This design comes from an exercise in tuning for small area and a short achievable clock period on the open sky130 flow, not from production work.
Where RTL was checked, it was by simulation tests only, not by an equivalence proof against the original.
The series may have gaps, and a smaller design here may also do less where the tests do not look.
No functional check of the RTL was part of runs 2 to 4.

==> flow/design.v <==
module MUX2to1 #(parameter WIDTH = 16)(
    input wire sel,
    input wire [WIDTH-1:0] in0,
    input wire [WIDTH-1:0] in1,
    output wire [WIDTH-1:0] out
);
    assign out = sel ? in1 : in0;
endmodule
module ProgramCounter (
    input wire clk,
    input wire rst,
    input wire load,              
    input wire inc,               
    input wire [15:0] pc_in,      
    output reg [15:0] pc_out      
);
    always @(posedge clk or posedge rst) begin
        if (rst)
            pc_out <= 16'd0;
        else if (load)
            pc_out <= pc_in;
        else if (inc)
            pc_out <= pc_out + 1;
    end
endmodule
module InstructionRegister (
    input wire clk,
    input wire rst,
    input wire load,
    input wire [15:0] instr_in,
    output reg [15:0] instr_out
);
    always @(posedge clk or posedge rst) begin
        if (rst)
            instr_out <= 16'd0;
        else if (load)
            instr_out <= instr_in;
    end
endmodule
module RegisterFile (
    input wire clk,
    input wire we,
    input wire [2:0] raddr1,
    input wire [2:0] raddr2,
    input wire [2:0] waddr,
    input wire [15:0] wdata,
    input wire [2:0] reg_select,
    output wire [15:0] rdata1,
    output wire [15:0] rdata2,
    output wire [15:0] reg_data_selected
);
    reg [15:0] regs [7:0];
    always @(posedge clk) begin
        if (we && waddr != 3'b000)
            regs[waddr] <= wdata;
    end
    assign rdata1 = (raddr1 == 3'b000) ? 16'd0 : regs[raddr1];
    assign rdata2 = (raddr2 == 3'b000) ? 16'd0 : regs[raddr2];
    assign reg_data_selected = (reg_select == 3'b000) ? 16'd0 : regs[reg_select];
endmodule
module SimpleRAM (
    input wire clk,
    input wire we,                       
    input wire [5:0] addr,               
    input wire [15:0] din,               
    input wire prog_we,                  
    input wire [5:0] prog_addr,
    input wire [15:0] prog_data,
    output reg [15:0] dout               
);
    reg [15:0] mem [0:63];               
    always @(posedge clk) begin
        if (prog_we)
            mem[prog_addr] <= prog_data;
        else if (we)
            mem[addr] <= din;
        dout <= mem[addr];               
    end
endmodule
module IntegerALU (
    input wire [15:0] op1,          
    input wire [15:0] op2,          
    input wire [3:0] alu_op,        
    output reg [15:0] result,       
    output wire zero                
);
    localparam ADD = 4'b0000,
               SUB = 4'b0001,
               AND_ = 4'b0010,
               OR_  = 4'b0011,
               XOR_ = 4'b0100,
               MUL = 4'b0101,
               SLL = 4'b0110,
               SRL = 4'b0111,
               SRA = 4'b1000;
    always @(*) begin
        case (alu_op)
            ADD: result = op1 + op2;
            SUB: result = op1 - op2;
            AND_: result = op1 & op2;
            OR_:  result = op1 | op2;
            XOR_: result = op1 ^ op2;
            MUL:  result = op1 * op2;  
            SLL:  result = op1 << op2[3:0];
            SRL:  result = op1 >> op2[3:0];
            SRA:  result = $signed(op1) >>> op2[3:0];
            default: result = 16'd0;
        endcase
    end
    assign zero = (result == 16'd0);
endmodule
module FloatingPointALU (
    input wire [15:0] op1,
    input wire [15:0] op2,
    input wire [3:0] alu_op,     
    output reg [15:0] result,
    output wire zero
);
    localparam FADD = 4'b1001, FSUB = 4'b1010, FMUL = 4'b1011;
    wire sign1 = op1[15];
    wire sign2 = op2[15];
    wire [4:0] exp1 = op1[14:10];
    wire [4:0] exp2 = op2[14:10];
    wire [10:0] mant1 = {1'b1, op1[9:0]};  
    wire [10:0] mant2 = {1'b1, op2[9:0]};
    reg sign_res;
    reg [4:0] exp_res;
    reg [11:0] mant_res;  
    reg [21:0] mant_mul;  
    reg [10:0] mant_final;
    reg [4:0] exp_final;
    assign zero = (result[14:0] == 0);
    task normalize;
        input [11:0] mant_in;
        input [4:0] exp_in;
        output [10:0] mant_out;
        output [4:0] exp_out;
        reg [11:0] mant_norm;
        reg [4:0] exp_norm;
        integer i;
    begin
        mant_norm = mant_in;
        exp_norm = exp_in;
        for (i = 0; i < 31; i = i + 1) begin
            if (mant_norm[11] == 0 && exp_norm > 0) begin
                mant_norm = mant_norm << 1;
                exp_norm = exp_norm - 1;
            end
        end
        mant_out = mant_norm[11:1];
        exp_out = exp_norm;
    end
    endtask
    reg [4:0] exp_diff;
    reg [10:0] mant1_shift, mant2_shift;
    reg [11:0] mant_calc;  
    reg sign_op2;
    always @(*) begin
        sign_res = 1'b0;
        exp_res = 5'd0;
        mant_res = 12'd0;
        mant_mul = 22'd0;
        mant_final = 11'd0;
        exp_final = 5'd0;
        exp_diff = 5'd0;
        mant1_shift = 11'd0;
        mant2_shift = 11'd0;
        mant_calc = 12'd0;
        sign_op2 = 1'b0;
        case (alu_op)
            FADD, FSUB: begin
                if (exp1 > exp2) begin
                    exp_diff = exp1 - exp2;
                    mant1_shift = mant1;
                    mant2_shift = mant2 >> exp_diff;
                    exp_res = exp1;
                end else begin
                    exp_diff = exp2 - exp1;
                    mant1_shift = mant1 >> exp_diff;
                    mant2_shift = mant2;
                    exp_res = exp2;
                end
                sign_op2 = (alu_op == FSUB) ? ~sign2 : sign2;
                if (sign1 == sign_op2) begin
                    mant_calc = mant1_shift + mant2_shift;
                    sign_res = sign1;
                    if (mant_calc[11] == 1) begin
                        mant_res = mant_calc >> 1;
                        exp_res = exp_res + 1;
                    end else begin
                        mant_res = mant_calc;
                    end
                end else begin
                    if (mant1_shift >= mant2_shift) begin
                        mant_calc = mant1_shift - mant2_shift;
                        sign_res = sign1;
                        exp_res = exp_res;
                    end else begin
                        mant_calc = mant2_shift - mant1_shift;
                        sign_res = sign_op2;
                        exp_res = exp_res;
                    end
                    mant_res = mant_calc;
                end
                normalize(mant_res, exp_res, mant_final, exp_final);
                result = {sign_res, exp_final, mant_final[9:0]};
            end
            FMUL: begin
                mant_mul = mant1 * mant2;
                exp_res = exp1 + exp2 - 5'd15;
                sign_res = sign1 ^ sign2;
                if (mant_mul[21] == 1) begin
                    mant_res = mant_mul[21:10];
                    exp_res = exp_res + 1;
                end else begin
                    mant_res = mant_mul[20:9];
                end
                normalize(mant_res, exp_res, mant_final, exp_final);
                result = {sign_res, exp_final, mant_final[9:0]};
            end
            default: begin
                result = 16'd0;
            end
        endcase
    end
endmodule
module ControlUnit (
    input wire clk,
    input wire rst,
    input wire [3:0] opcode,
    input wire zero_flag,          
    output reg [2:0] state,
    output reg pc_enable,
    output reg pc_load,
    output reg ir_load,
    output reg rf_we,
    output reg mem_read,
    output reg mem_write,
    output reg [3:0] alu_op,
    output reg sel_alu_src,
    output reg pc_branch     
);
    localparam FETCH   = 3'b000,
               DECODE  = 3'b001,
               EXECUTE = 3'b010,
               MEM     = 3'b011,
               WB      = 3'b100,
               BRANCH  = 3'b101;   
    localparam OP_ADD  = 4'b0000,
               OP_SUB  = 4'b0001,
               OP_AND  = 4'b0010,
               OP_OR   = 4'b0011,
               OP_XOR  = 4'b0100,
               OP_MUL  = 4'b0101,
               OP_SLL  = 4'b0110,
               OP_SRL  = 4'b0111,
               OP_SRA  = 4'b1000,
               OP_FADD = 4'b1001,
               OP_FSUB = 4'b1010,
               OP_FMUL = 4'b1011,
               OP_LOAD = 4'b1100,
               OP_STORE= 4'b1101,
               OP_BEQ  = 4'b1110,
               OP_BNE  = 4'b1111,
               OP_JMP  = 4'b1010,
               OP_MVI  = 4'b0111,
               OP_MOV  = 4'b0110;
    reg [2:0] current_state, next_state;
    always @(posedge clk or posedge rst) begin
        if (rst)
            current_state <= FETCH;
        else
            current_state <= next_state;
    end
    always @(*) begin
        case (current_state)
            FETCH:   next_state = DECODE;
            DECODE:  begin
                case (opcode)
                    OP_LOAD, OP_STORE: next_state = EXECUTE;
                    OP_BEQ, OP_BNE, OP_JMP: next_state = BRANCH;
                    default: next_state = EXECUTE;
                endcase
            end
            EXECUTE: begin
                case (opcode)
                    OP_LOAD, OP_STORE: next_state = MEM;
                    default: next_state = WB;
                endcase
            end
            MEM:     next_state = WB;
            WB:      next_state = FETCH;
            BRANCH:  next_state = FETCH;
            default: next_state = FETCH;
        endcase
    end
    always @(*) begin
        pc_enable = 0;
        pc_load = 0;
        ir_load = 0;
        rf_we = 0;
        mem_read = 0;
        mem_write = 0;
        alu_op = 4'b0000;
        sel_alu_src = 0;
        pc_branch = 0;
        state = current_state;
        case (opcode)
            OP_ADD: alu_op = 4'b0000;
            OP_SUB: alu_op = 4'b0001;
            OP_AND: alu_op = 4'b0010;
            OP_OR: alu_op = 4'b0011;
            OP_XOR: alu_op = 4'b0100;
            OP_MUL: alu_op = 4'b0101;
            OP_SLL: alu_op = 4'b0110;
            OP_SRL: alu_op = 4'b0111;
            OP_SRA: alu_op = 4'b1000;
            OP_FADD: alu_op = 4'b1001;
            OP_FSUB: alu_op = 4'b1010;
            OP_FMUL: alu_op = 4'b1011;
            OP_LOAD, OP_STORE: alu_op = 4'b0000;  
            OP_MVI: alu_op = 4'b0000;  
            OP_MOV: alu_op = 4'b0000;  
            OP_BEQ, OP_BNE: alu_op = 4'b0001;  
            default: alu_op = 4'b0000;
        endcase
        sel_alu_src = (opcode == OP_LOAD || opcode == OP_STORE || opcode == OP_MVI || opcode == OP_SLL || opcode == OP_SRL || opcode == OP_SRA);
        case (current_state)
            FETCH: begin
                mem_read = 1;
                ir_load = 1;
                pc_enable = 1;
            end
            DECODE: begin
            end
            EXECUTE: begin
                if (opcode == OP_LOAD) mem_read = 1;
                if (opcode == OP_STORE) mem_write = 1;
            end
            MEM: begin
                if (opcode == OP_LOAD)
                    mem_read = 1;
                else if (opcode == OP_STORE)
                    mem_write = 1;
            end
            WB: begin
                if (opcode == OP_ADD || opcode == OP_SUB || opcode == OP_AND ||
                    opcode == OP_OR || opcode == OP_XOR || opcode == OP_MUL ||
                    opcode == OP_SLL || opcode == OP_SRL || opcode == OP_SRA ||
                    opcode == OP_FADD || opcode == OP_FSUB || opcode == OP_FMUL ||
                    opcode == OP_MVI || opcode == OP_MOV || opcode == OP_LOAD)
                    rf_we = 1;
            end
            BRANCH: begin
                case (opcode)
                    OP_BEQ: if (zero_flag) pc_load = 1;  
                    OP_BNE: if (!zero_flag) pc_load = 1;  
                    OP_JMP: pc_load = 1;  
                endcase
            end
        endcase
    end
endmodule
module TopLevelCPU (
    input wire clk,
    input wire rst,
    input wire mode_run,          
    input wire step,              
    input wire [2:0] reg_select,  
    input wire prog_we,           
    input wire [5:0] prog_addr,
    input wire [15:0] prog_data,
    output wire [15:0] pc_out,
    output wire [15:0] instr_out,
    output wire [15:0] reg_debug
);
    wire cpu_clk;
    assign cpu_clk = clk;
    wire [15:0] instr;
    wire [15:0] mem_out;
    wire [15:0] alu_result;
    wire [15:0] write_data;
    wire [15:0] alu_src_b;
    wire [2:0] rs = instr[8:6];
    wire [2:0] rt = instr[5:3];
    wire [2:0] rd = instr[11:9];
    wire [3:0] opcode = instr[15:12];
    wire [15:0] immediate = {13'd0, instr[2:0]};  
    wire [15:0] pc_jump_addr = {4'b0000, instr[11:0]};   
    wire pc_enable, pc_load, ir_load, rf_we, mem_read, mem_write, sel_alu_src;
    wire [3:0] alu_op;
    wire zero;
    wire [2:0] fsm_state;
    wire [15:0] op1;
    wire [15:0] op2;
    ProgramCounter PC (
        .clk(cpu_clk),
        .rst(rst),
        .load(pc_load),
        .inc(pc_enable),
        .pc_in(pc_jump_addr),
        .pc_out(pc_out)
    );
    SimpleRAM RAM (
        .clk(cpu_clk),
        .we(mem_write),
        .addr(pc_out[5:0]),   
        .din(op2),
        .prog_we(prog_we),
        .prog_addr(prog_addr),
        .prog_data(prog_data),
        .dout(mem_out)
    );
    InstructionRegister IR (
        .clk(cpu_clk),
        .rst(rst),
        .load(ir_load),
        .instr_in(mem_out),
        .instr_out(instr)
    );
    RegisterFile RF (
        .clk(cpu_clk),
        .we(rf_we),
        .raddr1(rs),
        .raddr2(rt),
        .waddr(rd),
        .wdata(write_data),
        .reg_select(reg_select),
        .rdata1(op1),
        .rdata2(op2),
        .reg_data_selected(reg_debug)
    );
    MUX2to1 #(16) alu_src_mux (
        .sel(sel_alu_src),
        .in0(op2),
        .in1(immediate),
        .out(alu_src_b)
    );
    wire [15:0] int_result, fp_result;
    wire int_zero, fp_zero;
    IntegerALU ALU (
        .op1(op1),
        .op2(alu_src_b),
        .alu_op(alu_op),
        .result(int_result),
        .zero(int_zero)
    );
    FloatingPointALU FPU (
        .op1(op1),
        .op2(alu_src_b),
        .alu_op(alu_op),
        .result(fp_result),
        .zero(fp_zero)
    );
    wire use_fp = (alu_op == 4'b1001) || (alu_op == 4'b1010) || (alu_op == 4'b1011);
    assign alu_result = use_fp ? fp_result : int_result;
    assign zero = (alu_result == 16'd0);
    MUX2to1 #(16) wb_mux (
        .sel(opcode == 4'b1100),   
        .in0(alu_result),
        .in1(mem_out),
        .out(write_data)
    );
    ControlUnit CU (
        .clk(cpu_clk),
        .rst(rst),
        .opcode(opcode),
        .zero_flag(zero),
        .state(fsm_state),
        .pc_enable(pc_enable),
        .pc_load(pc_load),
        .ir_load(ir_load),
        .rf_we(rf_we),
        .mem_read(mem_read),
        .mem_write(mem_write),
        .alu_op(alu_op),
        .sel_alu_src(sel_alu_src)
    );
    assign instr_out = instr;
endmodule
==> flow/run.sh <==
#!/bin/bash
# synth_recipe.tcl (not shown) runs the flow's synth.tcl, then flattens the netlist and writes it again
# the make line also repeats each setting of config.mk as NAME=value (left out here)
make -C /OpenROAD-flow-scripts/flow DESIGN_CONFIG=/design/flow/config.mk WORK_HOME=/design/flow/orfs CLKGATE_MAP_FILE= SYNTH_SCRIPT=/design/flow/synth_recipe.tcl finish
==> flow/config.mk <==
export PLATFORM = sky130hd
export DESIGN_NAME = TopLevelCPU
export DESIGN_NICKNAME = TopLevelCPU
export VERILOG_FILES = /design/flow/design.v
export SDC_FILE = /design/flow/constraint.sdc
export NUM_CORES = 4
export LEC_CHECK = 0
export CAP_MARGIN = 20
export CORE_MARGIN = 2
export CORE_UTILIZATION = 40
export PLACE_DENSITY = 0.6
export SLEW_MARGIN = 20
==> flow/constraint.sdc <==
create_clock -name core_clock -period 38.0 [get_ports {clk}]
set_input_delay 7.6000 -clock core_clock [delete_from_list [all_inputs] [get_ports {clk}]]
set_output_delay 7.6000 -clock core_clock [all_outputs]
set_load 0.01 [all_outputs]
### PDN straps and rails, run 1

Pins as bars on the die edge.
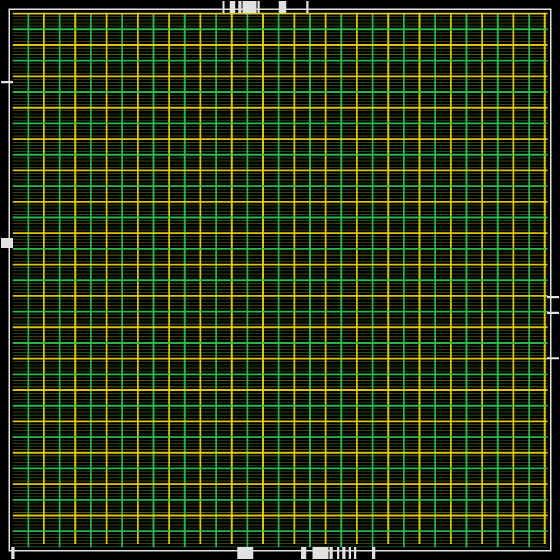
Key: green = VSS; yellow = VDD
171 met1 rails follow the rows. The core has 170 rows.
die width: 468.2 µm
Die Ht: 468.2 µm

### Cells coloured by class, run 1

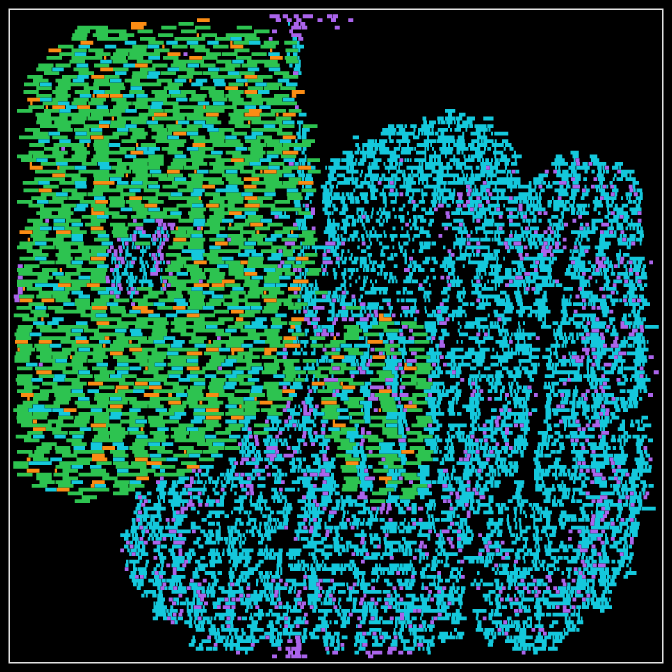
Key: cyan = combinational and other logic [cells 6168, share of their area 53%]; orange = clock drivers and dummy loads [cells 207, share of their area 3.8%]; green = flops [cells 1188, share of their area 35%]; purple = other buffers and delay cells [cells 984, share of their area 7.8%]
Seq/total area: 34.11%
core box area: 214400 µm²
fin util: 48.35%
Final Cell Area: 103700 µm²
# rows: 170

### Routed clock nets over the placement, run 1

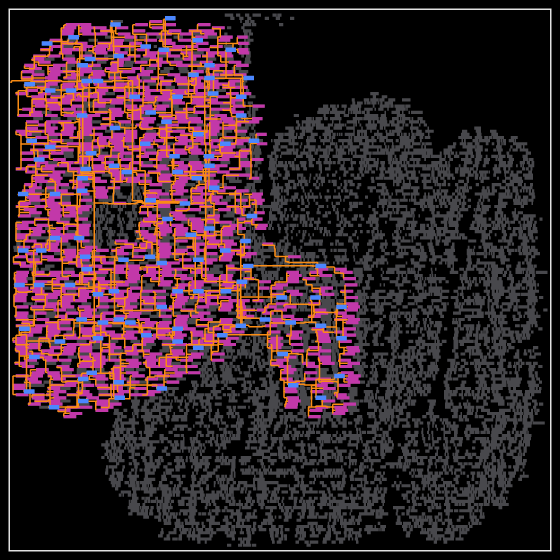
Key: blue = clock drivers [count 113]; orange = clock wires [length 12800 µm]; magenta = flip-flops [count 1188]
There are 114 routed clock nets.
clock skew: 0.04731 ns
clock latency (worst-skew pair): 0.73 ns

==> results.txt, run 1 <==
outcome=finished clean; Setup TNS Final=0 ns; Starting DRT DRC Count=approximately 6200; Crit path depth=just under 200; cell mode on critical path=ha_4; most common flop cell mapped by yosys=edfxtp_1; Yosys reg bits=between 1000 and 1500; antenna-violating nets left=0; IO Pins=between 70 and 80; DR pass1 iterations=5; hold path cells=2; commonest non-fill, non-tap cell in the layout=edfxtp_1; most frequent cells in the layout=1137 x edfxtp_1, 867 x buf_4, 592 x nand2_1; Yosys warnings=7; Inverters=between 500 and 600; number of CTS-inserted buffers=113; HP Class=flip-flop to flip-flop; Setup WS pre-CTS=-0.5756 ns; CP max FO=6; WP data arrival=around 37 ns; deepest level of the CTS H-tree=3; top cell type's share of synthesized area=between 30 and 40%; CTS tree=yes; via count=67430; R2R setup slack=roughly 1.2 ns; register area share after synthesis=approximately two fifths; fillers=~19000; slowest cell on the critical path=dfrtp_4; Worst Hold Slack=about 0.45 ns; dominant cell type by area after synthesis=edfxtp_1; Critical Path Start Type=flip-flop; FMAX=around 27 MHz; GRT Overall Usage=a little under a quarter; CP Capture Type=flip-flop; flip-flop and latch area=35360 µm²; Placed Area=approximately 96000 µm²; CP Buf/Inv Count=22; Starting Density=40.21%; endpoints failing setup=0; Cells after Synth=7760; Final Critical Period=about 37 ns; post-route setup slack=approximately 1.2 ns; Seq cells=between 1000 and 1500; Crit path max-delay family=compound AO/OA/AOI/OAI gates; Synth async-reset ratio=2.946%; total die area=roughly 220000 µm²; Ant. Diodes=2; wire per inst=roughly 24 µm; final wirelength=roughly 270000 µm; area of the multi-input gates=~51000 µm²; reg2reg path depth=199; synthesized cell area=86210 µm²; Layout area overhead=20.25%; grt ovf=0; max-cap violation count=0; HPWL after DPL=194500 µm; initial antenna violation count=6; DR vias/cell=about 5.9; number of signal-net buffers in the layout=984; Final Max Tran Viols=0; layout cells sized above 1=28.15%; Worst-Margin Slew=1.084 ns; Slew headroom=27.15%; Port Buffers=75; Non-clock buffers, area share=7.549%; CTS Root Cell=clkbuf_16; most instantiated library cell after synthesis=edfxtp_1; CLK BUF=between 100 and 150; GPL Wtd Cong=about 0.97; Req. time, crit path=around 39 ns; final worst-path cycle share=96.89%; crit-path max cell delay=~0.53 ns; Hold Violations, Final=0; syn avg cell area=~11 µm²; Worst Path Class, Setup=flip-flop to flip-flop; n_taps=approximately 2800; Multi-input comb cells=5654; CTS sink cnt=around 1200; largest cell class by area=multi-input combinational cells; Final nets=approximately 9000; Synth area leaders=edfxtp_1 40%, mux4_2 10%, mux2i_1 3.9%, ha_1 3.8%, fa_1 3.8%; global-route wire length before repair=roughly 400000 µm; fraction of area in multi-input gates=around half; Max Buffers Root-to-Sink=3; ClkCell Share=roughly 3.7%
[run 1: layer usage]
layer	wire length [µm]	global-route usage (%)	vias to the layer above	share of wire (%)
met2	132900	40.80	2096	49
met3	14270	2.237	385	5.3
li1	-	-	31160	-
met5	12	0	-	0.0044
met1	111400	31.35	33790	41
met4	11530	9.296	2	4.3
[run 1: kinds of logic (layout without fill, tap and decap cells)]
logic type / after synthesis / in the layout / share of synthesized area (%)
AOI/OAI and AO/OA: 1981 / 1981 / 16.34
adders and majority gates: 428 / 428 / 7.640
DFF: 1188 / 1188 / 40.99
muxes: 946 / 946 / 17.00
buffers and inverters: 918 / 1705 / 4.215
and+or+nand+nor: 2080 / 2080 / 11.51
xor gates and xnor gates: 218 / 218 / 2.296
other: 1 / 3 / 0.004350
[run 1: worst reg2reg max path: cells and delay by family, from the launching register on]
kind                       cells  cell delay (ns)
muxes                         17             4.90
DFF                            1             0.53
xor gates and xnor gates       8             1.14
adders and majority gates     32             6.06
AOI/OAI and AO/OA             62            13.46
buffers and inverters         22             2.24
and+or+nand+nor               58             8.33
[run 1: stage by stage]
stage | utilization (%) | std cells
2_1_floorplan | - | 7760
3_3_place_gp | 45.00 | 10950
3_5_place_dp | 45.00 | 10950
4_1_cts | 46.95 | 11180
5_1_grt | 48.35 | 11390
6_report | 48.35 | 11390
[run 1: timing repair]
item	CTS	global route
buffers inserted	17	208
hold buffers	0	0
setup endpoints to repair	16	122
pin swaps	29	252
hold endpoints to repair	0	0
gates resized for setup	43	319
cloned	0	1
[run 1: flip-flops by register name, indices dropped and copies added (netlist names)]
signal            cells
CU.current_state      3
IR.instr_out         16
PC.pc_out            16
RAM.dout             16
RAM.mem            1024
RF.regs             113
[run 1: worst paths after layout]
kind | from | end
hold reg to reg | RAM.dout[7] | IR.instr_out[7]
max in group asynchronous | rst | PC.pc_out[0]
setup reg to reg | IR.instr_out[4] | PC.pc_out[10]
hold / removal | RAM.dout[7] | IR.instr_out[7]
min in group asynchronous | rst | CU.current_state[2]
setup / recovery | IR.instr_out[4] | PC.pc_out[10]
==> run 2: a larger rewrite; changed files in full <==
==> flow/design.v <==
module ProgramCounter (
    input wire clk,
    input wire rst,
    input wire load,              
    input wire inc,               
    input wire [15:0] pc_in,
    output reg [15:0] pc_out
);
    always @(posedge clk or posedge rst) begin
        if (rst)
            pc_out <= 16'd0;
        else if (load)
            pc_out <= pc_in;
        else if (inc)
            pc_out <= pc_out + 16'd1;
    end
endmodule
module InstructionRegister (
    input wire clk,
    input wire rst,
    input wire load,
    input wire [15:0] instr_in,
    output reg [15:0] instr_out
);
    always @(posedge clk or posedge rst) begin
        if (rst)
            instr_out <= 16'd0;
        else if (load)
            instr_out <= instr_in;
    end
endmodule
module RfReadBit (
    input wire [7:1] sel,
    input wire [7:1] bits,
    output wire out
);
    wire g0, g1;
    Aoi222 u0 (.a0(sel[1]), .b0(bits[1]), .a1(sel[2]), .b1(bits[2]), .a2(sel[3]), .b2(bits[3]), .y(g0));
    Aoi222 u1 (.a0(sel[4]), .b0(bits[4]), .a1(sel[5]), .b1(bits[5]), .a2(sel[6]), .b2(bits[6]), .y(g1));
    assign out = ~(g0 & g1 & ~(sel[7] & bits[7]));
endmodule
module RegisterFile (
    input wire clk,
    input wire we,
    input wire [2:0] raddr,
    input wire [2:0] waddr,
    input wire [15:0] wdata,
    input wire [2:0] reg_select,
    output wire [15:0] rdata,
    output wire [15:0] reg_data_selected
);
    reg [15:0] regs [1:7];
    wire [15:0] regs_d [1:7];
    wire [7:0] wsel = {8{we}} & (8'd1 << waddr);
    wire [7:0] rsel = 8'd1 << raddr;
    wire [7:0] dsel = 8'd1 << reg_select;
    genvar w, b;
    generate
        for (w = 1; w < 8; w = w + 1) begin : word
            wire hold = ~wsel[w];
            for (b = 0; b < 16; b = b + 1) begin : bit_
                HoldMux hm (.ld(wsel[w]), .hold(hold), .d(wdata[b]), .q(regs[w][b]), .y(regs_d[w][b]));
            end
        end
        for (b = 0; b < 16; b = b + 1) begin : rbit
            wire [7:1] col;
            for (w = 1; w < 8; w = w + 1) begin : c
                assign col[w] = regs[w][b];
            end
            RfReadBit ra (.sel(rsel[7:1]), .bits(col), .out(rdata[b]));
            RfReadBit rd (.sel(dsel[7:1]), .bits(col), .out(reg_data_selected[b]));
        end
    endgenerate
    integer k;
    always @(posedge clk) begin
        for (k = 1; k < 8; k = k + 1)
            regs[k] <= regs_d[k];
    end
endmodule
module HoldMux (
    input wire ld,
    input wire hold,
    input wire d,
    input wire q,
    output wire y
);
    assign y = (ld & d) | (hold & q);
endmodule
module Aoi222 (
    input wire a0, b0, a1, b1, a2, b2,
    output wire y
);
    assign y = ~((a0 & b0) | (a1 & b1) | (a2 & b2));
endmodule
module Decode6 (
    input wire [5:0] a,
    input wire en,
    output wire [63:0] sel
);
    wire [7:0] lo = {8{en}} & (8'd1 << a[2:0]);
    wire [7:0] hi = 8'd1 << a[5:3];
    genvar k;
    generate
        for (k = 0; k < 64; k = k + 1) begin : g
            assign sel[k] = lo[k % 8] & hi[k / 8];
        end
    endgenerate
endmodule
module RamReadBit (
    input wire [63:0] sel,
    input wire [63:0] bits,
    output wire out
);
    wire [20:0] g;
    genvar i;
    generate
        for (i = 0; i < 21; i = i + 1) begin : t
            Aoi222 u (.a0(sel[3*i]), .b0(bits[3*i]), .a1(sel[3*i+1]), .b1(bits[3*i+1]),
                      .a2(sel[3*i+2]), .b2(bits[3*i+2]), .y(g[i]));
        end
    endgenerate
    assign out = ~(&g) | (sel[63] & bits[63]);
endmodule
module SimpleRAM (
    input wire clk,
    input wire we,
    input wire [5:0] addr,
    input wire [15:0] din,
    input wire prog_we,
    input wire [5:0] prog_addr,
    input wire [15:0] prog_data,
    output wire [15:0] dout
);
    reg [15:0] mem [0:63];
    wire [15:0] mem_d [0:63];
    reg [5:0] raddr;
    wire [5:0] waddr = prog_we ? prog_addr : addr;
    wire [15:0] wdata = prog_we ? prog_data : din;
    wire [63:0] wsel, rsel;
    Decode6 wdec (.a(waddr), .en(prog_we | we), .sel(wsel));
    Decode6 rdec (.a(raddr), .en(1'b1), .sel(rsel));
    genvar w, b;
    generate
        for (w = 0; w < 64; w = w + 1) begin : word
            wire hold = ~wsel[w];
            for (b = 0; b < 16; b = b + 1) begin : bit_
                HoldMux hm (.ld(wsel[w]), .hold(hold), .d(wdata[b]), .q(mem[w][b]), .y(mem_d[w][b]));
            end
        end
        for (b = 0; b < 16; b = b + 1) begin : rbit
            wire [63:0] col;
            for (w = 0; w < 64; w = w + 1) begin : c
                assign col[w] = mem[w][b];
            end
            RamReadBit rb (.sel(rsel), .bits(col), .out(dout[b]));
        end
    endgenerate
    integer k;
    always @(posedge clk) begin
        for (k = 0; k < 64; k = k + 1)
            mem[k] <= mem_d[k];
        raddr <= addr;
    end
endmodule
module SharedMultiplier (
    input wire [15:0] a,
    input wire [15:0] b,
    output wire [21:0] p
);
    wire pp_0_0 = a[0] & b[0];
    wire pp_0_1 = a[1] & b[0];
    wire pp_0_2 = a[2] & b[0];
    wire pp_0_3 = a[3] & b[0];
    wire pp_0_4 = a[4] & b[0];
    wire pp_0_5 = a[5] & b[0];
    wire pp_0_6 = a[6] & b[0];
    wire pp_0_7 = a[7] & b[0];
    wire pp_0_8 = a[8] & b[0];
    wire pp_0_9 = a[9] & b[0];
    wire pp_0_10 = a[10] & b[0];
    wire pp_0_11 = a[11] & b[0];
    wire pp_0_12 = a[12] & b[0];
    wire pp_0_13 = a[13] & b[0];
    wire pp_0_14 = a[14] & b[0];
    wire pp_0_15 = a[15] & b[0];
    wire pp_1_0 = a[0] & b[1];
    wire pp_1_1 = a[1] & b[1];
    wire pp_1_2 = a[2] & b[1];
    wire pp_1_3 = a[3] & b[1];
    wire pp_1_4 = a[4] & b[1];
    wire pp_1_5 = a[5] & b[1];
    wire pp_1_6 = a[6] & b[1];
    wire pp_1_7 = a[7] & b[1];
    wire pp_1_8 = a[8] & b[1];
    wire pp_1_9 = a[9] & b[1];
    wire pp_1_10 = a[10] & b[1];
    wire pp_1_11 = a[11] & b[1];
    wire pp_1_12 = a[12] & b[1];
    wire pp_1_13 = a[13] & b[1];
    wire pp_1_14 = a[14] & b[1];
    wire pp_2_0 = a[0] & b[2];
    wire pp_2_1 = a[1] & b[2];
    wire pp_2_2 = a[2] & b[2];
    wire pp_2_3 = a[3] & b[2];
    wire pp_2_4 = a[4] & b[2];
    wire pp_2_5 = a[5] & b[2];
    wire pp_2_6 = a[6] & b[2];
    wire pp_2_7 = a[7] & b[2];
    wire pp_2_8 = a[8] & b[2];
    wire pp_2_9 = a[9] & b[2];
    wire pp_2_10 = a[10] & b[2];
    wire pp_2_11 = a[11] & b[2];
    wire pp_2_12 = a[12] & b[2];
    wire pp_2_13 = a[13] & b[2];
    wire pp_3_0 = a[0] & b[3];
    wire pp_3_1 = a[1] & b[3];
    wire pp_3_2 = a[2] & b[3];
    wire pp_3_3 = a[3] & b[3];
    wire pp_3_4 = a[4] & b[3];
    wire pp_3_5 = a[5] & b[3];
    wire pp_3_6 = a[6] & b[3];
    wire pp_3_7 = a[7] & b[3];
    wire pp_3_8 = a[8] & b[3];
    wire pp_3_9 = a[9] & b[3];
    wire pp_3_10 = a[10] & b[3];
    wire pp_3_11 = a[11] & b[3];
    wire pp_3_12 = a[12] & b[3];
    wire pp_4_0 = a[0] & b[4];
    wire pp_4_1 = a[1] & b[4];
    wire pp_4_2 = a[2] & b[4];
    wire pp_4_3 = a[3] & b[4];
    wire pp_4_4 = a[4] & b[4];
    wire pp_4_5 = a[5] & b[4];
    wire pp_4_6 = a[6] & b[4];
    wire pp_4_7 = a[7] & b[4];
    wire pp_4_8 = a[8] & b[4];
    wire pp_4_9 = a[9] & b[4];
    wire pp_4_10 = a[10] & b[4];
    wire pp_4_11 = a[11] & b[4];
    wire pp_5_0 = a[0] & b[5];
    wire pp_5_1 = a[1] & b[5];
    wire pp_5_2 = a[2] & b[5];
    wire pp_5_3 = a[3] & b[5];
    wire pp_5_4 = a[4] & b[5];
    wire pp_5_5 = a[5] & b[5];
    wire pp_5_6 = a[6] & b[5];
    wire pp_5_7 = a[7] & b[5];
    wire pp_5_8 = a[8] & b[5];
    wire pp_5_9 = a[9] & b[5];
    wire pp_5_10 = a[10] & b[5];
    wire pp_6_0 = a[0] & b[6];
    wire pp_6_1 = a[1] & b[6];
    wire pp_6_2 = a[2] & b[6];
    wire pp_6_3 = a[3] & b[6];
    wire pp_6_4 = a[4] & b[6];
    wire pp_6_5 = a[5] & b[6];
    wire pp_6_6 = a[6] & b[6];
    wire pp_6_7 = a[7] & b[6];
    wire pp_6_8 = a[8] & b[6];
    wire pp_6_9 = a[9] & b[6];
    wire pp_6_10 = a[10] & b[6];
    wire pp_7_0 = a[0] & b[7];
    wire pp_7_1 = a[1] & b[7];
    wire pp_7_2 = a[2] & b[7];
    wire pp_7_3 = a[3] & b[7];
    wire pp_7_4 = a[4] & b[7];
    wire pp_7_5 = a[5] & b[7];
    wire pp_7_6 = a[6] & b[7];
    wire pp_7_7 = a[7] & b[7];
    wire pp_7_8 = a[8] & b[7];
    wire pp_7_9 = a[9] & b[7];
    wire pp_7_10 = a[10] & b[7];
    wire pp_8_0 = a[0] & b[8];
    wire pp_8_1 = a[1] & b[8];
    wire pp_8_2 = a[2] & b[8];
    wire pp_8_3 = a[3] & b[8];
    wire pp_8_4 = a[4] & b[8];
    wire pp_8_5 = a[5] & b[8];
    wire pp_8_6 = a[6] & b[8];
    wire pp_8_7 = a[7] & b[8];
    wire pp_8_8 = a[8] & b[8];
    wire pp_8_9 = a[9] & b[8];
    wire pp_8_10 = a[10] & b[8];
    wire pp_9_0 = a[0] & b[9];
    wire pp_9_1 = a[1] & b[9];
    wire pp_9_2 = a[2] & b[9];
    wire pp_9_3 = a[3] & b[9];
    wire pp_9_4 = a[4] & b[9];
    wire pp_9_5 = a[5] & b[9];
    wire pp_9_6 = a[6] & b[9];
    wire pp_9_7 = a[7] & b[9];
    wire pp_9_8 = a[8] & b[9];
    wire pp_9_9 = a[9] & b[9];
    wire pp_9_10 = a[10] & b[9];
    wire pp_10_0 = a[0] & b[10];
    wire pp_10_1 = a[1] & b[10];
    wire pp_10_2 = a[2] & b[10];
    wire pp_10_3 = a[3] & b[10];
    wire pp_10_4 = a[4] & b[10];
    wire pp_10_5 = a[5] & b[10];
    wire pp_10_6 = a[6] & b[10];
    wire pp_10_7 = a[7] & b[10];
    wire pp_10_8 = a[8] & b[10];
    wire pp_10_9 = a[9] & b[10];
    wire pp_10_10 = a[10] & b[10];
    wire pp_11_0 = a[0] & b[11];
    wire pp_11_1 = a[1] & b[11];
    wire pp_11_2 = a[2] & b[11];
    wire pp_11_3 = a[3] & b[11];
    wire pp_11_4 = a[4] & b[11];
    wire pp_12_0 = a[0] & b[12];
    wire pp_12_1 = a[1] & b[12];
    wire pp_12_2 = a[2] & b[12];
    wire pp_12_3 = a[3] & b[12];
    wire pp_13_0 = a[0] & b[13];
    wire pp_13_1 = a[1] & b[13];
    wire pp_13_2 = a[2] & b[13];
    wire pp_14_0 = a[0] & b[14];
    wire pp_14_1 = a[1] & b[14];
    wire pp_15_0 = a[0] & b[15];
    wire s1, c2;
    HalfAdd ha2 (.a(pp_0_13), .b(pp_1_12), .s(s1), .co(c2));
    wire s3, c4;
    FullAdd fa4 (.a(pp_0_14), .b(pp_1_13), .ci(pp_2_12), .s(s3), .co(c4));
    wire s5, c6;
    HalfAdd ha6 (.a(pp_3_11), .b(pp_4_10), .s(s5), .co(c6));
    wire s7, c8;
    FullAdd fa8 (.a(pp_0_15), .b(pp_1_14), .ci(pp_2_13), .s(s7), .co(c8));
    wire s9, c10;
    FullAdd fa10 (.a(pp_3_12), .b(pp_4_11), .ci(pp_5_10), .s(s9), .co(c10));
    wire s11, c12;
    HalfAdd ha12 (.a(pp_6_9), .b(pp_7_8), .s(s11), .co(c12));
    wire s13, c14;
    HalfAdd ha14 (.a(pp_0_9), .b(pp_1_8), .s(s13), .co(c14));
    wire s15, c16;
    FullAdd fa16 (.a(pp_0_10), .b(pp_1_9), .ci(pp_2_8), .s(s15), .co(c16));
    wire s17, c18;
    HalfAdd ha18 (.a(pp_3_7), .b(pp_4_6), .s(s17), .co(c18));
    wire s19, c20;
    FullAdd fa20 (.a(pp_0_11), .b(pp_1_10), .ci(pp_2_9), .s(s19), .co(c20));
    wire s21, c22;
    FullAdd fa22 (.a(pp_3_8), .b(pp_4_7), .ci(pp_5_6), .s(s21), .co(c22));
    wire s23, c24;
    HalfAdd ha24 (.a(pp_6_5), .b(pp_7_4), .s(s23), .co(c24));
    wire s25, c26;
    FullAdd fa26 (.a(pp_0_12), .b(pp_1_11), .ci(pp_2_10), .s(s25), .co(c26));
    wire s27, c28;
    FullAdd fa28 (.a(pp_3_9), .b(pp_4_8), .ci(pp_5_7), .s(s27), .co(c28));
    wire s29, c30;
    FullAdd fa30 (.a(pp_6_6), .b(pp_7_5), .ci(pp_8_4), .s(s29), .co(c30));
    wire s31, c32;
    HalfAdd ha32 (.a(pp_9_3), .b(pp_10_2), .s(s31), .co(c32));
    wire s33, c34;
    FullAdd fa34 (.a(s1), .b(pp_2_11), .ci(pp_3_10), .s(s33), .co(c34));
    wire s35, c36;
    FullAdd fa36 (.a(pp_4_9), .b(pp_5_8), .ci(pp_6_7), .s(s35), .co(c36));
    wire s37, c38;
    FullAdd fa38 (.a(pp_7_6), .b(pp_8_5), .ci(pp_9_4), .s(s37), .co(c38));
    wire s39, c40;
    FullAdd fa40 (.a(pp_10_3), .b(pp_11_2), .ci(pp_12_1), .s(s39), .co(c40));
    wire s41, c42;
    FullAdd fa42 (.a(c2), .b(s3), .ci(s5), .s(s41), .co(c42));
    wire s43, c44;
    FullAdd fa44 (.a(pp_5_9), .b(pp_6_8), .ci(pp_7_7), .s(s43), .co(c44));
    wire s45, c46;
    FullAdd fa46 (.a(pp_8_6), .b(pp_9_5), .ci(pp_10_4), .s(s45), .co(c46));
    wire s47, c48;
    FullAdd fa48 (.a(pp_11_3), .b(pp_12_2), .ci(pp_13_1), .s(s47), .co(c48));
    wire s49, c50;
    FullAdd fa50 (.a(c4), .b(c6), .ci(s7), .s(s49), .co(c50));
    wire s51, c52;
    FullAdd fa52 (.a(s9), .b(s11), .ci(pp_8_7), .s(s51), .co(c52));
    wire s53, c54;
    FullAdd fa54 (.a(pp_9_6), .b(pp_10_5), .ci(pp_11_4), .s(s53), .co(c54));
    wire s55, c56;
    FullAdd fa56 (.a(pp_12_3), .b(pp_13_2), .ci(pp_14_1), .s(s55), .co(c56));
    wire s57, c58;
    FullAdd fa58 (.a(c8), .b(c10), .ci(c12), .s(s57), .co(c58));
    wire s59, c60;
    HalfAdd ha60 (.a(pp_6_10), .b(pp_7_9), .s(s59), .co(c60));
    wire s61, c62;
    HalfAdd ha62 (.a(pp_0_6), .b(pp_1_5), .s(s61), .co(c62));
    wire s63, c64;
    FullAdd fa64 (.a(pp_0_7), .b(pp_1_6), .ci(pp_2_5), .s(s63), .co(c64));
    wire s65, c66;
    HalfAdd ha66 (.a(pp_3_4), .b(pp_4_3), .s(s65), .co(c66));
    wire s67, c68;
    FullAdd fa68 (.a(pp_0_8), .b(pp_1_7), .ci(pp_2_6), .s(s67), .co(c68));
    wire s69, c70;
    FullAdd fa70 (.a(pp_3_5), .b(pp_4_4), .ci(pp_5_3), .s(s69), .co(c70));
    wire s71, c72;
    HalfAdd ha72 (.a(pp_6_2), .b(pp_7_1), .s(s71), .co(c72));
    wire s73, c74;
    FullAdd fa74 (.a(s13), .b(pp_2_7), .ci(pp_3_6), .s(s73), .co(c74));
    wire s75, c76;
    FullAdd fa76 (.a(pp_4_5), .b(pp_5_4), .ci(pp_6_3), .s(s75), .co(c76));
    wire s77, c78;
    FullAdd fa78 (.a(pp_7_2), .b(pp_8_1), .ci(pp_9_0), .s(s77), .co(c78));
    wire s79, c80;
    FullAdd fa80 (.a(c14), .b(s15), .ci(s17), .s(s79), .co(c80));
    wire s81, c82;
    FullAdd fa82 (.a(pp_5_5), .b(pp_6_4), .ci(pp_7_3), .s(s81), .co(c82));
    wire s83, c84;
    FullAdd fa84 (.a(pp_8_2), .b(pp_9_1), .ci(pp_10_0), .s(s83), .co(c84));
    wire s85, c86;
    FullAdd fa86 (.a(c16), .b(c18), .ci(s19), .s(s85), .co(c86));
    wire s87, c88;
    FullAdd fa88 (.a(s21), .b(s23), .ci(pp_8_3), .s(s87), .co(c88));
    wire s89, c90;
    FullAdd fa90 (.a(pp_9_2), .b(pp_10_1), .ci(pp_11_0), .s(s89), .co(c90));
    wire s91, c92;
    FullAdd fa92 (.a(c20), .b(c22), .ci(c24), .s(s91), .co(c92));
    wire s93, c94;
    FullAdd fa94 (.a(s25), .b(s27), .ci(s29), .s(s93), .co(c94));
    wire s95, c96;
    FullAdd fa96 (.a(s31), .b(pp_11_1), .ci(pp_12_0), .s(s95), .co(c96));
    wire s97, c98;
    FullAdd fa98 (.a(c26), .b(c28), .ci(c30), .s(s97), .co(c98));
    wire s99, c100;
    FullAdd fa100 (.a(c32), .b(s33), .ci(s35), .s(s99), .co(c100));
    wire s101, c102;
    FullAdd fa102 (.a(s37), .b(s39), .ci(pp_13_0), .s(s101), .co(c102));
    wire s103, c104;
    FullAdd fa104 (.a(c34), .b(c36), .ci(c38), .s(s103), .co(c104));
    wire s105, c106;
    FullAdd fa106 (.a(c40), .b(s41), .ci(s43), .s(s105), .co(c106));
    wire s107, c108;
    FullAdd fa108 (.a(s45), .b(s47), .ci(pp_14_0), .s(s107), .co(c108));
    wire s109, c110;
    FullAdd fa110 (.a(c42), .b(c44), .ci(c46), .s(s109), .co(c110));
    wire s111, c112;
    FullAdd fa112 (.a(c48), .b(s49), .ci(s51), .s(s111), .co(c112));
    wire s113, c114;
    FullAdd fa114 (.a(s53), .b(s55), .ci(pp_15_0), .s(s113), .co(c114));
    wire s115, c116;
    FullAdd fa116 (.a(c50), .b(c52), .ci(c54), .s(s115), .co(c116));
    wire s117, c118;
    FullAdd fa118 (.a(c56), .b(s57), .ci(s59), .s(s117), .co(c118));
    wire s119, c120;
    FullAdd fa120 (.a(pp_8_8), .b(pp_9_7), .ci(pp_10_6), .s(s119), .co(c120));
    wire s121, c122;
    FullAdd fa122 (.a(c58), .b(c60), .ci(pp_7_10), .s(s121), .co(c122));
    wire s123, c124;
    HalfAdd ha124 (.a(pp_8_9), .b(pp_9_8), .s(s123), .co(c124));
    wire s125, c126;
    HalfAdd ha126 (.a(pp_0_4), .b(pp_1_3), .s(s125), .co(c126));
    wire s127, c128;
    FullAdd fa128 (.a(pp_0_5), .b(pp_1_4), .ci(pp_2_3), .s(s127), .co(c128));
    wire s129, c130;
    HalfAdd ha130 (.a(pp_3_2), .b(pp_4_1), .s(s129), .co(c130));
    wire s131, c132;
    FullAdd fa132 (.a(s61), .b(pp_2_4), .ci(pp_3_3), .s(s131), .co(c132));
    wire s133, c134;
    FullAdd fa134 (.a(pp_4_2), .b(pp_5_1), .ci(pp_6_0), .s(s133), .co(c134));
    wire s135, c136;
    FullAdd fa136 (.a(c62), .b(s63), .ci(s65), .s(s135), .co(c136));
    wire s137, c138;
    FullAdd fa138 (.a(pp_5_2), .b(pp_6_1), .ci(pp_7_0), .s(s137), .co(c138));
    wire s139, c140;
    FullAdd fa140 (.a(c64), .b(c66), .ci(s67), .s(s139), .co(c140));
    wire s141, c142;
    FullAdd fa142 (.a(s69), .b(s71), .ci(pp_8_0), .s(s141), .co(c142));
    wire s143, c144;
    FullAdd fa144 (.a(c68), .b(c70), .ci(c72), .s(s143), .co(c144));
    wire s145, c146;
    FullAdd fa146 (.a(s73), .b(s75), .ci(s77), .s(s145), .co(c146));
    wire s147, c148;
    FullAdd fa148 (.a(c74), .b(c76), .ci(c78), .s(s147), .co(c148));
    wire s149, c150;
    FullAdd fa150 (.a(s79), .b(s81), .ci(s83), .s(s149), .co(c150));
    wire s151, c152;
    FullAdd fa152 (.a(c80), .b(c82), .ci(c84), .s(s151), .co(c152));
    wire s153, c154;
    FullAdd fa154 (.a(s85), .b(s87), .ci(s89), .s(s153), .co(c154));
    wire s155, c156;
    FullAdd fa156 (.a(c86), .b(c88), .ci(c90), .s(s155), .co(c156));
    wire s157, c158;
    FullAdd fa158 (.a(s91), .b(s93), .ci(s95), .s(s157), .co(c158));
    wire s159, c160;
    FullAdd fa160 (.a(c92), .b(c94), .ci(c96), .s(s159), .co(c160));
    wire s161, c162;
    FullAdd fa162 (.a(s97), .b(s99), .ci(s101), .s(s161), .co(c162));
    wire s163, c164;
    FullAdd fa164 (.a(c98), .b(c100), .ci(c102), .s(s163), .co(c164));
    wire s165, c166;
    FullAdd fa166 (.a(s103), .b(s105), .ci(s107), .s(s165), .co(c166));
    wire s167, c168;
    FullAdd fa168 (.a(c104), .b(c106), .ci(c108), .s(s167), .co(c168));
    wire s169, c170;
    FullAdd fa170 (.a(s109), .b(s111), .ci(s113), .s(s169), .co(c170));
    wire s171, c172;
    FullAdd fa172 (.a(c110), .b(c112), .ci(c114), .s(s171), .co(c172));
    wire s173, c174;
    FullAdd fa174 (.a(s115), .b(s117), .ci(s119), .s(s173), .co(c174));
    wire s175, c176;
    FullAdd fa176 (.a(c116), .b(c118), .ci(c120), .s(s175), .co(c176));
    wire s177, c178;
    FullAdd fa178 (.a(s121), .b(s123), .ci(pp_10_7), .s(s177), .co(c178));
    wire s179, c180;
    FullAdd fa180 (.a(c122), .b(c124), .ci(pp_8_10), .s(s179), .co(c180));
    wire s181, c182;
    HalfAdd ha182 (.a(pp_9_9), .b(pp_10_8), .s(s181), .co(c182));
    wire s183, c184;
    HalfAdd ha184 (.a(pp_0_3), .b(pp_1_2), .s(s183), .co(c184));
    wire s185, c186;
    FullAdd fa186 (.a(s125), .b(pp_2_2), .ci(pp_3_1), .s(s185), .co(c186));
    wire s187, c188;
    FullAdd fa188 (.a(c126), .b(s127), .ci(s129), .s(s187), .co(c188));
    wire s189, c190;
    FullAdd fa190 (.a(c128), .b(c130), .ci(s131), .s(s189), .co(c190));
    wire s191, c192;
    FullAdd fa192 (.a(c132), .b(c134), .ci(s135), .s(s191), .co(c192));
    wire s193, c194;
    FullAdd fa194 (.a(c136), .b(c138), .ci(s139), .s(s193), .co(c194));
    wire s195, c196;
    FullAdd fa196 (.a(c140), .b(c142), .ci(s143), .s(s195), .co(c196));
    wire s197, c198;
    FullAdd fa198 (.a(c144), .b(c146), .ci(s147), .s(s197), .co(c198));
    wire s199, c200;
    FullAdd fa200 (.a(c148), .b(c150), .ci(s151), .s(s199), .co(c200));
    wire s201, c202;
    FullAdd fa202 (.a(c152), .b(c154), .ci(s155), .s(s201), .co(c202));
    wire s203, c204;
    FullAdd fa204 (.a(c156), .b(c158), .ci(s159), .s(s203), .co(c204));
    wire s205, c206;
    FullAdd fa206 (.a(c160), .b(c162), .ci(s163), .s(s205), .co(c206));
    wire s207, c208;
    FullAdd fa208 (.a(c164), .b(c166), .ci(s167), .s(s207), .co(c208));
    wire s209, c210;
    FullAdd fa210 (.a(c168), .b(c170), .ci(s171), .s(s209), .co(c210));
    wire s211, c212;
    FullAdd fa212 (.a(c172), .b(c174), .ci(s175), .s(s211), .co(c212));
    wire s213, c214;
    FullAdd fa214 (.a(c176), .b(c178), .ci(s179), .s(s213), .co(c214));
    wire s215, c216;
    FullAdd fa216 (.a(c180), .b(c182), .ci(pp_9_10), .s(s215), .co(c216));
    wire s217, c218;
    HalfAdd ha218 (.a(pp_0_2), .b(pp_1_1), .s(s217), .co(c218));
    wire s219, c220;
    FullAdd fa220 (.a(s183), .b(pp_2_1), .ci(pp_3_0), .s(s219), .co(c220));
    wire s221, c222;
    FullAdd fa222 (.a(c184), .b(s185), .ci(pp_4_0), .s(s221), .co(c222));
    wire s223, c224;
    FullAdd fa224 (.a(c186), .b(s187), .ci(pp_5_0), .s(s223), .co(c224));
    wire s225, c226;
    FullAdd fa226 (.a(c188), .b(s189), .ci(s133), .s(s225), .co(c226));
    wire s227, c228;
    FullAdd fa228 (.a(c190), .b(s191), .ci(s137), .s(s227), .co(c228));
    wire s229, c230;
    FullAdd fa230 (.a(c192), .b(s193), .ci(s141), .s(s229), .co(c230));
    wire s231, c232;
    FullAdd fa232 (.a(c194), .b(s195), .ci(s145), .s(s231), .co(c232));
    wire s233, c234;
    FullAdd fa234 (.a(c196), .b(s197), .ci(s149), .s(s233), .co(c234));
    wire s235, c236;
    FullAdd fa236 (.a(c198), .b(s199), .ci(s153), .s(s235), .co(c236));
    wire s237, c238;
    FullAdd fa238 (.a(c200), .b(s201), .ci(s157), .s(s237), .co(c238));
    wire s239, c240;
    FullAdd fa240 (.a(c202), .b(s203), .ci(s161), .s(s239), .co(c240));
    wire s241, c242;
    FullAdd fa242 (.a(c204), .b(s205), .ci(s165), .s(s241), .co(c242));
    wire s243, c244;
    FullAdd fa244 (.a(c206), .b(s207), .ci(s169), .s(s243), .co(c244));
    wire s245, c246;
    FullAdd fa246 (.a(c208), .b(s209), .ci(s173), .s(s245), .co(c246));
    wire s247, c248;
    FullAdd fa248 (.a(c210), .b(s211), .ci(s177), .s(s247), .co(c248));
    wire s249, c250;
    FullAdd fa250 (.a(c212), .b(s213), .ci(s181), .s(s249), .co(c250));
    wire s251, c252;
    FullAdd fa252 (.a(c214), .b(s215), .ci(pp_10_9), .s(s251), .co(c252));
    wire s253, c254;
    HalfAdd ha254 (.a(c216), .b(pp_10_10), .s(s253), .co(c254));
    assign p[0] = pp_0_0;
    wire r255;
    HalfAdd ha255 (.a(pp_0_1), .b(pp_1_0), .s(p[1]), .co(r255));
    wire r256;
    FullAdd fa256 (.a(s217), .b(pp_2_0), .ci(r255), .s(p[2]), .co(r256));
    wire r257;
    FullAdd fa257 (.a(c218), .b(s219), .ci(r256), .s(p[3]), .co(r257));
    wire r258;
    FullAdd fa258 (.a(c220), .b(s221), .ci(r257), .s(p[4]), .co(r258));
    wire r259;
    FullAdd fa259 (.a(c222), .b(s223), .ci(r258), .s(p[5]), .co(r259));
    wire r260;
    FullAdd fa260 (.a(c224), .b(s225), .ci(r259), .s(p[6]), .co(r260));
    wire r261;
    FullAdd fa261 (.a(c226), .b(s227), .ci(r260), .s(p[7]), .co(r261));
    wire r262;
    FullAdd fa262 (.a(c228), .b(s229), .ci(r261), .s(p[8]), .co(r262));
    wire r263;
    FullAdd fa263 (.a(c230), .b(s231), .ci(r262), .s(p[9]), .co(r263));
    wire r264;
    FullAdd fa264 (.a(c232), .b(s233), .ci(r263), .s(p[10]), .co(r264));
    wire r265;
    FullAdd fa265 (.a(c234), .b(s235), .ci(r264), .s(p[11]), .co(r265));
    wire r266;
    FullAdd fa266 (.a(c236), .b(s237), .ci(r265), .s(p[12]), .co(r266));
    wire r267;
    FullAdd fa267 (.a(c238), .b(s239), .ci(r266), .s(p[13]), .co(r267));
    wire r268;
    FullAdd fa268 (.a(c240), .b(s241), .ci(r267), .s(p[14]), .co(r268));
    wire r269;
    FullAdd fa269 (.a(c242), .b(s243), .ci(r268), .s(p[15]), .co(r269));
    wire r270;
    FullAdd fa270 (.a(c244), .b(s245), .ci(r269), .s(p[16]), .co(r270));
    wire r271;
    FullAdd fa271 (.a(c246), .b(s247), .ci(r270), .s(p[17]), .co(r271));
    wire r272;
    FullAdd fa272 (.a(c248), .b(s249), .ci(r271), .s(p[18]), .co(r272));
    wire r273;
    FullAdd fa273 (.a(c250), .b(s251), .ci(r272), .s(p[19]), .co(r273));
    wire r274;
    FullAdd fa274 (.a(c252), .b(s253), .ci(r273), .s(p[20]), .co(r274));
    wire r275;
    HalfAdd ha275 (.a(c254), .b(r274), .s(p[21]), .co(r275));
endmodule
module FullAdd (
    input wire a,
    input wire b,
    input wire ci,
    output wire s,
    output wire co
);
    assign s = a ^ b ^ ci;
    assign co = (a & b) | (a & ci) | (b & ci);
endmodule
module HalfAdd (
    input wire a,
    input wire b,
    output wire s,
    output wire co
);
    assign s = a ^ b;
    assign co = a & b;
endmodule
module IntegerALU (
    input wire [15:0] op1,
    input wire [15:0] op2,
    input wire [2:0] shamt,
    input wire sub,
    input wire sra,
    output wire [15:0] sum,
    output wire [15:0] and_r,
    output wire [15:0] or_r,
    output wire [15:0] xor_r,
    output wire [15:0] shr
);
    assign sum = sub ? op1 - op2 : op1 + op2;
    assign and_r = op1 & op2;
    assign or_r = op1 | op2;
    assign xor_r = op1 ^ op2;
    wire signed [16:0] shr_in = {sra & op1[15], op1};
    wire signed [16:0] shr_out = shr_in >>> shamt;
    assign shr = shr_out[15:0];
endmodule
module FloatingPointALU (
    input wire [15:0] op1,
    input wire [15:0] op2,
    input wire [21:0] mant_mul,    
    output wire [15:0] fadd,
    output wire [15:0] fmul
);
    wire s1 = op1[15];
    wire s2 = op2[15];
    wire big1 = (op1[14:0] >= op2[14:0]);
    wire [4:0] eb = big1 ? op1[14:10] : op2[14:10];
    wire [4:0] es = big1 ? op2[14:10] : op1[14:10];
    wire [10:0] mb = {1'b1, big1 ? op1[9:0] : op2[9:0]};
    wire [10:0] ms = {1'b1, big1 ? op2[9:0] : op1[9:0]};
    wire [4:0] d = eb - es;
    wire [10:0] msh = ms >> d;
    wire same = (s1 == s2);
    wire [11:0] calc = same ? {1'b0, mb} + {1'b0, msh} : {1'b0, mb} - {1'b0, msh};
    wire ovf = same & calc[11];
    wire [10:0] x0 = ovf ? calc[11:1] : calc[10:0];
    wire [4:0] er = eb + {4'd0, ovf};
    wire er_zero = (er == 5'd0);
    wire x_zero = (x0 == 11'd0);
    wire [4:0] e0 = er - 5'd1;
    wire c8 = (x0[10:3] == 8'd0) && (e0 >= 5'd8);
    wire [10:0] x1 = c8 ? {x0[2:0], 8'd0} : x0;
    wire [4:0] e1 = c8 ? e0 - 5'd8 : e0;
    wire c4 = (x1[10:7] == 4'd0) && (e1 >= 5'd4);
    wire [10:0] x2 = c4 ? {x1[6:0], 4'd0} : x1;
    wire [4:0] e2 = c4 ? e1 - 5'd4 : e1;
    wire c2 = (x2[10:9] == 2'd0) && (e2 >= 5'd2);
    wire [10:0] x3 = c2 ? {x2[8:0], 2'd0} : x2;
    wire [4:0] e3 = c2 ? e2 - 5'd2 : e2;
    wire c1 = (x3[10] == 1'b0) && (e3 >= 5'd1);
    wire [10:0] x4 = c1 ? {x3[9:0], 1'b0} : x3;
    wire [4:0] e4 = c1 ? e3 - 5'd1 : e3;
    wire [9:0] fadd_m = er_zero ? x0[10:1] : x4[9:0];
    wire [4:0] fadd_e = (er_zero || x_zero) ? 5'd0 : e4;
    assign fadd = {big1 ? s1 : s2, fadd_e, fadd_m};
    wire top = mant_mul[21];
    wire [4:0] fmul_e = op1[14:10] + op2[14:10] + 5'd17 + {4'd0, top};
    wire [9:0] fmul_m = top ? mant_mul[20:11] : mant_mul[19:10];
    assign fmul = {s1 ^ s2, fmul_e, fmul_m};
endmodule
module ControlUnit (
    input wire clk,
    input wire rst,
    input wire [3:0] opcode,
    output wire st_fetch,
    output wire st_decode,
    output wire st_exmem,      
    output wire st_wb,
    output wire st_branch
);
    localparam FETCH   = 3'b000,
               DECODE  = 3'b001,
               EXECUTE = 3'b011,
               MEM     = 3'b010,
               WB      = 3'b110,
               BRANCH  = 3'b100;
    reg [2:0] state;
    reg [2:0] next_state;
    wire op_branch = (opcode == 4'b1010) || (opcode == 4'b1110) || (opcode == 4'b1111);
    wire op_mem = (opcode == 4'b1100) || (opcode == 4'b1101);
    always @(posedge clk or posedge rst) begin
        if (rst)
            state <= FETCH;
        else
            state <= next_state;
    end
    always @(*) begin
        case (state)
            FETCH:   next_state = DECODE;
            DECODE:  next_state = op_branch ? BRANCH : EXECUTE;
            EXECUTE: next_state = op_mem ? MEM : WB;
            MEM:     next_state = WB;
            default: next_state = FETCH;
        endcase
    end
    assign st_fetch  = (state == FETCH);
    assign st_decode = (state == DECODE);
    assign st_exmem  = (state == EXECUTE) || (state == MEM);
    assign st_wb     = (state == WB);
    assign st_branch = (state == BRANCH);
endmodule
module TopLevelCPU (
    input wire clk,
    input wire rst,
    input wire mode_run,          
    input wire step,              
    input wire [2:0] reg_select,  
    input wire prog_we,           
    input wire [5:0] prog_addr,
    input wire [15:0] prog_data,
    output wire [15:0] pc_out,
    output wire [15:0] instr_out,
    output wire [15:0] reg_debug
);
    wire [15:0] instr;
    wire [15:0] mem_out;
    wire [3:0] opcode = instr[15:12];
    wire [2:0] rd = instr[11:9];
    wire [2:0] rs = instr[8:6];
    wire [2:0] rt = instr[5:3];
    wire [2:0] imm = instr[2:0];
    wire st_fetch, st_decode, st_exmem, st_wb, st_branch;
    ControlUnit CU (
        .clk(clk),
        .rst(rst),
        .opcode(opcode),
        .st_fetch(st_fetch),
        .st_decode(st_decode),
        .st_exmem(st_exmem),
        .st_wb(st_wb),
        .st_branch(st_branch)
    );
    wire [15:0] rdata;
    wire [15:0] write_data;
    reg [15:0] op2;
    wire rf_we = st_wb && (opcode != 4'b1101);
    RegisterFile RF (
        .clk(clk),
        .we(rf_we),
        .raddr(st_decode ? rt : rs),
        .waddr(rd),
        .wdata(write_data),
        .reg_select(reg_select),
        .rdata(rdata),
        .reg_data_selected(reg_debug)
    );
    always @(posedge clk) begin
        if (st_decode)
            op2 <= rdata;
    end
    wire [15:0] op1 = rdata;
    wire [15:0] xor_r;
    wire equal = (xor_r == 16'd0);
    wire pc_load = st_branch && (!opcode[2] || (opcode[0] ? !equal : equal));
    ProgramCounter PC (
        .clk(clk),
        .rst(rst),
        .load(pc_load),
        .inc(st_fetch),
        .pc_in({4'b0000, instr[11:0]}),
        .pc_out(pc_out)
    );
    SimpleRAM RAM (
        .clk(clk),
        .we(st_exmem && opcode == 4'b1101),
        .addr(pc_out[5:0]),
        .din(op2),
        .prog_we(prog_we),
        .prog_addr(prog_addr),
        .prog_data(prog_data),
        .dout(mem_out)
    );
    InstructionRegister IR (
        .clk(clk),
        .rst(rst),
        .load(st_fetch),
        .instr_in(mem_out),
        .instr_out(instr)
    );
    wire op_fmul = (opcode == 4'b1011);
    wire op_sll = (opcode == 4'b0110);
    wire [15:0] mul_a = op_fmul ? {5'd0, 1'b1, op1[9:0]} : op1;
    wire [15:0] mul_b = op_fmul ? {5'd0, 1'b1, op2[9:0]} :
                        op_sll  ? {8'd0, 8'd1 << imm} : op2;
    wire [21:0] prod;
    SharedMultiplier MUL (
        .a(mul_a),
        .b(mul_b),
        .p(prod)
    );
    wire [15:0] sum, and_r, or_r, shr;
    IntegerALU ALU (
        .op1(op1),
        .op2(op2),
        .shamt(imm),
        .sub(opcode[0]),
        .sra(opcode[3]),
        .sum(sum),
        .and_r(and_r),
        .or_r(or_r),
        .xor_r(xor_r),
        .shr(shr)
    );
    wire [15:0] fadd, fmul;
    FloatingPointALU FPU (
        .op1(op1),
        .op2(op2),
        .mant_mul(prod),
        .fadd(fadd),
        .fmul(fmul)
    );
    reg [15:0] result;
    always @(*) begin
        case (opcode)
            4'b0000, 4'b0001: result = sum;
            4'b0010: result = and_r;
            4'b0011: result = or_r;
            4'b0100: result = xor_r;
            4'b0101, 4'b0110: result = prod[15:0];
            4'b0111, 4'b1000: result = shr;
            4'b1001: result = fadd;
            4'b1011: result = fmul;
            default: result = mem_out;
        endcase
    end
    assign write_data = result;
    assign instr_out = instr;
endmodule
==> flow/config.mk <==
export PLATFORM = sky130hd
export DESIGN_NAME = TopLevelCPU
export DESIGN_NICKNAME = TopLevelCPU
export VERILOG_FILES = /design/flow/design.v
export SDC_FILE = /design/flow/constraint.sdc
export NUM_CORES = 4
export LEC_CHECK = 0
export CAP_MARGIN = 20
export CORE_MARGIN = 2
export CORE_UTILIZATION = 40
export PLACE_DENSITY = 0.6
export SLEW_MARGIN = 20
export SYNTH_HIERARCHICAL = 1
export SYNTH_MINIMUM_KEEP_SIZE = 0
### PDN straps and rails, run 2

Pins as bars on the die edge.
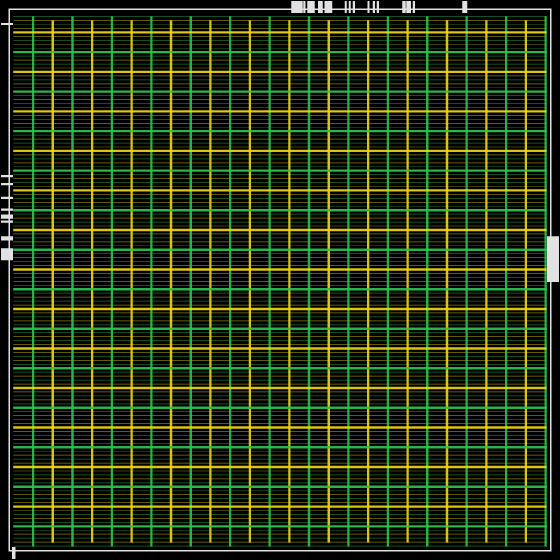
die width: 371.8 µm
core box area: 133800 µm²
Die Ht: 371.8 µm

### The clock network, run 2

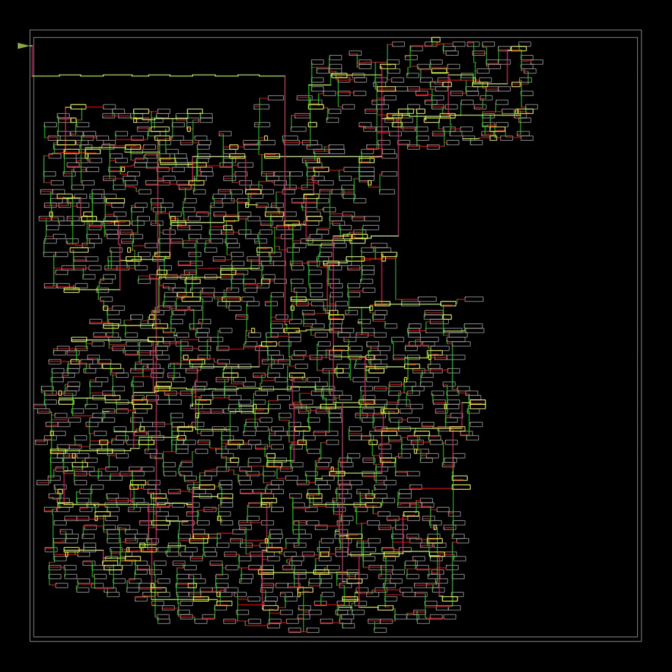
Seq cells: 1193
clock latency (worst-skew pair): 0.76 ns

==> run 2 against run 1 <==
- final area is 40% lower
- synthesized cell count shrank 37%
- via count decreased by 31%
- worst hold slack improved by 0.019 ns
- critical path type unchanged
- register-to-register slack gained 18 ns
- sequential share of layout area up 5.0 points
- clock-buffer cell count rose by 23
- first-iteration DRC count increased by 17%
- setup slack better by 18 ns
- clock skew up 0.00052 ns
==> results.txt, run 2 <==
area of the multi-input gates=28610 µm² (-44%); Critical path destination=RF.regs[6][11]; outcome=finished clean; post-synthesis cell type count=about 110; max reg flops=1024 (unchanged); Hold Violations, Final=0 (unchanged); flip-flop and latch area=24220 µm² (-32%); CTS sink cnt=1193 (+0.42%); Max Buffers Root-to-Sink=3 (unchanged); Port Buffers=75 (unchanged); cell mode on critical path=ha_1; Cells after Synth=4878 (-37%); Regs by FF count=RAM.mem (1024), RF.regs (112); vias in the first global route=between 40000 and 50000; Synth async-reset ratio=2.934% (-0.012 points); final worst-path cycle share=49.83% (-47 points); largest net degree at the start of global routing=65; Slew headroom=20.37% (-6.8 points); Largest Register=RAM.mem; Critical Path Start Type=flip-flop; R2R setup slack=19.07 ns (+17.88 ns); crit-path max cell delay=0.83 ns (+0.30 ns); CTS Root Cell=clkbuf_16; final wirelength=200800 µm (-26%); register area share after synthesis=44.77% (+3.8 points); synthesized cell area=54100 µm² (-37%); clock skew=0.04783 ns (+0.0005180 ns); most common flop cell mapped by yosys=dfxtp_1; fin util=46.34% (-2.0 points); number of synthesized flops with an enable pin=16; RR Endpoint=RF.regs[6][11]; Layout area overhead=14.61%; Final nets=5407 (-39%); Worst-Margin Slew=1.194 ns (+0.1100 ns); Reg clk slew, reported paths=around 0.060 ns; Placed Area=57900 µm² (-40%); DR vias/cell=6.643 (+12%); post-route setup slack=19.07 ns (+17.88 ns); commonest non-fill, non-tap cell in the layout=a22o_1; HP Start=RAM.mem[10][8]; IO Pins=78 (unchanged); CTS tree=yes; initial antenna violation count=9 (+3); fillers=12490 (-35%); Starting DRT DRC Count=7232 (+17%); dominant cell type by area after synthesis=dfxtp_1; most frequent cells in the layout=1143 x a22o_1, 1142 x dfxtp_1, 401 x a222oi_1; Final Critical Period=18.93 ns (-17.88 ns); hold worst-path end=RAM.mem[10][8]; Setup WS pre-CTS=19.25 ns (+19.83 ns); syn avg cell area=11.09 µm² (-0.17%); via count=46490 (-31%); max-cap violation count=0 (unchanged); RSZ-0062 raised after global routing=false; grt ovf=0 (unchanged); top cell type's share of synthesized area=42.26% (+2.7 points); CP max FO=31 (+25); GRT Overall Usage=28.12% (+4.2 points); Worst Hold Slack=0.4691 ns (+0.01900 ns); slowest cell on the critical path=o41ai_1; deepest level of the CTS H-tree=3 (unchanged); Worst Path Class, Setup=flip-flop to flip-flop; Setup TNS Final=0 ns (unchanged); Yosys reg bits=1193 (+0.42%); HP Class=flip-flop to flip-flop; Starting Density=40.43% (+0.23 points); setup repair bufs after CTS=0 (-17); DR pass1 iterations=10 (+5); most instantiated library cell after synthesis=a22o_1; Req. time, crit path=38.68 ns (+0.11 ns); Final Max Tran Viols=0 (unchanged); GPL Wtd Cong=0.9816 (+1.4%); hold path cells=1 (-1); CP Capture Type=flip-flop; WP data arrival=19.62 ns (-17.77 ns); DRC viols=0; endpoints failing setup=0 (unchanged); HPWL after DPL=125800 µm (-35%); total die area=138200 µm² (-37%); leading cell types by count after synthesis=1143 x a22o_1, 1142 x dfxtp_1, 401 x a222oi_1; reg2reg path depth=61 (-69%); post-CTS resize count=0 (-100%); antenna-violating nets left=0 (unchanged); reg-to-reg startpoint=CU.state[2]; Synth area leaders=dfxtp_1 42%, a22o_1 19%, a222oi_1 7.4%, fa_1 4.8%, ha_1 2.5%; FMAX=52.82 MHz (+94%); wire per inst=28.69 µm (+21%); hold buffer count at CTS=0 (unchanged); global-route wire length before repair=295500 µm (-27%); layout cells sized above 1=10.45% (-18 points); Yosys warnings=16 (+9); number of CTS-inserted buffers=115 (+1.8%); Worst Setup SP=CU.state[2]
### Cells coloured by class, run 2

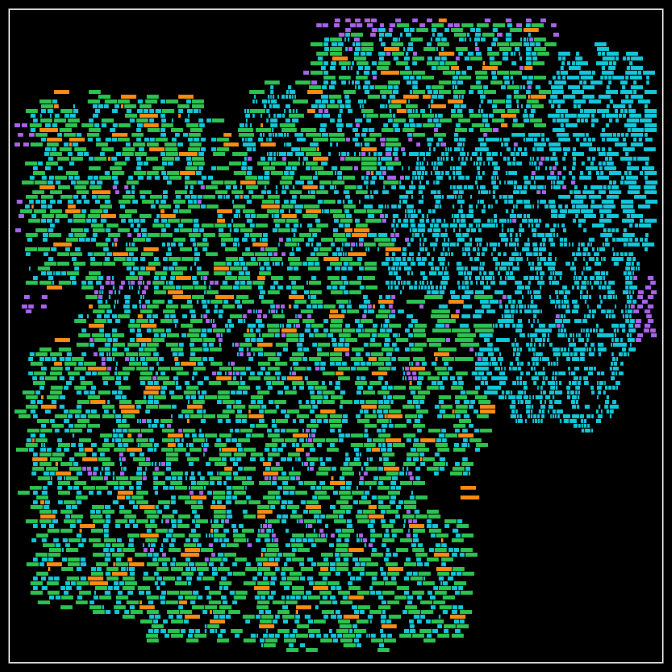
Key: green = flops [cells 1193, share of their area 41%]; orange = clock drivers and dummy loads [cells 208, share of their area 6.8%]; purple = other buffers and delay cells [cells 271, share of their area 3.7%]; cyan = combinational and other logic [cells 3555, share of their area 49%]
Final Cell Area: 62000 µm²
# rows: 134

==> run 2: cell types whose count changed after synthesis, moves of 240 or more <==
cell	change
o21ai_0	-240
dfxtp_1	+1126
mux2i_1	-283
a222oi_1	+396
mux4_2	-378
edfxtp_1	-1121
a22o_1	+1123
nor2_1	-410
a21oi_1	-372
nand2_1	-442
inv_1	-323
==> run 2: cell type report <==
| class | instances | area share (%) |
|---|---|---|
| Inverter | 170 | 1.029 |
| Multi-Input combinational cell | 3385 | 46.15 |
| Clock buffer | 160 | 5.471 |
| Sequential cell | 1193 | 39.07 |
| Antenna cell | 3 | 0.01211 |
| Clock inverter | 48 | 1.120 |
| Tap cell | 1768 | 3.568 |
| Timing Repair Buffer | 271 | 3.588 |
==> run 2: modules after synthesis, one instance, submodules excluded, excerpt <==
module	cell area, µm²	cells	copies in the design
InstructionRegister	653.1	35	1
TopLevelCPU	2560	317	1
RegisterFile	2536	144	1
SharedMultiplier	1075	174	1
ProgramCounter	917.1	101	1
HalfAdd	12.51	1	20
Decode6	456.7	95	2
==> run 2: cells by family after synthesis <==
logic type	after synthesis	share of synthesized area, %
AOI/OAI and AO/OA	1950	31.13
DFF	1193	44.77
and+or+nand+nor	970	9.624
buffers and inverters	303	2.627
adders and majority gates	241	7.392
muxes	143	3.219
xor gates and xnor gates	76	1.230
other	2	0.01388
==> run 2: per-stage QoR <==
stage | std cells
2_1_floorplan | 4881
3_3_place_gp | 6785
3_5_place_dp | 6786
4_1_cts | 6994
5_1_grt | 6995
6_report | 6998
==> run 2: metal layers <==
| metal | GRT usage [%] | vias up | part of all wire, % |
|---|---|---|---|
| li1 | - | 20390 | - |
| met1 | 40.62 | 23330 | 44 |
| met2 | 41.47 | 2405 | 43 |
| met3 | 5.658 | 350 | 10 |
| met4 | 9.739 | 6 | 3.4 |
| met5 | 0 | - | 0.016 |
==> run 2: critical path, delay by kind of cell, from the launching register on <==
kind                       cells  cell delay [ns]
AOI/OAI and AO/OA             26             7.26
and+or+nand+nor               18             5.48
adders and majority gates      7             2.43
buffers and inverters          5             1.65
muxes                          3             1.02
xor gates and xnor gates       2             0.51
DFF                            1             0.45
==> run 3, diff against run 2 <==
--- a/flow/design.v
+++ b/flow/design.v
@@ -786,11 +786,11 @@
         .reg_data_selected(reg_debug)
     );
+    reg [15:0] op1;
     always @(posedge clk) begin
         if (st_decode)
             op2 <= rdata;
+        op1 <= rdata;
     end
-    wire [15:0] op1 = rdata;
-    wire [15:0] xor_r;
-    wire equal = (xor_r == 16'd0);
+    wire equal = (rdata == op2);
     wire pc_load = st_branch && (!opcode[2] || (opcode[0] ? !equal : equal));
     ProgramCounter PC (
@@ -830,5 +830,5 @@
         .p(prod)
     );
-    wire [15:0] sum, and_r, or_r, shr;
+    wire [15:0] sum, and_r, or_r, xor_r, shr;
     IntegerALU ALU (
         .op1(op1),
--- a/flow/config.mk
+++ b/flow/config.mk
@@ -8,6 +8,6 @@
 export CAP_MARGIN = 20
 export CORE_MARGIN = 2
-export CORE_UTILIZATION = 40
-export PLACE_DENSITY = 0.6
+export CORE_UTILIZATION = 60
+export PLACE_DENSITY = 0.7
 export SLEW_MARGIN = 20
 export SYNTH_HIERARCHICAL = 1
### PDN straps and rails, run 3

Pins as bars on the die edge.
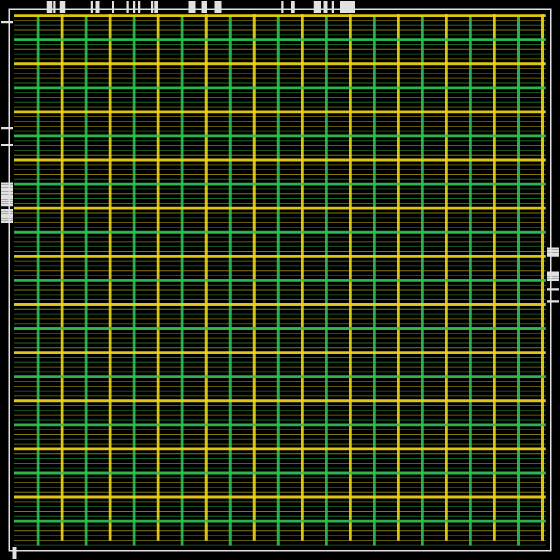
Die Ht: 305.1 µm

### The clock network, run 3

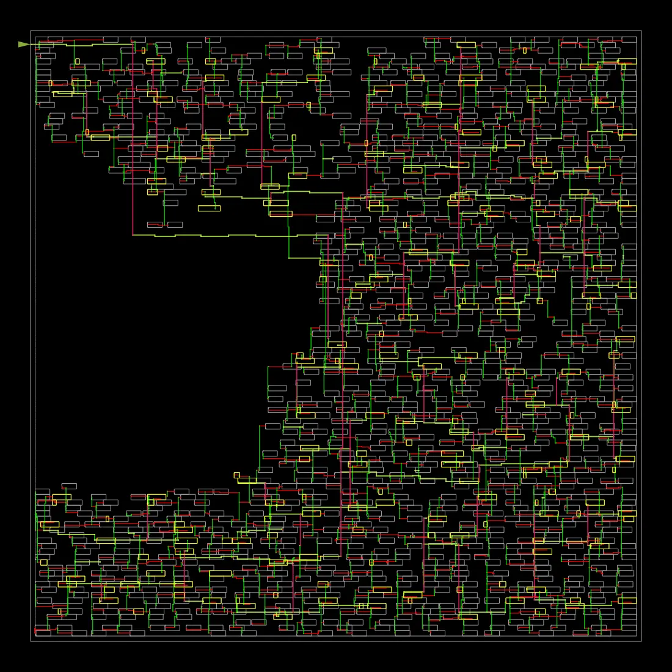
CLK BUF: 172
CTS sink cnt: 1209
clock skew: 0.06636 ns

==> run 3 against run 2 <==
- still clean on timing, DRC and antenna
- global-route usage increased by 13 points
- flip-flop and latch count grew 16
- sequential share of layout area up 0.84 points
- non-clock buffer count decreased by 4
- synthesized area is 0.54% higher
- first-iteration DRC count up 5.7%
- worst hold slack got worse by 0.00061 ns
==> results.txt, run 3 <==
global-route wire length before repair=288900 µm (-2.2%); Port Buffers=75 (unchanged); fraction of area in multi-input gates=46.59% (+0.44 points); Worst Setup SP=reg_select[0]; Placed Area=57410 µm² (-0.84%); Final Critical Period=17.60 ns (-1.332 ns); register area share after synthesis=45.12% (+0.35 points); FMAX=56.81 MHz (+7.6%); Synth Area in Adders=7.352% (-0.040 points); Worst Path Class, Setup=input port to output port; Seq cells=1209 (+1.3%); leading cell types by count after synthesis=1158 x dfxtp_1, 1139 x a22o_1, 401 x a222oi_1; Final Max Tran Viols=0 (unchanged); post-synthesis xor/xnor area fraction=1.481% (+0.25 points); Synth Area in Simple Gates=9.499% (-0.13 points); Largest Register=RAM.mem; CP max FO=16 (-48%); area of the multi-input gates=28650 µm² (+0.13%); DR vias/cell=7.345 (+11%); final wirelength=196700 µm (-2.0%); Starting Density=60.52% (+20 points); Worst Hold Slack=0.4685 ns (-0.0006090 ns); RSZ-0062 raised after global routing=false; CP Capture Type=output port; Yosys warnings=16 (unchanged); Reg clk slew, reported paths=0.06 ns (about the same); number of signal-net buffers in the layout=267 (-1.5%); DRC viols=0 (unchanged); largest cell class by area=multi-input combinational cells; DR pass1 iterations=9 (-1); Ant. Diodes=1 (-2); number of synthesized flops with an enable pin=16 (unchanged); endpoints failing setup=0 (unchanged); top cell type's share of synthesized area=42.62% (+0.36 points); RR Endpoint=RF.regs[3][14]; clock latency (worst-skew pair)=0.75 ns (about the same); antenna-violating nets left=0 (unchanged); combinational family with the most area after synthesis=compound AO/OA/AOI/OAI gates; ClkCell Share=6.452% (-0.14 points); Synth async-reset ratio=2.895% (-0.039 points); GRT Overall Usage=40.68% (+13 points); Setup WS pre-CTS=20.47 ns (+1.222 ns); Inverters=171 (+0.59%); number of CTS-inserted buffers=118 (+2.6%); post-route setup slack=20.40 ns (+1.332 ns); most instantiated library cell after synthesis=dfxtp_1; Multi-input comb cells=3406 (+0.62%); commonest non-fill, non-tap cell in the layout=dfxtp_1; vias in the first global route=44540 (+0.99%); Layout area overhead=13.06%; Max Buffers Root-to-Sink=3 (unchanged); mux contribution to synthesized area=3.154% (-0.066 points); grt ovf=0 (unchanged); HP Class=flip-flop to flip-flop; wire per inst=30.50 µm (+6.3%); synthesized cell area=54390 µm² (+0.54%); Starting DRT DRC Count=7647 (+5.7%); largest net degree at the start of global routing=65 (unchanged); Yosys reg bits=1209 (+1.3%); HPWL after DPL=125400 µm (-0.37%); total die area=93070 µm² (-33%); Worst-Margin Slew=1.290 ns (+0.09518 ns); Critical Path Start Type=input port; most common flop cell mapped by yosys=dfxtp_1; CTS tree=yes; Hold Violations, Final=0 (unchanged); setup repair bufs after CTS=0 (unchanged); outcome=finished clean; Final nets=5444 (+0.68%); Req. time, crit path=30.40 ns (-8.28 ns); GPL Wtd Cong=1.035 (+5.5%); CTS Root Cell=clkbuf_16; via count=47370 (+1.9%); R2R setup slack=21.89 ns (+2.82 ns)
### Cells coloured by class, run 3

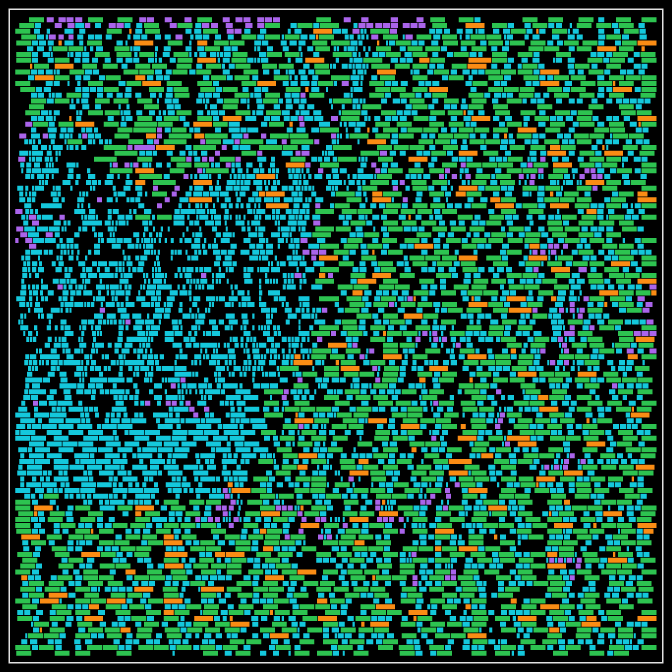
Key: cyan = combinational and other logic [cells 3577, share of their area 49%]; purple = other buffers and delay cells [cells 267, share of their area 3.7%]; orange = clock drivers and dummy loads [cells 219, share of their area 6.6%]; green = flops [cells 1209, share of their area 41%]
# rows: 110
Final Cell Area: 61490 µm²
core box area: 89870 µm²
fin util: 68.42%
Seq/total area: 39.91%

-- run 3: cell types whose count changed in the layout (fill, tap and decap cells not counted), sizes merged, moves of 7 or more --
cell / delta
mux2i: +18
xnor2: +17
dfxtp: +16
mux2: -16
nor2b: -16
nand2: +15
a21oi: +12
clkbuf: +12
nor2: +11
a32oi: -9
bufinv: -9
nand3: +7
-- run 3: critical path: stages --
cell             delay, ns
clkdlybuf4s50_1       0.60
and3b_1               0.80
a222oi_1              0.21
nand3_1               0.22
clkdlybuf4s50_1       0.57
-- run 3: worst min path at each step --
stage	start	to	slack, ns	depth (start not counted)
2_1_floorplan	RAM.mem[0][0]	RAM.mem[0][0]	0.44	1
3_3_place_gp	RAM.mem[24][13]	RAM.mem[24][13]	0.45	1
3_5_place_dp	RAM.mem[12][1]	RAM.mem[12][1]	0.45	1
4_1_cts	RAM.mem[6][8]	RAM.mem[6][8]	0.47	1
5_1_grt	RAM.mem[57][13]	RAM.mem[57][13]	0.48	1
6_report	RAM.mem[36][2]	RAM.mem[36][2]	0.47	1
-- run 3: Yosys stat by module (local to each module, per instance), a selection --
module,flip-flops and latches,copies in the design,area (µm²),cells
SimpleRAM,1030,1,21140,1120
IntegerALU,0,1,2096,302
SharedMultiplier,0,1,1075,174
ProgramCounter,16,1,917.1,101
InstructionRegister,16,1,653.1,35
Decode6,0,2,456.7,95
ControlUnit,3,1,180.2,17
RamReadBit,0,16,51.30,9
HalfAdd,0,20,12.51,1
Aoi222,0,400,10.01,1
-- run 3: per-stage QoR --
step | util [%] | cells
floorplan | - | 4915
global placement | 63.88 | 6224
detailed placement | 63.88 | 6224
CTS | 68.29 | 6443
global route | 68.42 | 6448
finish | 68.42 | 6449
-- run 3: layer usage --
metal | up-vias | part of all wire [%] | global-route usage (%)
li1 | 20470 | - | -
met2 | 3013 | 42 | 59.28
met1 | 23310 | 40 | 56.02
met5 | - | 0 | 0
met4 | 0 | 6.2 | 22.62
met3 | 571 | 12 | 8.984
==> run 4, diff against run 3 <==
--- a/flow/config.mk
+++ b/flow/config.mk
@@ -6,9 +6,10 @@
 export NUM_CORES = 4
 export LEC_CHECK = 0
-export CAP_MARGIN = 20
+export CAP_MARGIN = 0
 export CORE_MARGIN = 2
 export CORE_UTILIZATION = 60
+export CTS_BUF_LIST = sky130_fd_sc_hd__clkbuf_8
 export PLACE_DENSITY = 0.7
-export SLEW_MARGIN = 20
+export SLEW_MARGIN = 0
 export SYNTH_HIERARCHICAL = 1
 export SYNTH_MINIMUM_KEEP_SIZE = 0
### Routed clock nets over the placement, run 4

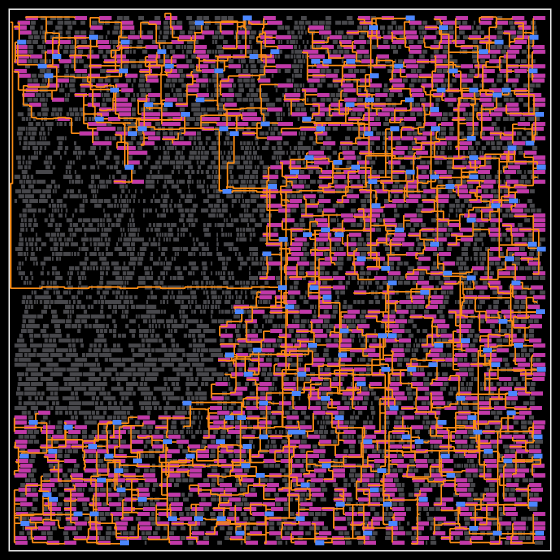
Key: orange = clock wires [length 14700 µm]; magenta = flip-flops [count 1209]; blue = clock drivers [count 187]
Position of the flops: spread over the die. There are 188 routed clock nets.
clock skew: 0.05186 ns
clock latency (worst-skew pair): 0.90 ns

### Signal wires by layer, run 4

The bar under the picture is 100 µm long.
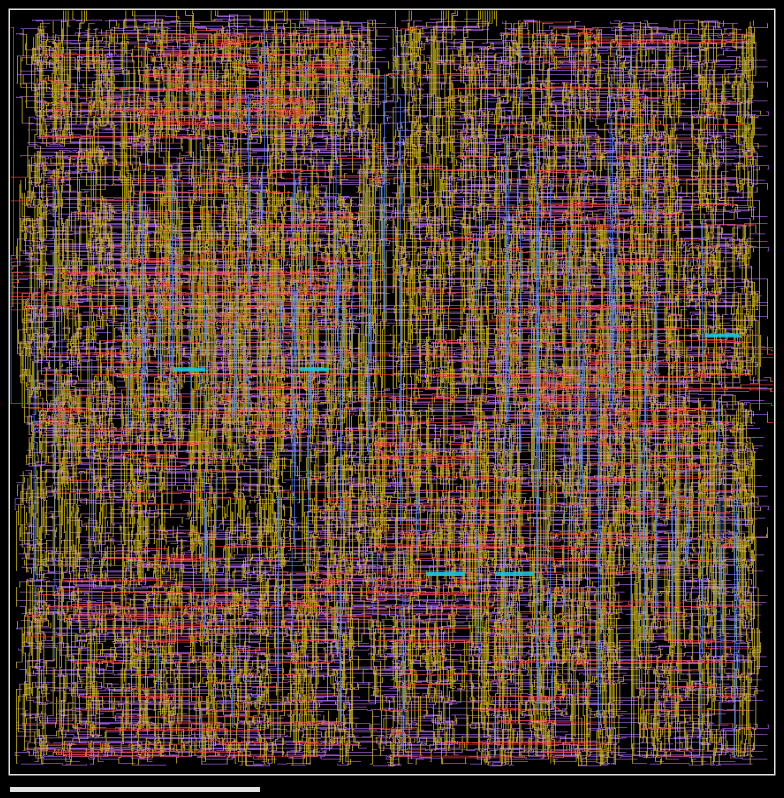
Key: purple = metal 1 [wire length 78.4 mm]; red = metal 3 [wire length 23.2 mm]; blue = metal 4 [wire length 12000 µm]; cyan = metal 5 [wire length 61.0 µm]; yellow = metal 2 [wire length 84.0 mm]
final wirelength: 197600 µm
wire per inst: 30.14 µm

==> run 4 against run 3 <==
- via count grew 0.68%
- clock skew shrank 0.014 ns
- still clean on timing, DRC and antenna
- utilization shrank 0.32 points
==> results.txt, run 4 <==
cell mode on critical path=clkdlybuf4s50_1; crit path cell chain=clkdlybuf4s50_1, and3b_1, a222oi_1, nand3_1, clkdlybuf4s50_1; initial antenna violation count=5; number of synthesized flops with an enable pin=16 (unchanged); most common flop cell mapped by yosys=dfxtp_1; outcome=finished clean; Layout area overhead=12.54%; DRC viols=0 (unchanged); register area share after synthesis=45.12% (unchanged); WP data arrival=10.03 ns; Final Cell Area=61210 µm² (-0.47%); Setup TNS Final=0 ns; IO Pins=between 70 and 80; endpoints failing setup=0 (unchanged); Synth Area in Adders=7.352% (unchanged); CP Buf/Inv Count=2 (unchanged); DR pass1 iterations=10 (+1); layout cells sized above 1=about 11%; vias in the first global route=45100 (+1.3%); most instantiated library cell after synthesis=dfxtp_1; Layout Cells excl Fill=6557 (+1.7%); Die Ht=305.1 µm (unchanged); FMAX=56.72 MHz (-0.16%); crit-path max cell delay=0.81 ns (about the same); Final nets=5508 (+1.2%); slowest cell on the critical path=and3b_1; Final Critical Period=17.63 ns (+0.02870 ns); grt ovf=0 (unchanged); GRT Overall Usage=40.99% (+0.31 points); Synth Area in Compound Gates=around 31%; mux contribution to synthesized area=3.154% (unchanged); deepest level of the CTS H-tree=4; Starting Density=60.52% (unchanged); max-cap violation count=0; Worst Hold Slack=0.4677 ns (-0.0007500 ns); commonest non-fill, non-tap cell in the layout=dfxtp_1; Synth Area in Simple Gates=9.499% (unchanged); most frequent cells in the layout=1158 x dfxtp_1, 1139 x a22o_1, 401 x a222oi_1; Crit path max-delay family=buffers and inverters; die width=approximately 310 µm; combinational family with the most area after synthesis=compound AO/OA/AOI/OAI gates; HP Class=flip-flop to flip-flop; core box area=89870 µm² (unchanged); # rows=110 (unchanged); via count=47690 (+0.68%); Synth area leaders=dfxtp_1 43%, a22o_1 18%, a222oi_1 7.4%, fa_1 4.8%, ha_1 2.5%; Req. time, crit path=30.40 ns (about the same); CTS Root Cell=clkbuf_8; RSZ-0062 raised after global routing=false; Critical Path Start Type=input port; Worst Path Class, Setup=input port to output port; setup repair bufs after CTS=0 (unchanged); post-synthesis cell type count=about 110; Yosys reg bits=1209 (unchanged); total die area=93070 µm² (unchanged); Port Buffers=75 (unchanged); DR vias/cell=7.273 (-0.97%); HPWL after DPL=125400 µm (about the same); Synth async-reset ratio=2.895% (unchanged); CTS tree=yes; Regs by FF count=RAM.mem (1024), RF.regs (112); fillers=between 7000 and 8000; top cell type's share of synthesized area=42.62% (unchanged); post-synthesis xor/xnor area fraction=1.481% (unchanged); GPL Wtd Cong=1.035 (unchanged); Final Max Tran Viols=0 (unchanged); CP Capture Type=output port; Max Buffers Root-to-Sink=3 (unchanged); hold buffer count at CTS=0; syn avg cell area=11.07 µm²; Starting DRT DRC Count=7305 (-4.5%); Hold Violations, Final=0 (unchanged); Slew headroom=around 13%; synthesized cell area=54390 µm² (unchanged); Inst Count DP=6224 (unchanged); max reg flops=~1000; Worst-Margin Slew=1.298 ns (+0.008644 ns); largest net degree at the start of global routing=65 (unchanged); dominant cell type by area after synthesis=dfxtp_1; antenna-violating nets left=0 (unchanged); leading cell types by count after synthesis=1158 x dfxtp_1, 1139 x a22o_1, 401 x a222oi_1; CP max FO=16 (unchanged); CTS sink cnt=1209 (unchanged); Largest Register=RAM.mem; Cells after Synth=a little under 5000; final worst-path cycle share=between 40% and 50%; global-route wire length before repair=290200 µm (+0.45%); Yosys warnings=16 (unchanged); Reg clk slew, reported paths=0.06 ns (about the same); Placed Area=57410 µm² (unchanged); post-CTS resize count=0
### The clock network, run 4

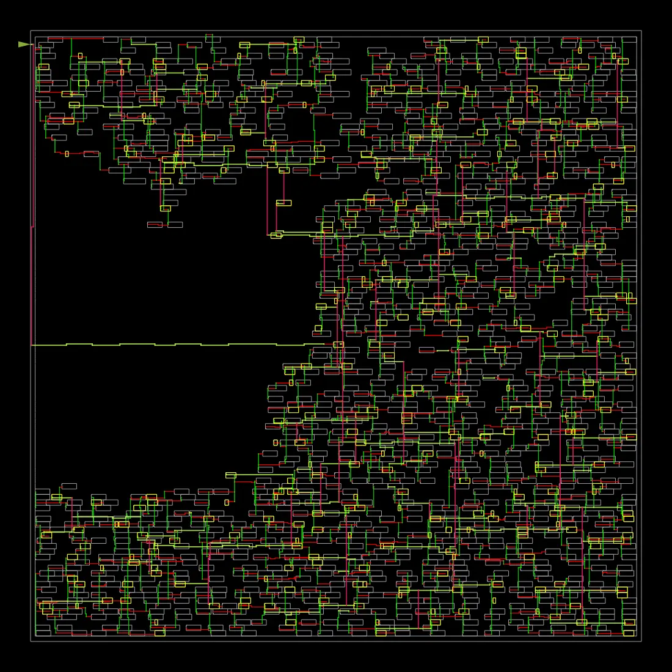
number of CTS-inserted buffers: 187
CLK BUF: 237
Seq cells: 1209

==> run 4: cell families after synthesis <==
kind of cell / count (synthesis)
compound gates: 1945
flops: 1209
xor+xnor: 92
buf+inv: 300
fa+ha+maj: 241
other cells: 2
simple gates: 979
mux: 144
==> run 4: routing by layer <==
metal | routed length, µm | track usage (%) | part of all wire, %
met1 | 78370 | 55.47 | 40
met2 | 83980 | 59.52 | 42
met3 | 23240 | 10.58 | 12
met4 | 12000 | 23.20 | 6.1
met5 | 60 | 0 | 0.030
==> run 4: stage by stage <==
stage / setup slack [ns] / util [%]
after global placement: 20.48 / 63.88
final: 20.37 / 68.10
after global routing: 20.32 / 68.10
after CTS: 20.47 / 68.09
after detailed placement: 20.47 / 63.88
after floorplan: 21.43 / -
==> run 4: path summary, 6_finish.rpt <==
kind	to	start	cells after the start	slack, ns
setup / recovery	reg_debug[12]	reg_select[1]	5	20.37
hold / removal	RAM.mem[27][15]	RAM.mem[27][15]	1	0.47
setup reg to reg	RF.regs[3][14]	op1[10]	56	21.57
hold reg to reg	RAM.mem[27][15]	RAM.mem[27][15]	1	0.47
max in group asynchronous	IR.instr_out[12]	rst	2	30.20
min in group asynchronous	CU.state[1]	rst	2	7.03
==> run 4: layout make-up <==
cell class / count / area, µm² / area share, %
Antenna cell: 5 / 12.51 / 0.02044
Clock buffer: 237 / 3262 / 5.329
Clock inverter: 91 / 523.0 / 0.8545
Inverter: 171 / 641.9 / 1.049
Multi-Input combinational cell: 3406 / 28610 / 46.74
Sequential cell: 1209 / 24540 / 40.09
Tap cell: 1176 / 1471 / 2.404
Timing Repair Buffer: 262 / 2150 / 3.512
==> run 4: modules after synthesis, one instance, submodules excluded, a selection <==
module	cells inside	copies in the design
TopLevelCPU	351	1
RegisterFile	144	1
RamReadBit	9	16
RfReadBit	2	32
FullAdd	1	128
ProgramCounter	101	1
==> run 5, diff against run 4 <==
--- a/flow/design.v
+++ b/flow/design.v
@@ -23,9 +23,17 @@
     output reg [15:0] instr_out
 );
+    wire [15:0] d;
+    wire hold = ~load;
+    genvar b;
+    generate
+        for (b = 0; b < 16; b = b + 1) begin : bit_
+            HoldMux hm (.ld(load), .hold(hold), .d(instr_in[b]), .q(instr_out[b]), .y(d[b]));
+        end
+    endgenerate
     always @(posedge clk or posedge rst) begin
         if (rst)
             instr_out <= 16'd0;
-        else if (load)
-            instr_out <= instr_in;
+        else
+            instr_out <= d;
     end
 endmodule
@@ -648,5 +656,5 @@
     output wire [15:0] shr
 );
-    assign sum = sub ? op1 - op2 : op1 + op2;
+    RippleAdd #(16) add (.a(op1), .b(op2 ^ {16{sub}}), .ci(sub), .s(sum), .co());
     assign and_r = op1 & op2;
     assign or_r = op1 | op2;
@@ -656,4 +664,21 @@
     assign shr = shr_out[15:0];
 endmodule
+module RippleAdd #(parameter W = 4) (
+    input wire [W-1:0] a,
+    input wire [W-1:0] b,
+    input wire ci,
+    output wire [W-1:0] s,
+    output wire co
+);
+    wire [W:0] c;
+    assign c[0] = ci;
+    genvar i;
+    generate
+        for (i = 0; i < W; i = i + 1) begin : fa
+            FullAdd u (.a(a[i]), .b(b[i]), .ci(c[i]), .s(s[i]), .co(c[i+1]));
+        end
+    endgenerate
+    assign co = c[W];
+endmodule
 module FloatingPointALU (
     input wire [15:0] op1,
@@ -667,30 +692,45 @@
     wire big1 = (op1[14:0] >= op2[14:0]);
     wire [4:0] eb = big1 ? op1[14:10] : op2[14:10];
-    wire [4:0] es = big1 ? op2[14:10] : op1[14:10];
-    wire [10:0] mb = {1'b1, big1 ? op1[9:0] : op2[9:0]};
-    wire [10:0] ms = {1'b1, big1 ? op2[9:0] : op1[9:0]};
-    wire [4:0] d = eb - es;
-    wire [10:0] msh = ms >> d;
+    wire [9:0] fb = big1 ? op1[9:0] : op2[9:0];
+    wire [9:0] fs = big1 ? op2[9:0] : op1[9:0];
+    wire [4:0] d12, d21;
+    RippleAdd #(5) dsub12 (.a(op1[14:10]), .b(~op2[14:10]), .ci(1'b1), .s(d12), .co());
+    RippleAdd #(5) dsub21 (.a(op2[14:10]), .b(~op1[14:10]), .ci(1'b1), .s(d21), .co());
+    wire [4:0] d = big1 ? d12 : d21;
+    wire [10:0] a0 = {1'b1, fs};
+    wire [10:0] a1 = d[0] ? {1'b0, a0[10:1]} : a0;
+    wire [10:0] a2 = d[1] ? {2'b0, a1[10:2]} : a1;
+    wire [10:0] a3 = d[2] ? {4'b0, a2[10:4]} : a2;
+    wire [10:0] a4 = d[3] ? {8'b0, a3[10:8]} : a3;
+    wire [10:0] msh = d[4] ? 11'd0 : a4;
     wire same = (s1 == s2);
-    wire [11:0] calc = same ? {1'b0, mb} + {1'b0, msh} : {1'b0, mb} - {1'b0, msh};
-    wire ovf = same & calc[11];
-    wire [10:0] x0 = ovf ? calc[11:1] : calc[10:0];
-    wire [4:0] er = eb + {4'd0, ovf};
-    wire er_zero = (er == 5'd0);
+    wire [10:0] addend = same ? msh : ~msh;
+    wire [11:0] sum12;
+    wire clo;
+    wire [5:0] hi0, hi1;
+    wire co0, co1;
+    RippleAdd #(5) msum_lo (.a(fb[4:0]), .b(addend[4:0]), .ci(~same), .s(sum12[4:0]), .co(clo));
+    RippleAdd #(6) msum_h0 (.a({1'b1, fb[9:5]}), .b(addend[10:5]), .ci(1'b0), .s(hi0), .co(co0));
+    RippleAdd #(6) msum_h1 (.a({1'b1, fb[9:5]}), .b(addend[10:5]), .ci(1'b1), .s(hi1), .co(co1));
+    assign sum12[11:5] = clo ? {co1, hi1} : {co0, hi0};
+    wire ovf = same & sum12[11];
+    wire [10:0] x0 = ovf ? sum12[11:1] : sum12[10:0];
+    wire [4:0] ebm1 = eb - 5'd1;
+    wire [4:0] e0 = ovf ? eb : ebm1;
+    wire er_zero = ovf ? (eb == 5'd31) : (eb == 5'd0);
     wire x_zero = (x0 == 11'd0);
-    wire [4:0] e0 = er - 5'd1;
-    wire c8 = (x0[10:3] == 8'd0) && (e0 >= 5'd8);
+    wire c8 = (x0[10:3] == 8'd0) && (e0[4] || e0[3]);
     wire [10:0] x1 = c8 ? {x0[2:0], 8'd0} : x0;
     wire [4:0] e1 = c8 ? e0 - 5'd8 : e0;
-    wire c4 = (x1[10:7] == 4'd0) && (e1 >= 5'd4);
+    wire c4 = (x1[10:7] == 4'd0) && (e1[4] || e1[3] || e1[2]);
     wire [10:0] x2 = c4 ? {x1[6:0], 4'd0} : x1;
     wire [4:0] e2 = c4 ? e1 - 5'd4 : e1;
-    wire c2 = (x2[10:9] == 2'd0) && (e2 >= 5'd2);
+    wire c2 = (x2[10:9] == 2'd0) && (e2[4:1] != 4'd0);
     wire [10:0] x3 = c2 ? {x2[8:0], 2'd0} : x2;
     wire [4:0] e3 = c2 ? e2 - 5'd2 : e2;
-    wire c1 = (x3[10] == 1'b0) && (e3 >= 5'd1);
-    wire [10:0] x4 = c1 ? {x3[9:0], 1'b0} : x3;
+    wire c1 = !x3[10] && (e3 != 5'd0);
+    wire [9:0] x4 = c1 ? x3[8:0] << 1 : x3[9:0];
     wire [4:0] e4 = c1 ? e3 - 5'd1 : e3;
-    wire [9:0] fadd_m = er_zero ? x0[10:1] : x4[9:0];
+    wire [9:0] fadd_m = er_zero ? x0[10:1] : x4;
     wire [4:0] fadd_e = (er_zero || x_zero) ? 5'd0 : e4;
     assign fadd = {big1 ? s1 : s2, fadd_e, fadd_m};
@@ -787,7 +827,14 @@
     );
     reg [15:0] op1;
+    wire [15:0] op2_d;
+    wire op2_hold = ~st_decode;
+    genvar b;
+    generate
+        for (b = 0; b < 16; b = b + 1) begin : op2_bit
+            HoldMux hm (.ld(st_decode), .hold(op2_hold), .d(rdata[b]), .q(op2[b]), .y(op2_d[b]));
+        end
+    endgenerate
     always @(posedge clk) begin
-        if (st_decode)
-            op2 <= rdata;
+        op2 <= op2_d;
         op1 <= rdata;
     end
==> flow/flow/run.sh (new file) <==
#!/bin/bash
# Layout flow: the standard flow (standard.sh, standard synthesis included)
# with two changes to how the layout is made, at the design's clock and
# constraints: the port buffers are buf_4 cells instead of the slow delay
# buffers buffer_ports picks by default, and timing repair aims for a setup
# slack margin so that it also speeds up paths that already meet the clock.
# make's full output goes to run_standard.log; each step's tool output is in
# orfs/logs/.
set -euo pipefail
bash standard.sh \
  "BUFFER_PORTS_ARGS=-buffer_cell sky130_fd_sc_hd__buf_4" \
  "SETUP_SLACK_MARGIN=21" \
  finish > run_standard.log 2>&1
==> flow/standard.sh (new file) <==
#!/bin/bash
# synth_recipe.tcl (not shown) runs the flow's synth.tcl, then flattens the netlist and writes it again
# the make line also repeats each setting of config.mk as NAME=value (left out here)
make -C /OpenROAD-flow-scripts/flow DESIGN_CONFIG=/design/flow/config.mk WORK_HOME=/design/flow/orfs CLKGATE_MAP_FILE= SYNTH_SCRIPT=/design/flow/synth_recipe.tcl "${@:-finish}"
--- a/flow/config.mk
+++ b/flow/config.mk
@@ -6,10 +6,11 @@
 export NUM_CORES = 4
 export LEC_CHECK = 0
-export CAP_MARGIN = 0
+export CAP_MARGIN = 20
 export CORE_MARGIN = 2
 export CORE_UTILIZATION = 60
-export CTS_BUF_LIST = sky130_fd_sc_hd__clkbuf_8
+export CTS_CLUSTER_DIAMETER = 100
+export CTS_CLUSTER_SIZE = 30
 export PLACE_DENSITY = 0.7
-export SLEW_MARGIN = 0
+export SLEW_MARGIN = 20
 export SYNTH_HIERARCHICAL = 1
 export SYNTH_MINIMUM_KEEP_SIZE = 0
removed: flow/run.sh
### PDN straps and rails, run 5

Pins as bars on the die edge.
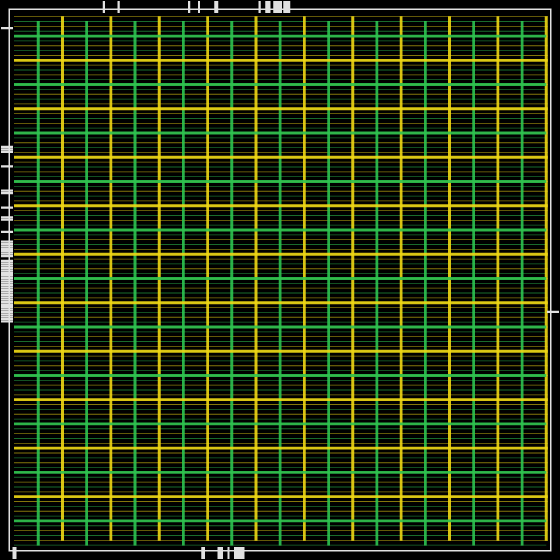
die width: 302.9 µm
Die Ht: 302.9 µm
core box area: 88510 µm²

### The clock network, run 5

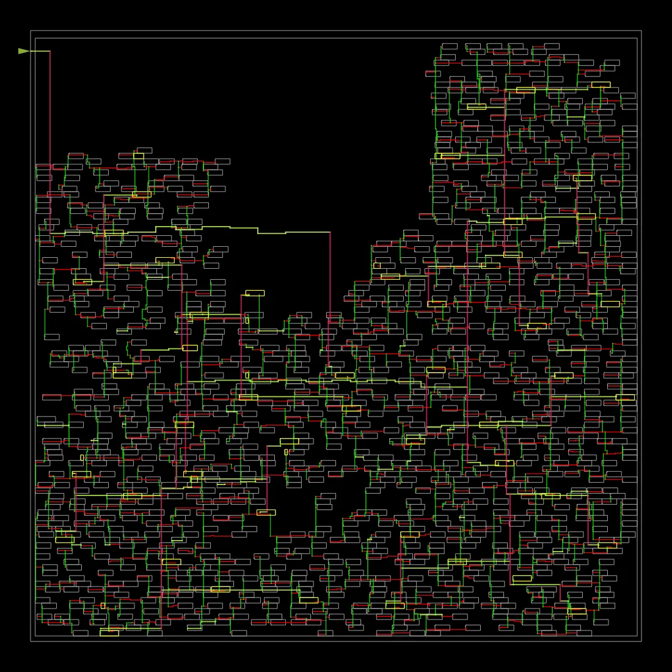
clock latency (worst-skew pair): 0.69 ns
clock skew: 0.03103 ns

==> run 5 against run 4 <==
- critical path type unchanged
- setup slack improved by 0.91 ns
- critical path depth stayed put
- maximum frequency grew 5.4%
- flip-flop and latch count did not move
==> results.txt, run 5 <==
top cell type's share of synthesized area=43.83% (+1.2 points); Yosys warnings=14 (-2); Synth area leaders=dfxtp_1 44%, a22o_1 19%, a222oi_1 7.6%, fa_1 6.4%, and2_1 1.9%; antenna-violating nets left=0 (unchanged); Cells after Synth=4711 (-4.1%); Hold Violations, Final=0 (unchanged); Reg clk slew, reported paths=0.11 ns (+0.05 ns); DRC viols=0 (unchanged); CP max FO=16 (unchanged); initial antenna violation count=1 (-4); Req. time, crit path=30.40 ns (about the same); Setup TNS Final=0 ns (unchanged); CTS sink cnt=1209 (unchanged); endpoints failing setup=0 (unchanged); Worst Path Class, Setup=input port to output port; number of CTS-inserted buffers=46 (-75%); wire per inst=29.54 µm (-2.0%); final wirelength=179800 µm (-9.0%); total die area=91770 µm² (-1.4%); post-CTS resize count=0 (unchanged); Worst-Margin Slew=1.186 ns (-0.1122 ns); outcome=finished clean; global-route wire length before repair=266600 µm (-8.1%); Final Critical Period=16.72 ns (-0.9056 ns); DR vias/cell=7.293 (+0.27%); via count=44380 (-6.9%); fillers=6988 (-0.89%); FMAX=59.79 MHz (+5.4%); final worst-path cycle share=44.01% (-2.4 points); post-synthesis cell type count=102 (-5.6%); IO Pins=78 (unchanged); max-cap violation count=0 (unchanged); layout cells sized above 1=9.475% (-1.5 points); Setup WS pre-CTS=21.39 ns (+0.9152 ns); GPL Wtd Cong=0.9865 (-4.7%); number of synthesized flops with an enable pin=0 (-16); largest net degree at the start of global routing=65 (unchanged); Slew headroom=20.64% (+7.6 points); DR pass1 iterations=12 (+2); grt ovf=0 (unchanged); RSZ-0062 raised after global routing=false; Critical Path Start Type=input port; hold buffer count at CTS=0 (unchanged); Largest Register=RAM.mem; HP Class=flip-flop to flip-flop; Port Buffers=75 (unchanged); deepest level of the CTS H-tree=2 (-2); max reg flops=1024 (unchanged); most frequent cells in the layout=1177 x a22o_1, 1174 x dfxtp_1, 406 x a222oi_1; register area share after synthesis=45.47% (+0.35 points); CP Capture Type=output port; synthesized cell area=53620 µm² (-1.4%); CTS Root Cell=clkbuf_16; Final nets=5189 (-5.8%); Starting DRT DRC Count=7024 (-3.8%); most instantiated library cell after synthesis=a22o_1; Synth async-reset ratio=2.895% (unchanged); Final Max Tran Viols=0 (unchanged); commonest non-fill, non-tap cell in the layout=a22o_1; most common flop cell mapped by yosys=dfxtp_1; Regs by FF count=RAM.mem (1024), RF.regs (112); Yosys reg bits=1209 (unchanged); leading cell types by count after synthesis=1177 x a22o_1, 1174 x dfxtp_1, 406 x a222oi_1; setup repair bufs after CTS=0 (unchanged); Max Buffers Root-to-Sink=3 (unchanged); syn avg cell area=11.38 µm² (+2.8%); Layout area overhead=7.812%; CTS tree=yes; HPWL after DPL=116900 µm (-6.8%); WP data arrival=9.12 ns (-0.91 ns); post-route setup slack=21.28 ns (+0.9056 ns); dominant cell type by area after synthesis=dfxtp_1; vias in the first global route=41430 (-8.1%); GRT Overall Usage=37.96% (-3.0 points); Starting Density=60.58% (+0.061 points)
### Cells coloured by class, run 5

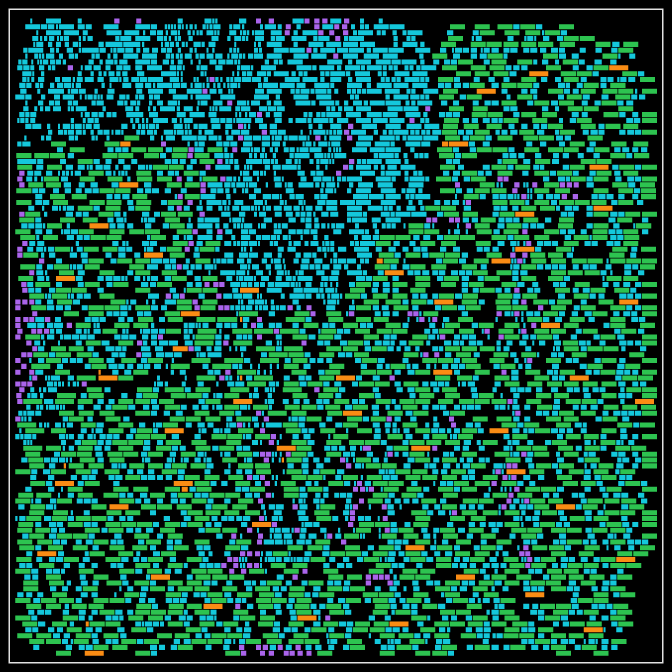
Key: purple = other buffers and delay cells [cells 266, share of their area 3.6%]; cyan = combinational and other logic [cells 3385, share of their area 51%]; green = flops [cells 1209, share of their area 43%]; orange = clock drivers and dummy loads [cells 58, share of their area 2.2%]
# rows: 109
Seq/total area: 42.18%

==> run 5: worst max-delay path, cell delays in order <==
cell and delay [ns]:
buf_4 0.14, and3b_1 0.78, a222oi_1 0.22, nand3_1 0.22
buf_4 0.15
==> run 5: final timing paths <==
kind                                       from               to  slack [ns]  cells past startpoint
worst max-delay path              reg_select[2]     reg_debug[3]       21.28                      5
worst min-delay path            RAM.mem[61][15]  RAM.mem[61][15]        0.48                      1
worst max register to register           op1[0]   RF.regs[3][11]       23.54                     46
worst min register to register  RAM.mem[61][15]  RAM.mem[61][15]        0.48                      1
max in group asynchronous                   rst     PC.pc_out[5]       30.43                      2
min in group asynchronous                   rst      CU.state[2]        6.83                      2
==> run 5: cell type report <==
class                   instances  area, µm²  area share, %
inverters                     162      608.1          1.052
clock buffers                  53       1209          2.091
repair buffers                266       2001          3.461
flip-flops and latches       1209      24380          42.18
clock inverters                 5      51.30        0.08874
well taps                    1165       1458          2.522
multi-input cells            3223      28090          48.60
diodes                          3      7.507        0.01299
==> run 5: logic make-up after synthesis <==
logic type	count (synthesis)	synth area share, %
AO/OA/AOI/OAI	1907	31.10
flip-flops	1209	45.47
AND/OR/NAND/NOR	845	8.615
buffers and inverters	286	2.474
adder cells (fa/ha/maj)	251	8.265
multiplexers	138	2.877
XOR/XNOR	71	1.174
other	4	0.02799
==> run 5: per-stage QoR <==
step                cell area [µm²]  hold slack (ns)  util, %  std cells
floorplan                     53650           0.4383        -       4718
global placement              56500           0.4508    63.84       6023
detailed placement            56520           0.4518    63.86       6024
CTS                           57780           0.4824    65.28       6082
global route                  57800           0.4918    65.30       6083
finish                        57810           0.4804    65.31       6086
==> run 5: per-layer routing <==
metal,GRT usage [%],routed length (µm),up-vias
met4,16.47,8858,2
met3,7.096,18560,427
met5,0,13,-
met1,54.27,74670,21880
li1,-,-,19530
met2,56.20,77710,2548
==> run 6, diff against run 5 <==
--- a/flow/flow/run.sh
+++ b/flow/flow/run.sh
@@ -10,4 +10,4 @@
 bash standard.sh \
   "BUFFER_PORTS_ARGS=-buffer_cell sky130_fd_sc_hd__buf_4" \
-  "SETUP_SLACK_MARGIN=21" \
+  "SETUP_SLACK_MARGIN=21.5" \
   finish > run_standard.log 2>&1
### Routed clock nets over the placement, run 6

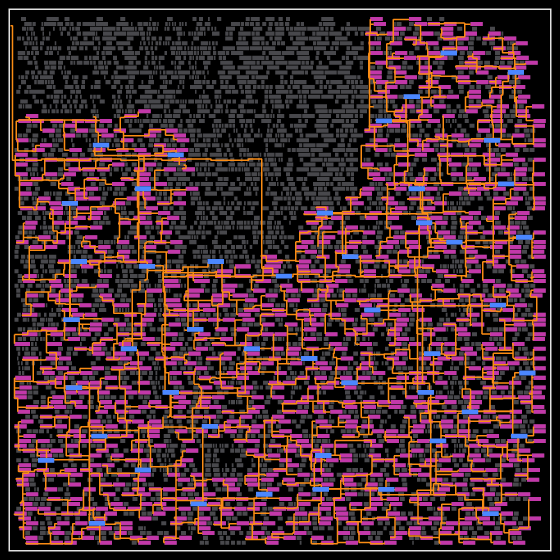
Key: orange = clock wires [length 11700 µm]; blue = clock drivers [count 47]; magenta = flip-flops [count 1209]
Position of the flops: spread over the die.
clock latency (worst-skew pair): 0.67 ns
clock skew: 0.05272 ns

### PDN straps and rails, run 6

Pins as bars on the die edge.
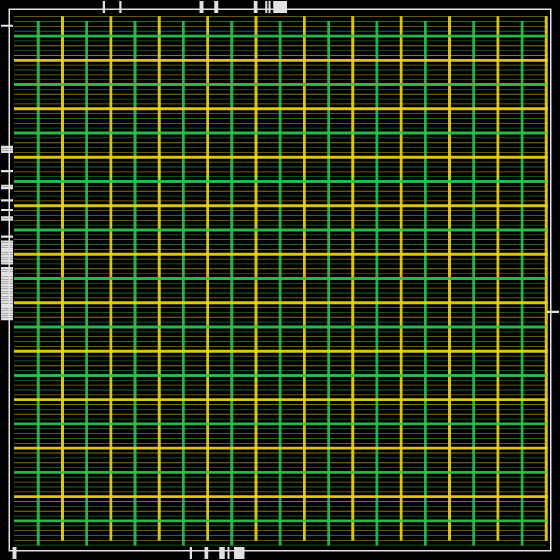
Key: yellow = VDD; green = VSS
22 straps on met4. The core has 109 rows. 110 met1 rails follow the rows. 21 straps on met5. 78 signal pins sit on the boundary.

==> run 6 against run 5 <==
- via count grew 1.4%
- flip-flop and latch count did not move
- largest cell class unchanged
- highest routed layer is now met4
==> results.txt, run 6 <==
register area share after synthesis=45.47% (unchanged); DR vias/cell=7.395 (+1.4%); Setup TNS Final=0 ns (unchanged); wire per inst=30.23 µm (+2.3%); Synth async-reset ratio=2.895% (unchanged); most frequent cells in the layout=1177 x a22o_1, 1174 x dfxtp_1, 406 x a222oi_1; deepest level of the CTS H-tree=2 (unchanged); initial antenna violation count=2 (+1); FMAX=60.68 MHz (+1.5%); die width=302.9 µm (unchanged); Max Buffers Root-to-Sink=3 (unchanged); top cell type's share of synthesized area=43.83% (unchanged); most common flop cell mapped by yosys=dfxtp_1; Worst Hold Slack=0.4796 ns (-0.0007600 ns); flip-flop and latch area=24380 µm² (unchanged); syn avg cell area=11.38 µm² (unchanged); Worst Setup SP=reg_select[0]; Hold Violations, Final=0 (unchanged); Starting DRT DRC Count=7122 (+1.4%); area of the multi-input gates=28090 µm² (about the same); Worst Path Class, Setup=input port to output port; Critical Path Start Type=input port; HP Class=flip-flop to flip-flop; Placed Area=56520 µm² (unchanged); Final Max Tran Viols=0 (unchanged); final worst-path cycle share=43.37% (-0.65 points); post-synthesis cell type count=102 (unchanged); Regs by FF count=RAM.mem (1024), RF.regs (112); grt ovf=0 (unchanged); max reg flops=1024 (unchanged); Largest Register=RAM.mem; Final Cell Area=57860 µm² (about the same); vias in the first global route=41640 (+0.50%); Port Buffers=75 (unchanged); CP max FO=16 (unchanged); commonest non-fill, non-tap cell in the layout=a22o_1; IO Pins=78 (unchanged); dominant cell type by area after synthesis=dfxtp_1; Die Ht=302.9 µm (unchanged); antenna-violating nets left=0 (unchanged); CTS sink cnt=1209 (unchanged); core box area=88510 µm² (unchanged); Worst-Margin Slew=1.204 ns (+0.01763 ns); CP Capture Type=output port; Layout Cells excl Fill=6087 (+0.016%); total die area=91770 µm² (unchanged); DR pass1 iterations=8 (-4); outcome=finished clean; layout cells sized above 1=9.431% (-0.045 points); Final nets=5189 (unchanged); fin util=65.37% (about the same); endpoints failing setup=0 (unchanged); most instantiated library cell after synthesis=a22o_1; Slew headroom=19.29% (-1.3 points); Yosys warnings=14 (unchanged); Cells after Synth=4711 (unchanged); HPWL after DPL=118200 µm (+1.2%); largest net degree at the start of global routing=65 (unchanged); Setup WS pre-CTS=21.32 ns (-0.07160 ns); RSZ-0062 raised after global routing=false; number of CTS-inserted buffers=47 (+2.2%); synthesized cell area=53620 µm² (unchanged); final wirelength=184000 µm (+2.3%); fillers=7063 (+1.1%); HP Start=RAM.mem[37][14]; leading cell types by count after synthesis=1177 x a22o_1, 1174 x dfxtp_1, 406 x a222oi_1; R2R setup slack=23.86 ns (+0.32 ns); Req. time, crit path=30.40 ns (about the same); CTS tree=yes; Layout area overhead=7.911% (about the same); reg-to-reg startpoint=op1[10]; Starting Density=60.58% (unchanged); global-route wire length before repair=270400 µm (+1.5%); Yosys reg bits=1209 (unchanged); CTS Root Cell=clkbuf_16; Final Critical Period=16.48 ns (-0.2458 ns); GPL Wtd Cong=0.9785 (-0.81%); Reg clk slew, reported paths=0.11 ns (about the same); WP data arrival=8.88 ns (-0.24 ns); Synth area leaders=dfxtp_1 44%, a22o_1 19%, a222oi_1 7.6%, fa_1 6.4%, and2_1 1.9%; DRC viols=0 (unchanged); post-route setup slack=21.52 ns (+0.2458 ns); max-cap violation count=0 (unchanged); number of synthesized flops with an enable pin=0 (unchanged); # rows=109 (unchanged); Inst Count DP=6024 (unchanged)
### Signal wires by layer, run 6

The bar under the picture is 100 µm long.
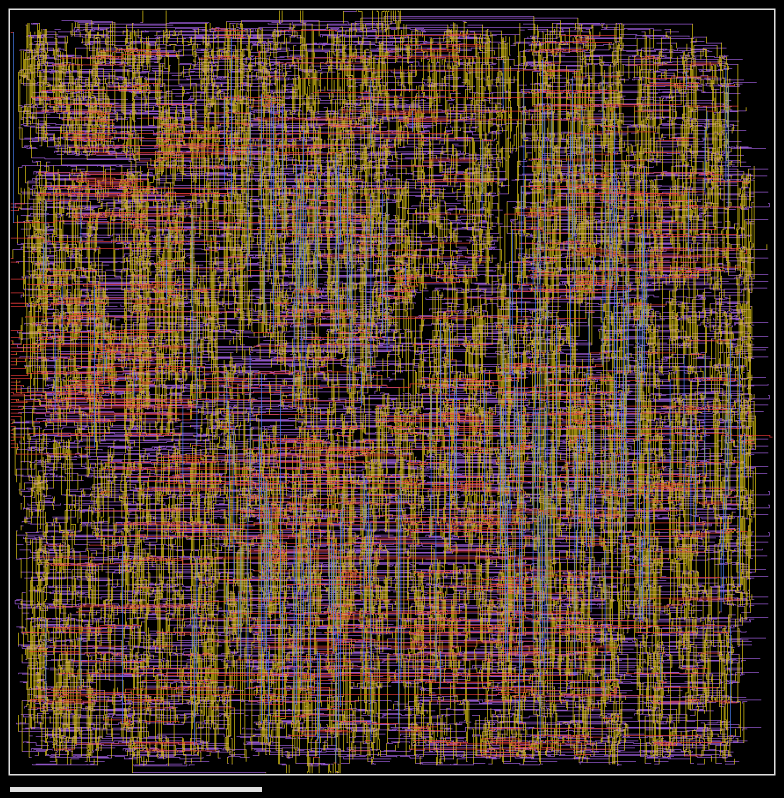
Key: red = metal 3 [wire length 20.2 mm]; yellow = metal 2 [wire length 78.4 mm]; purple = metal 1 [wire length 75.9 mm]; blue = metal 4 [wire length 9460 µm]
via count: 45020
GRT Overall Usage: 38.84%

run 6: cell counts after synthesis:
Identical to the previous run, type by type.
run 6: cell families (layout without fill, tap and decap cells):
logic type | after synthesis | in the layout | synth area share [%]
flops | 1209 | 1209 | 45.47
fa+ha+maj | 251 | 251 | 8.265
buf+inv | 286 | 488 | 2.474
compound gates | 1907 | 1907 | 31.10
xor+xnor | 71 | 71 | 1.174
mux | 138 | 138 | 2.877
simple gates | 845 | 845 | 8.615
other cells | 4 | 13 | 0.02799
run 6: final cells by class:
cell class,count,area share [%]
Multi-Input combinational cell,3223,48.55
Clock buffer,56,2.128
Tap cell,1165,2.519
Clock inverter,5,0.1514
Sequential cell,1209,42.14
Inverter,162,1.051
Timing Repair Buffer,265,3.458
Antenna cell,2,0.008650
run 6: Yosys stat by module (local to each module, per instance), a selection:
module | cells inside | cell area (µm²) | flip-flops and latches
HoldMux | 1 | 8.758 | 0
RamReadBit | 9 | 51.30 | 0
ControlUnit | 17 | 180.2 | 3
TopLevelCPU | 320 | 2754 | 32
RfReadBit | 2 | 8.758 | 0
IntegerALU | 172 | 1279 | 0
SharedMultiplier | 174 | 1075 | 0
FloatingPointALU | 488 | 3408 | 0
InstructionRegister | 18 | 407.9 | 16
RegisterFile | 144 | 2536 | 112
Aoi222 | 1 | 10.01 | 0
Decode6 | 95 | 456.7 | 0
run 6: per-layer routing:
layer	global-route usage [%]	share of wire [%]	vias up
met5	0	0	-
met4	17.68	5.1	0
met3	7.569	11	433
met2	56.26	43	2728
met1	56.07	41	22300
li1	-	-	19550
run 6: path summary, 6_finish.rpt:
path                                   end  cells past startpoint
max                           reg_debug[5]                      6
min                        RAM.mem[37][14]                      1
max reg2reg                 RF.regs[4][11]                     44
min reg2reg                RAM.mem[37][14]                      1
max in group asynchronous     PC.pc_out[0]                      2
min in group asynchronous      CU.state[0]                      2
run 6: repair_timing:
item | CTS | global route
endpoints found under the setup margin | 16 | 6
hold endpoints to repair | 0 | 0
hold buffers | 0 | 0
setup buffers | 0 | 0
pin swaps | 3 | 10
gates resized for setup | 6 | 2
run 6: worst max-delay path, cell delays in order:
cell and delay [ns]:
buf_4 0.14, nor3b_2 0.15, buf_4 0.21, a222oi_1 0.34, nand3_1 0.24, buf_6 0.19

==> notes/layouts.md <==
Pictures saved along the way, in no particular order.

Signal wires by layer.
The bar under the picture is 100 µm long.
(a)
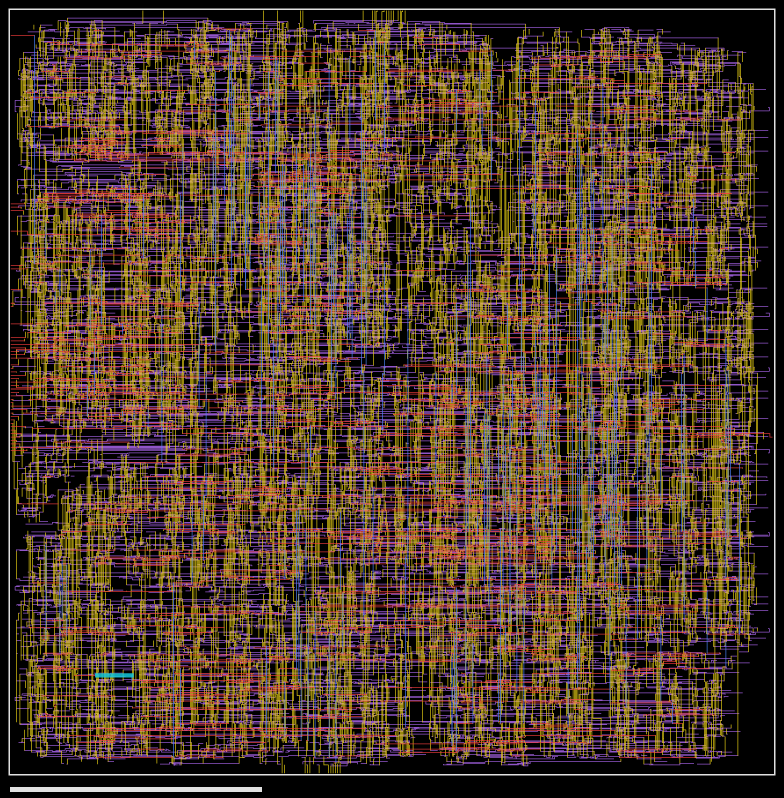
(b)
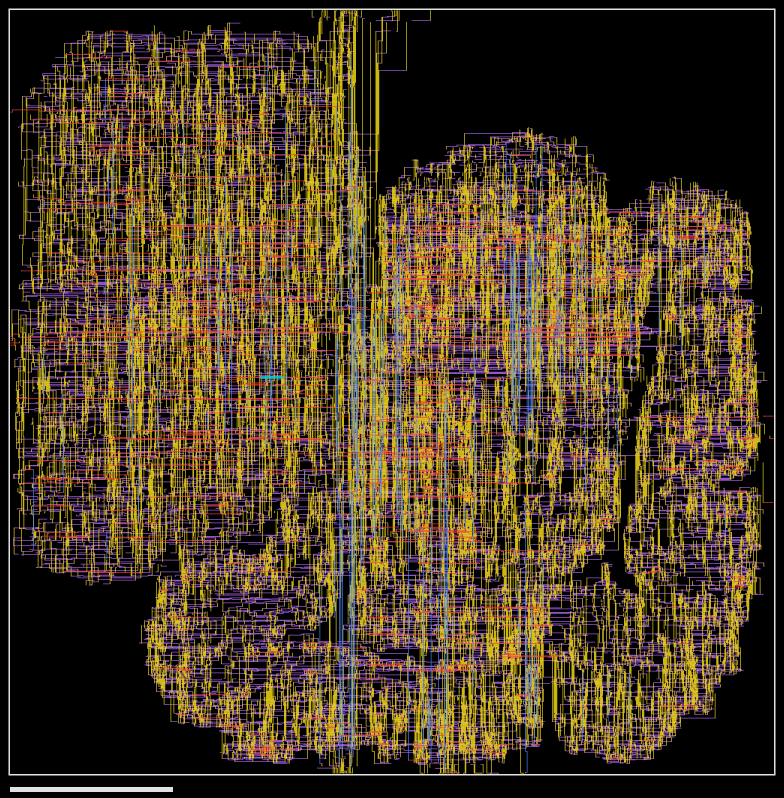
(c)
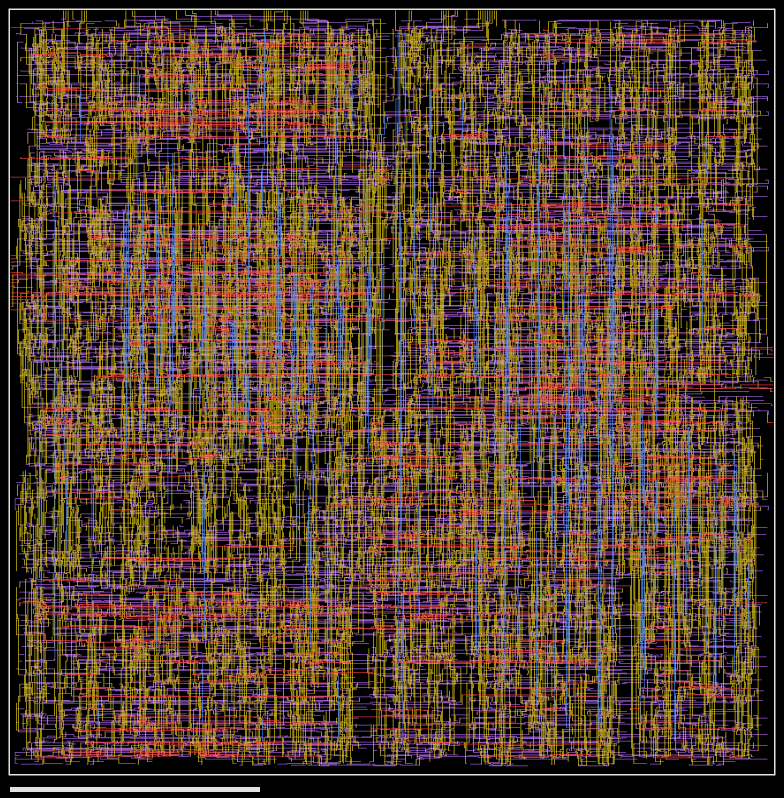
(d)
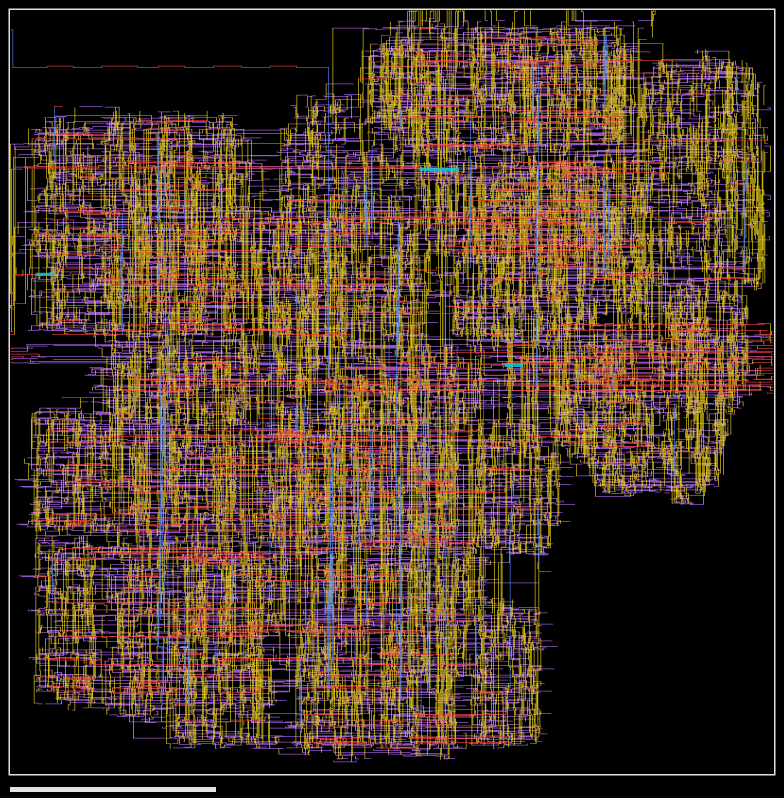
| from | picture |
|---|---|
| run 3 | (c) |
| run 5 | (a) |
| run 1 | (b) |
| run 2 | (d) |
Of these, largest die: (b)

Key to (c):
Key: red = metal 3 [wire length 22.9 mm]; purple = metal 1 [wire length 78.1 mm]; yellow = metal 2 [wire length 83.5 mm]; blue = metal 4 [wire length 12200 µm]


==> screenshots <==
Routed clock nets over the placement.
Plate I
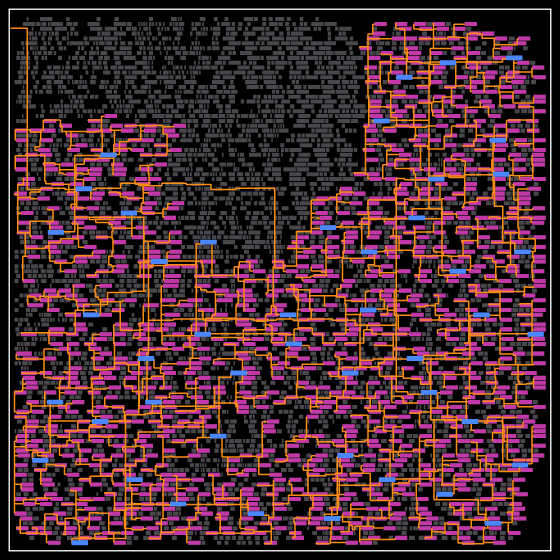
Plate II
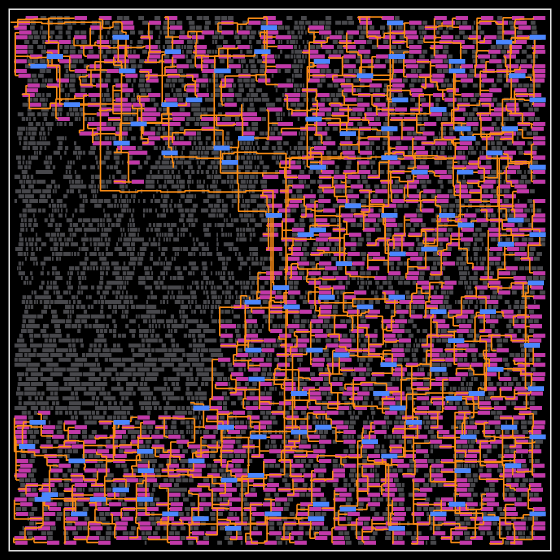
Plate III
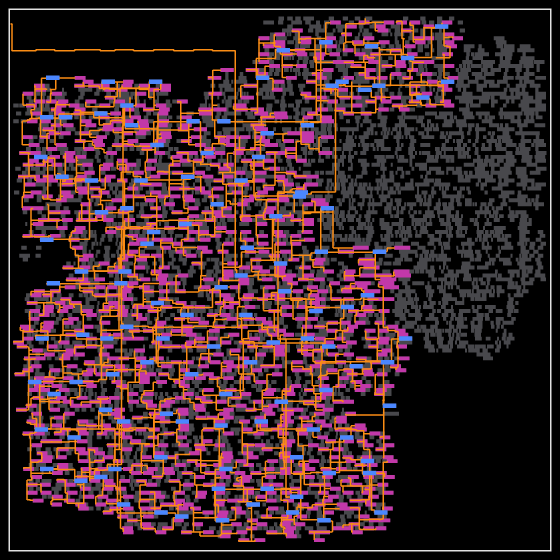
Plate II comes from run 3.
Plate III comes from run 2.
Plate I comes from run 5.

## afterwards: timing with drivers on the ports
No port has a modelled driver above. Below, the same layouts with a new extraction and two added sets of constraints. Step 1, drivers: a clkbuf_16 drives clk and a buf_2 each remaining input, both assumed. Step 2 also shifts input and output timing later by t, the mid clock arrival at the registers, as if the neighbouring blocks saw the same clock. a / b / c = no drivers / after step 1 / after step 2; a / b = the first two.
run | t, ns | slack for setup (ns) | worst register clock-pin slew, ns
run 1 | 0.776 | 1.181 / 1.181 / 1.181 | 0.07 / 0.07
run 2 | 0.806 | 19.066 / 19.066 / 19.066 | 0.07 / 0.07
run 3 | 0.791 | 20.399 / 20.375 / 20.375 | 0.07 / 0.07
run 4 | 0.945 | 20.370 / 20.343 / 20.343 | 0.07 / 0.07
run 5 | 0.750 | 21.275 / 21.255 / 21.255 | 0.12 / 0.12
run 6 | 0.717 | 21.521 / 21.496 / 21.496 | 0.12 / 0.12
After both steps every run listed still meets setup and hold. For run 4, which loses most, drivers alone change the setup slack by -0.027 ns; drivers and shift together by -0.027 ns.
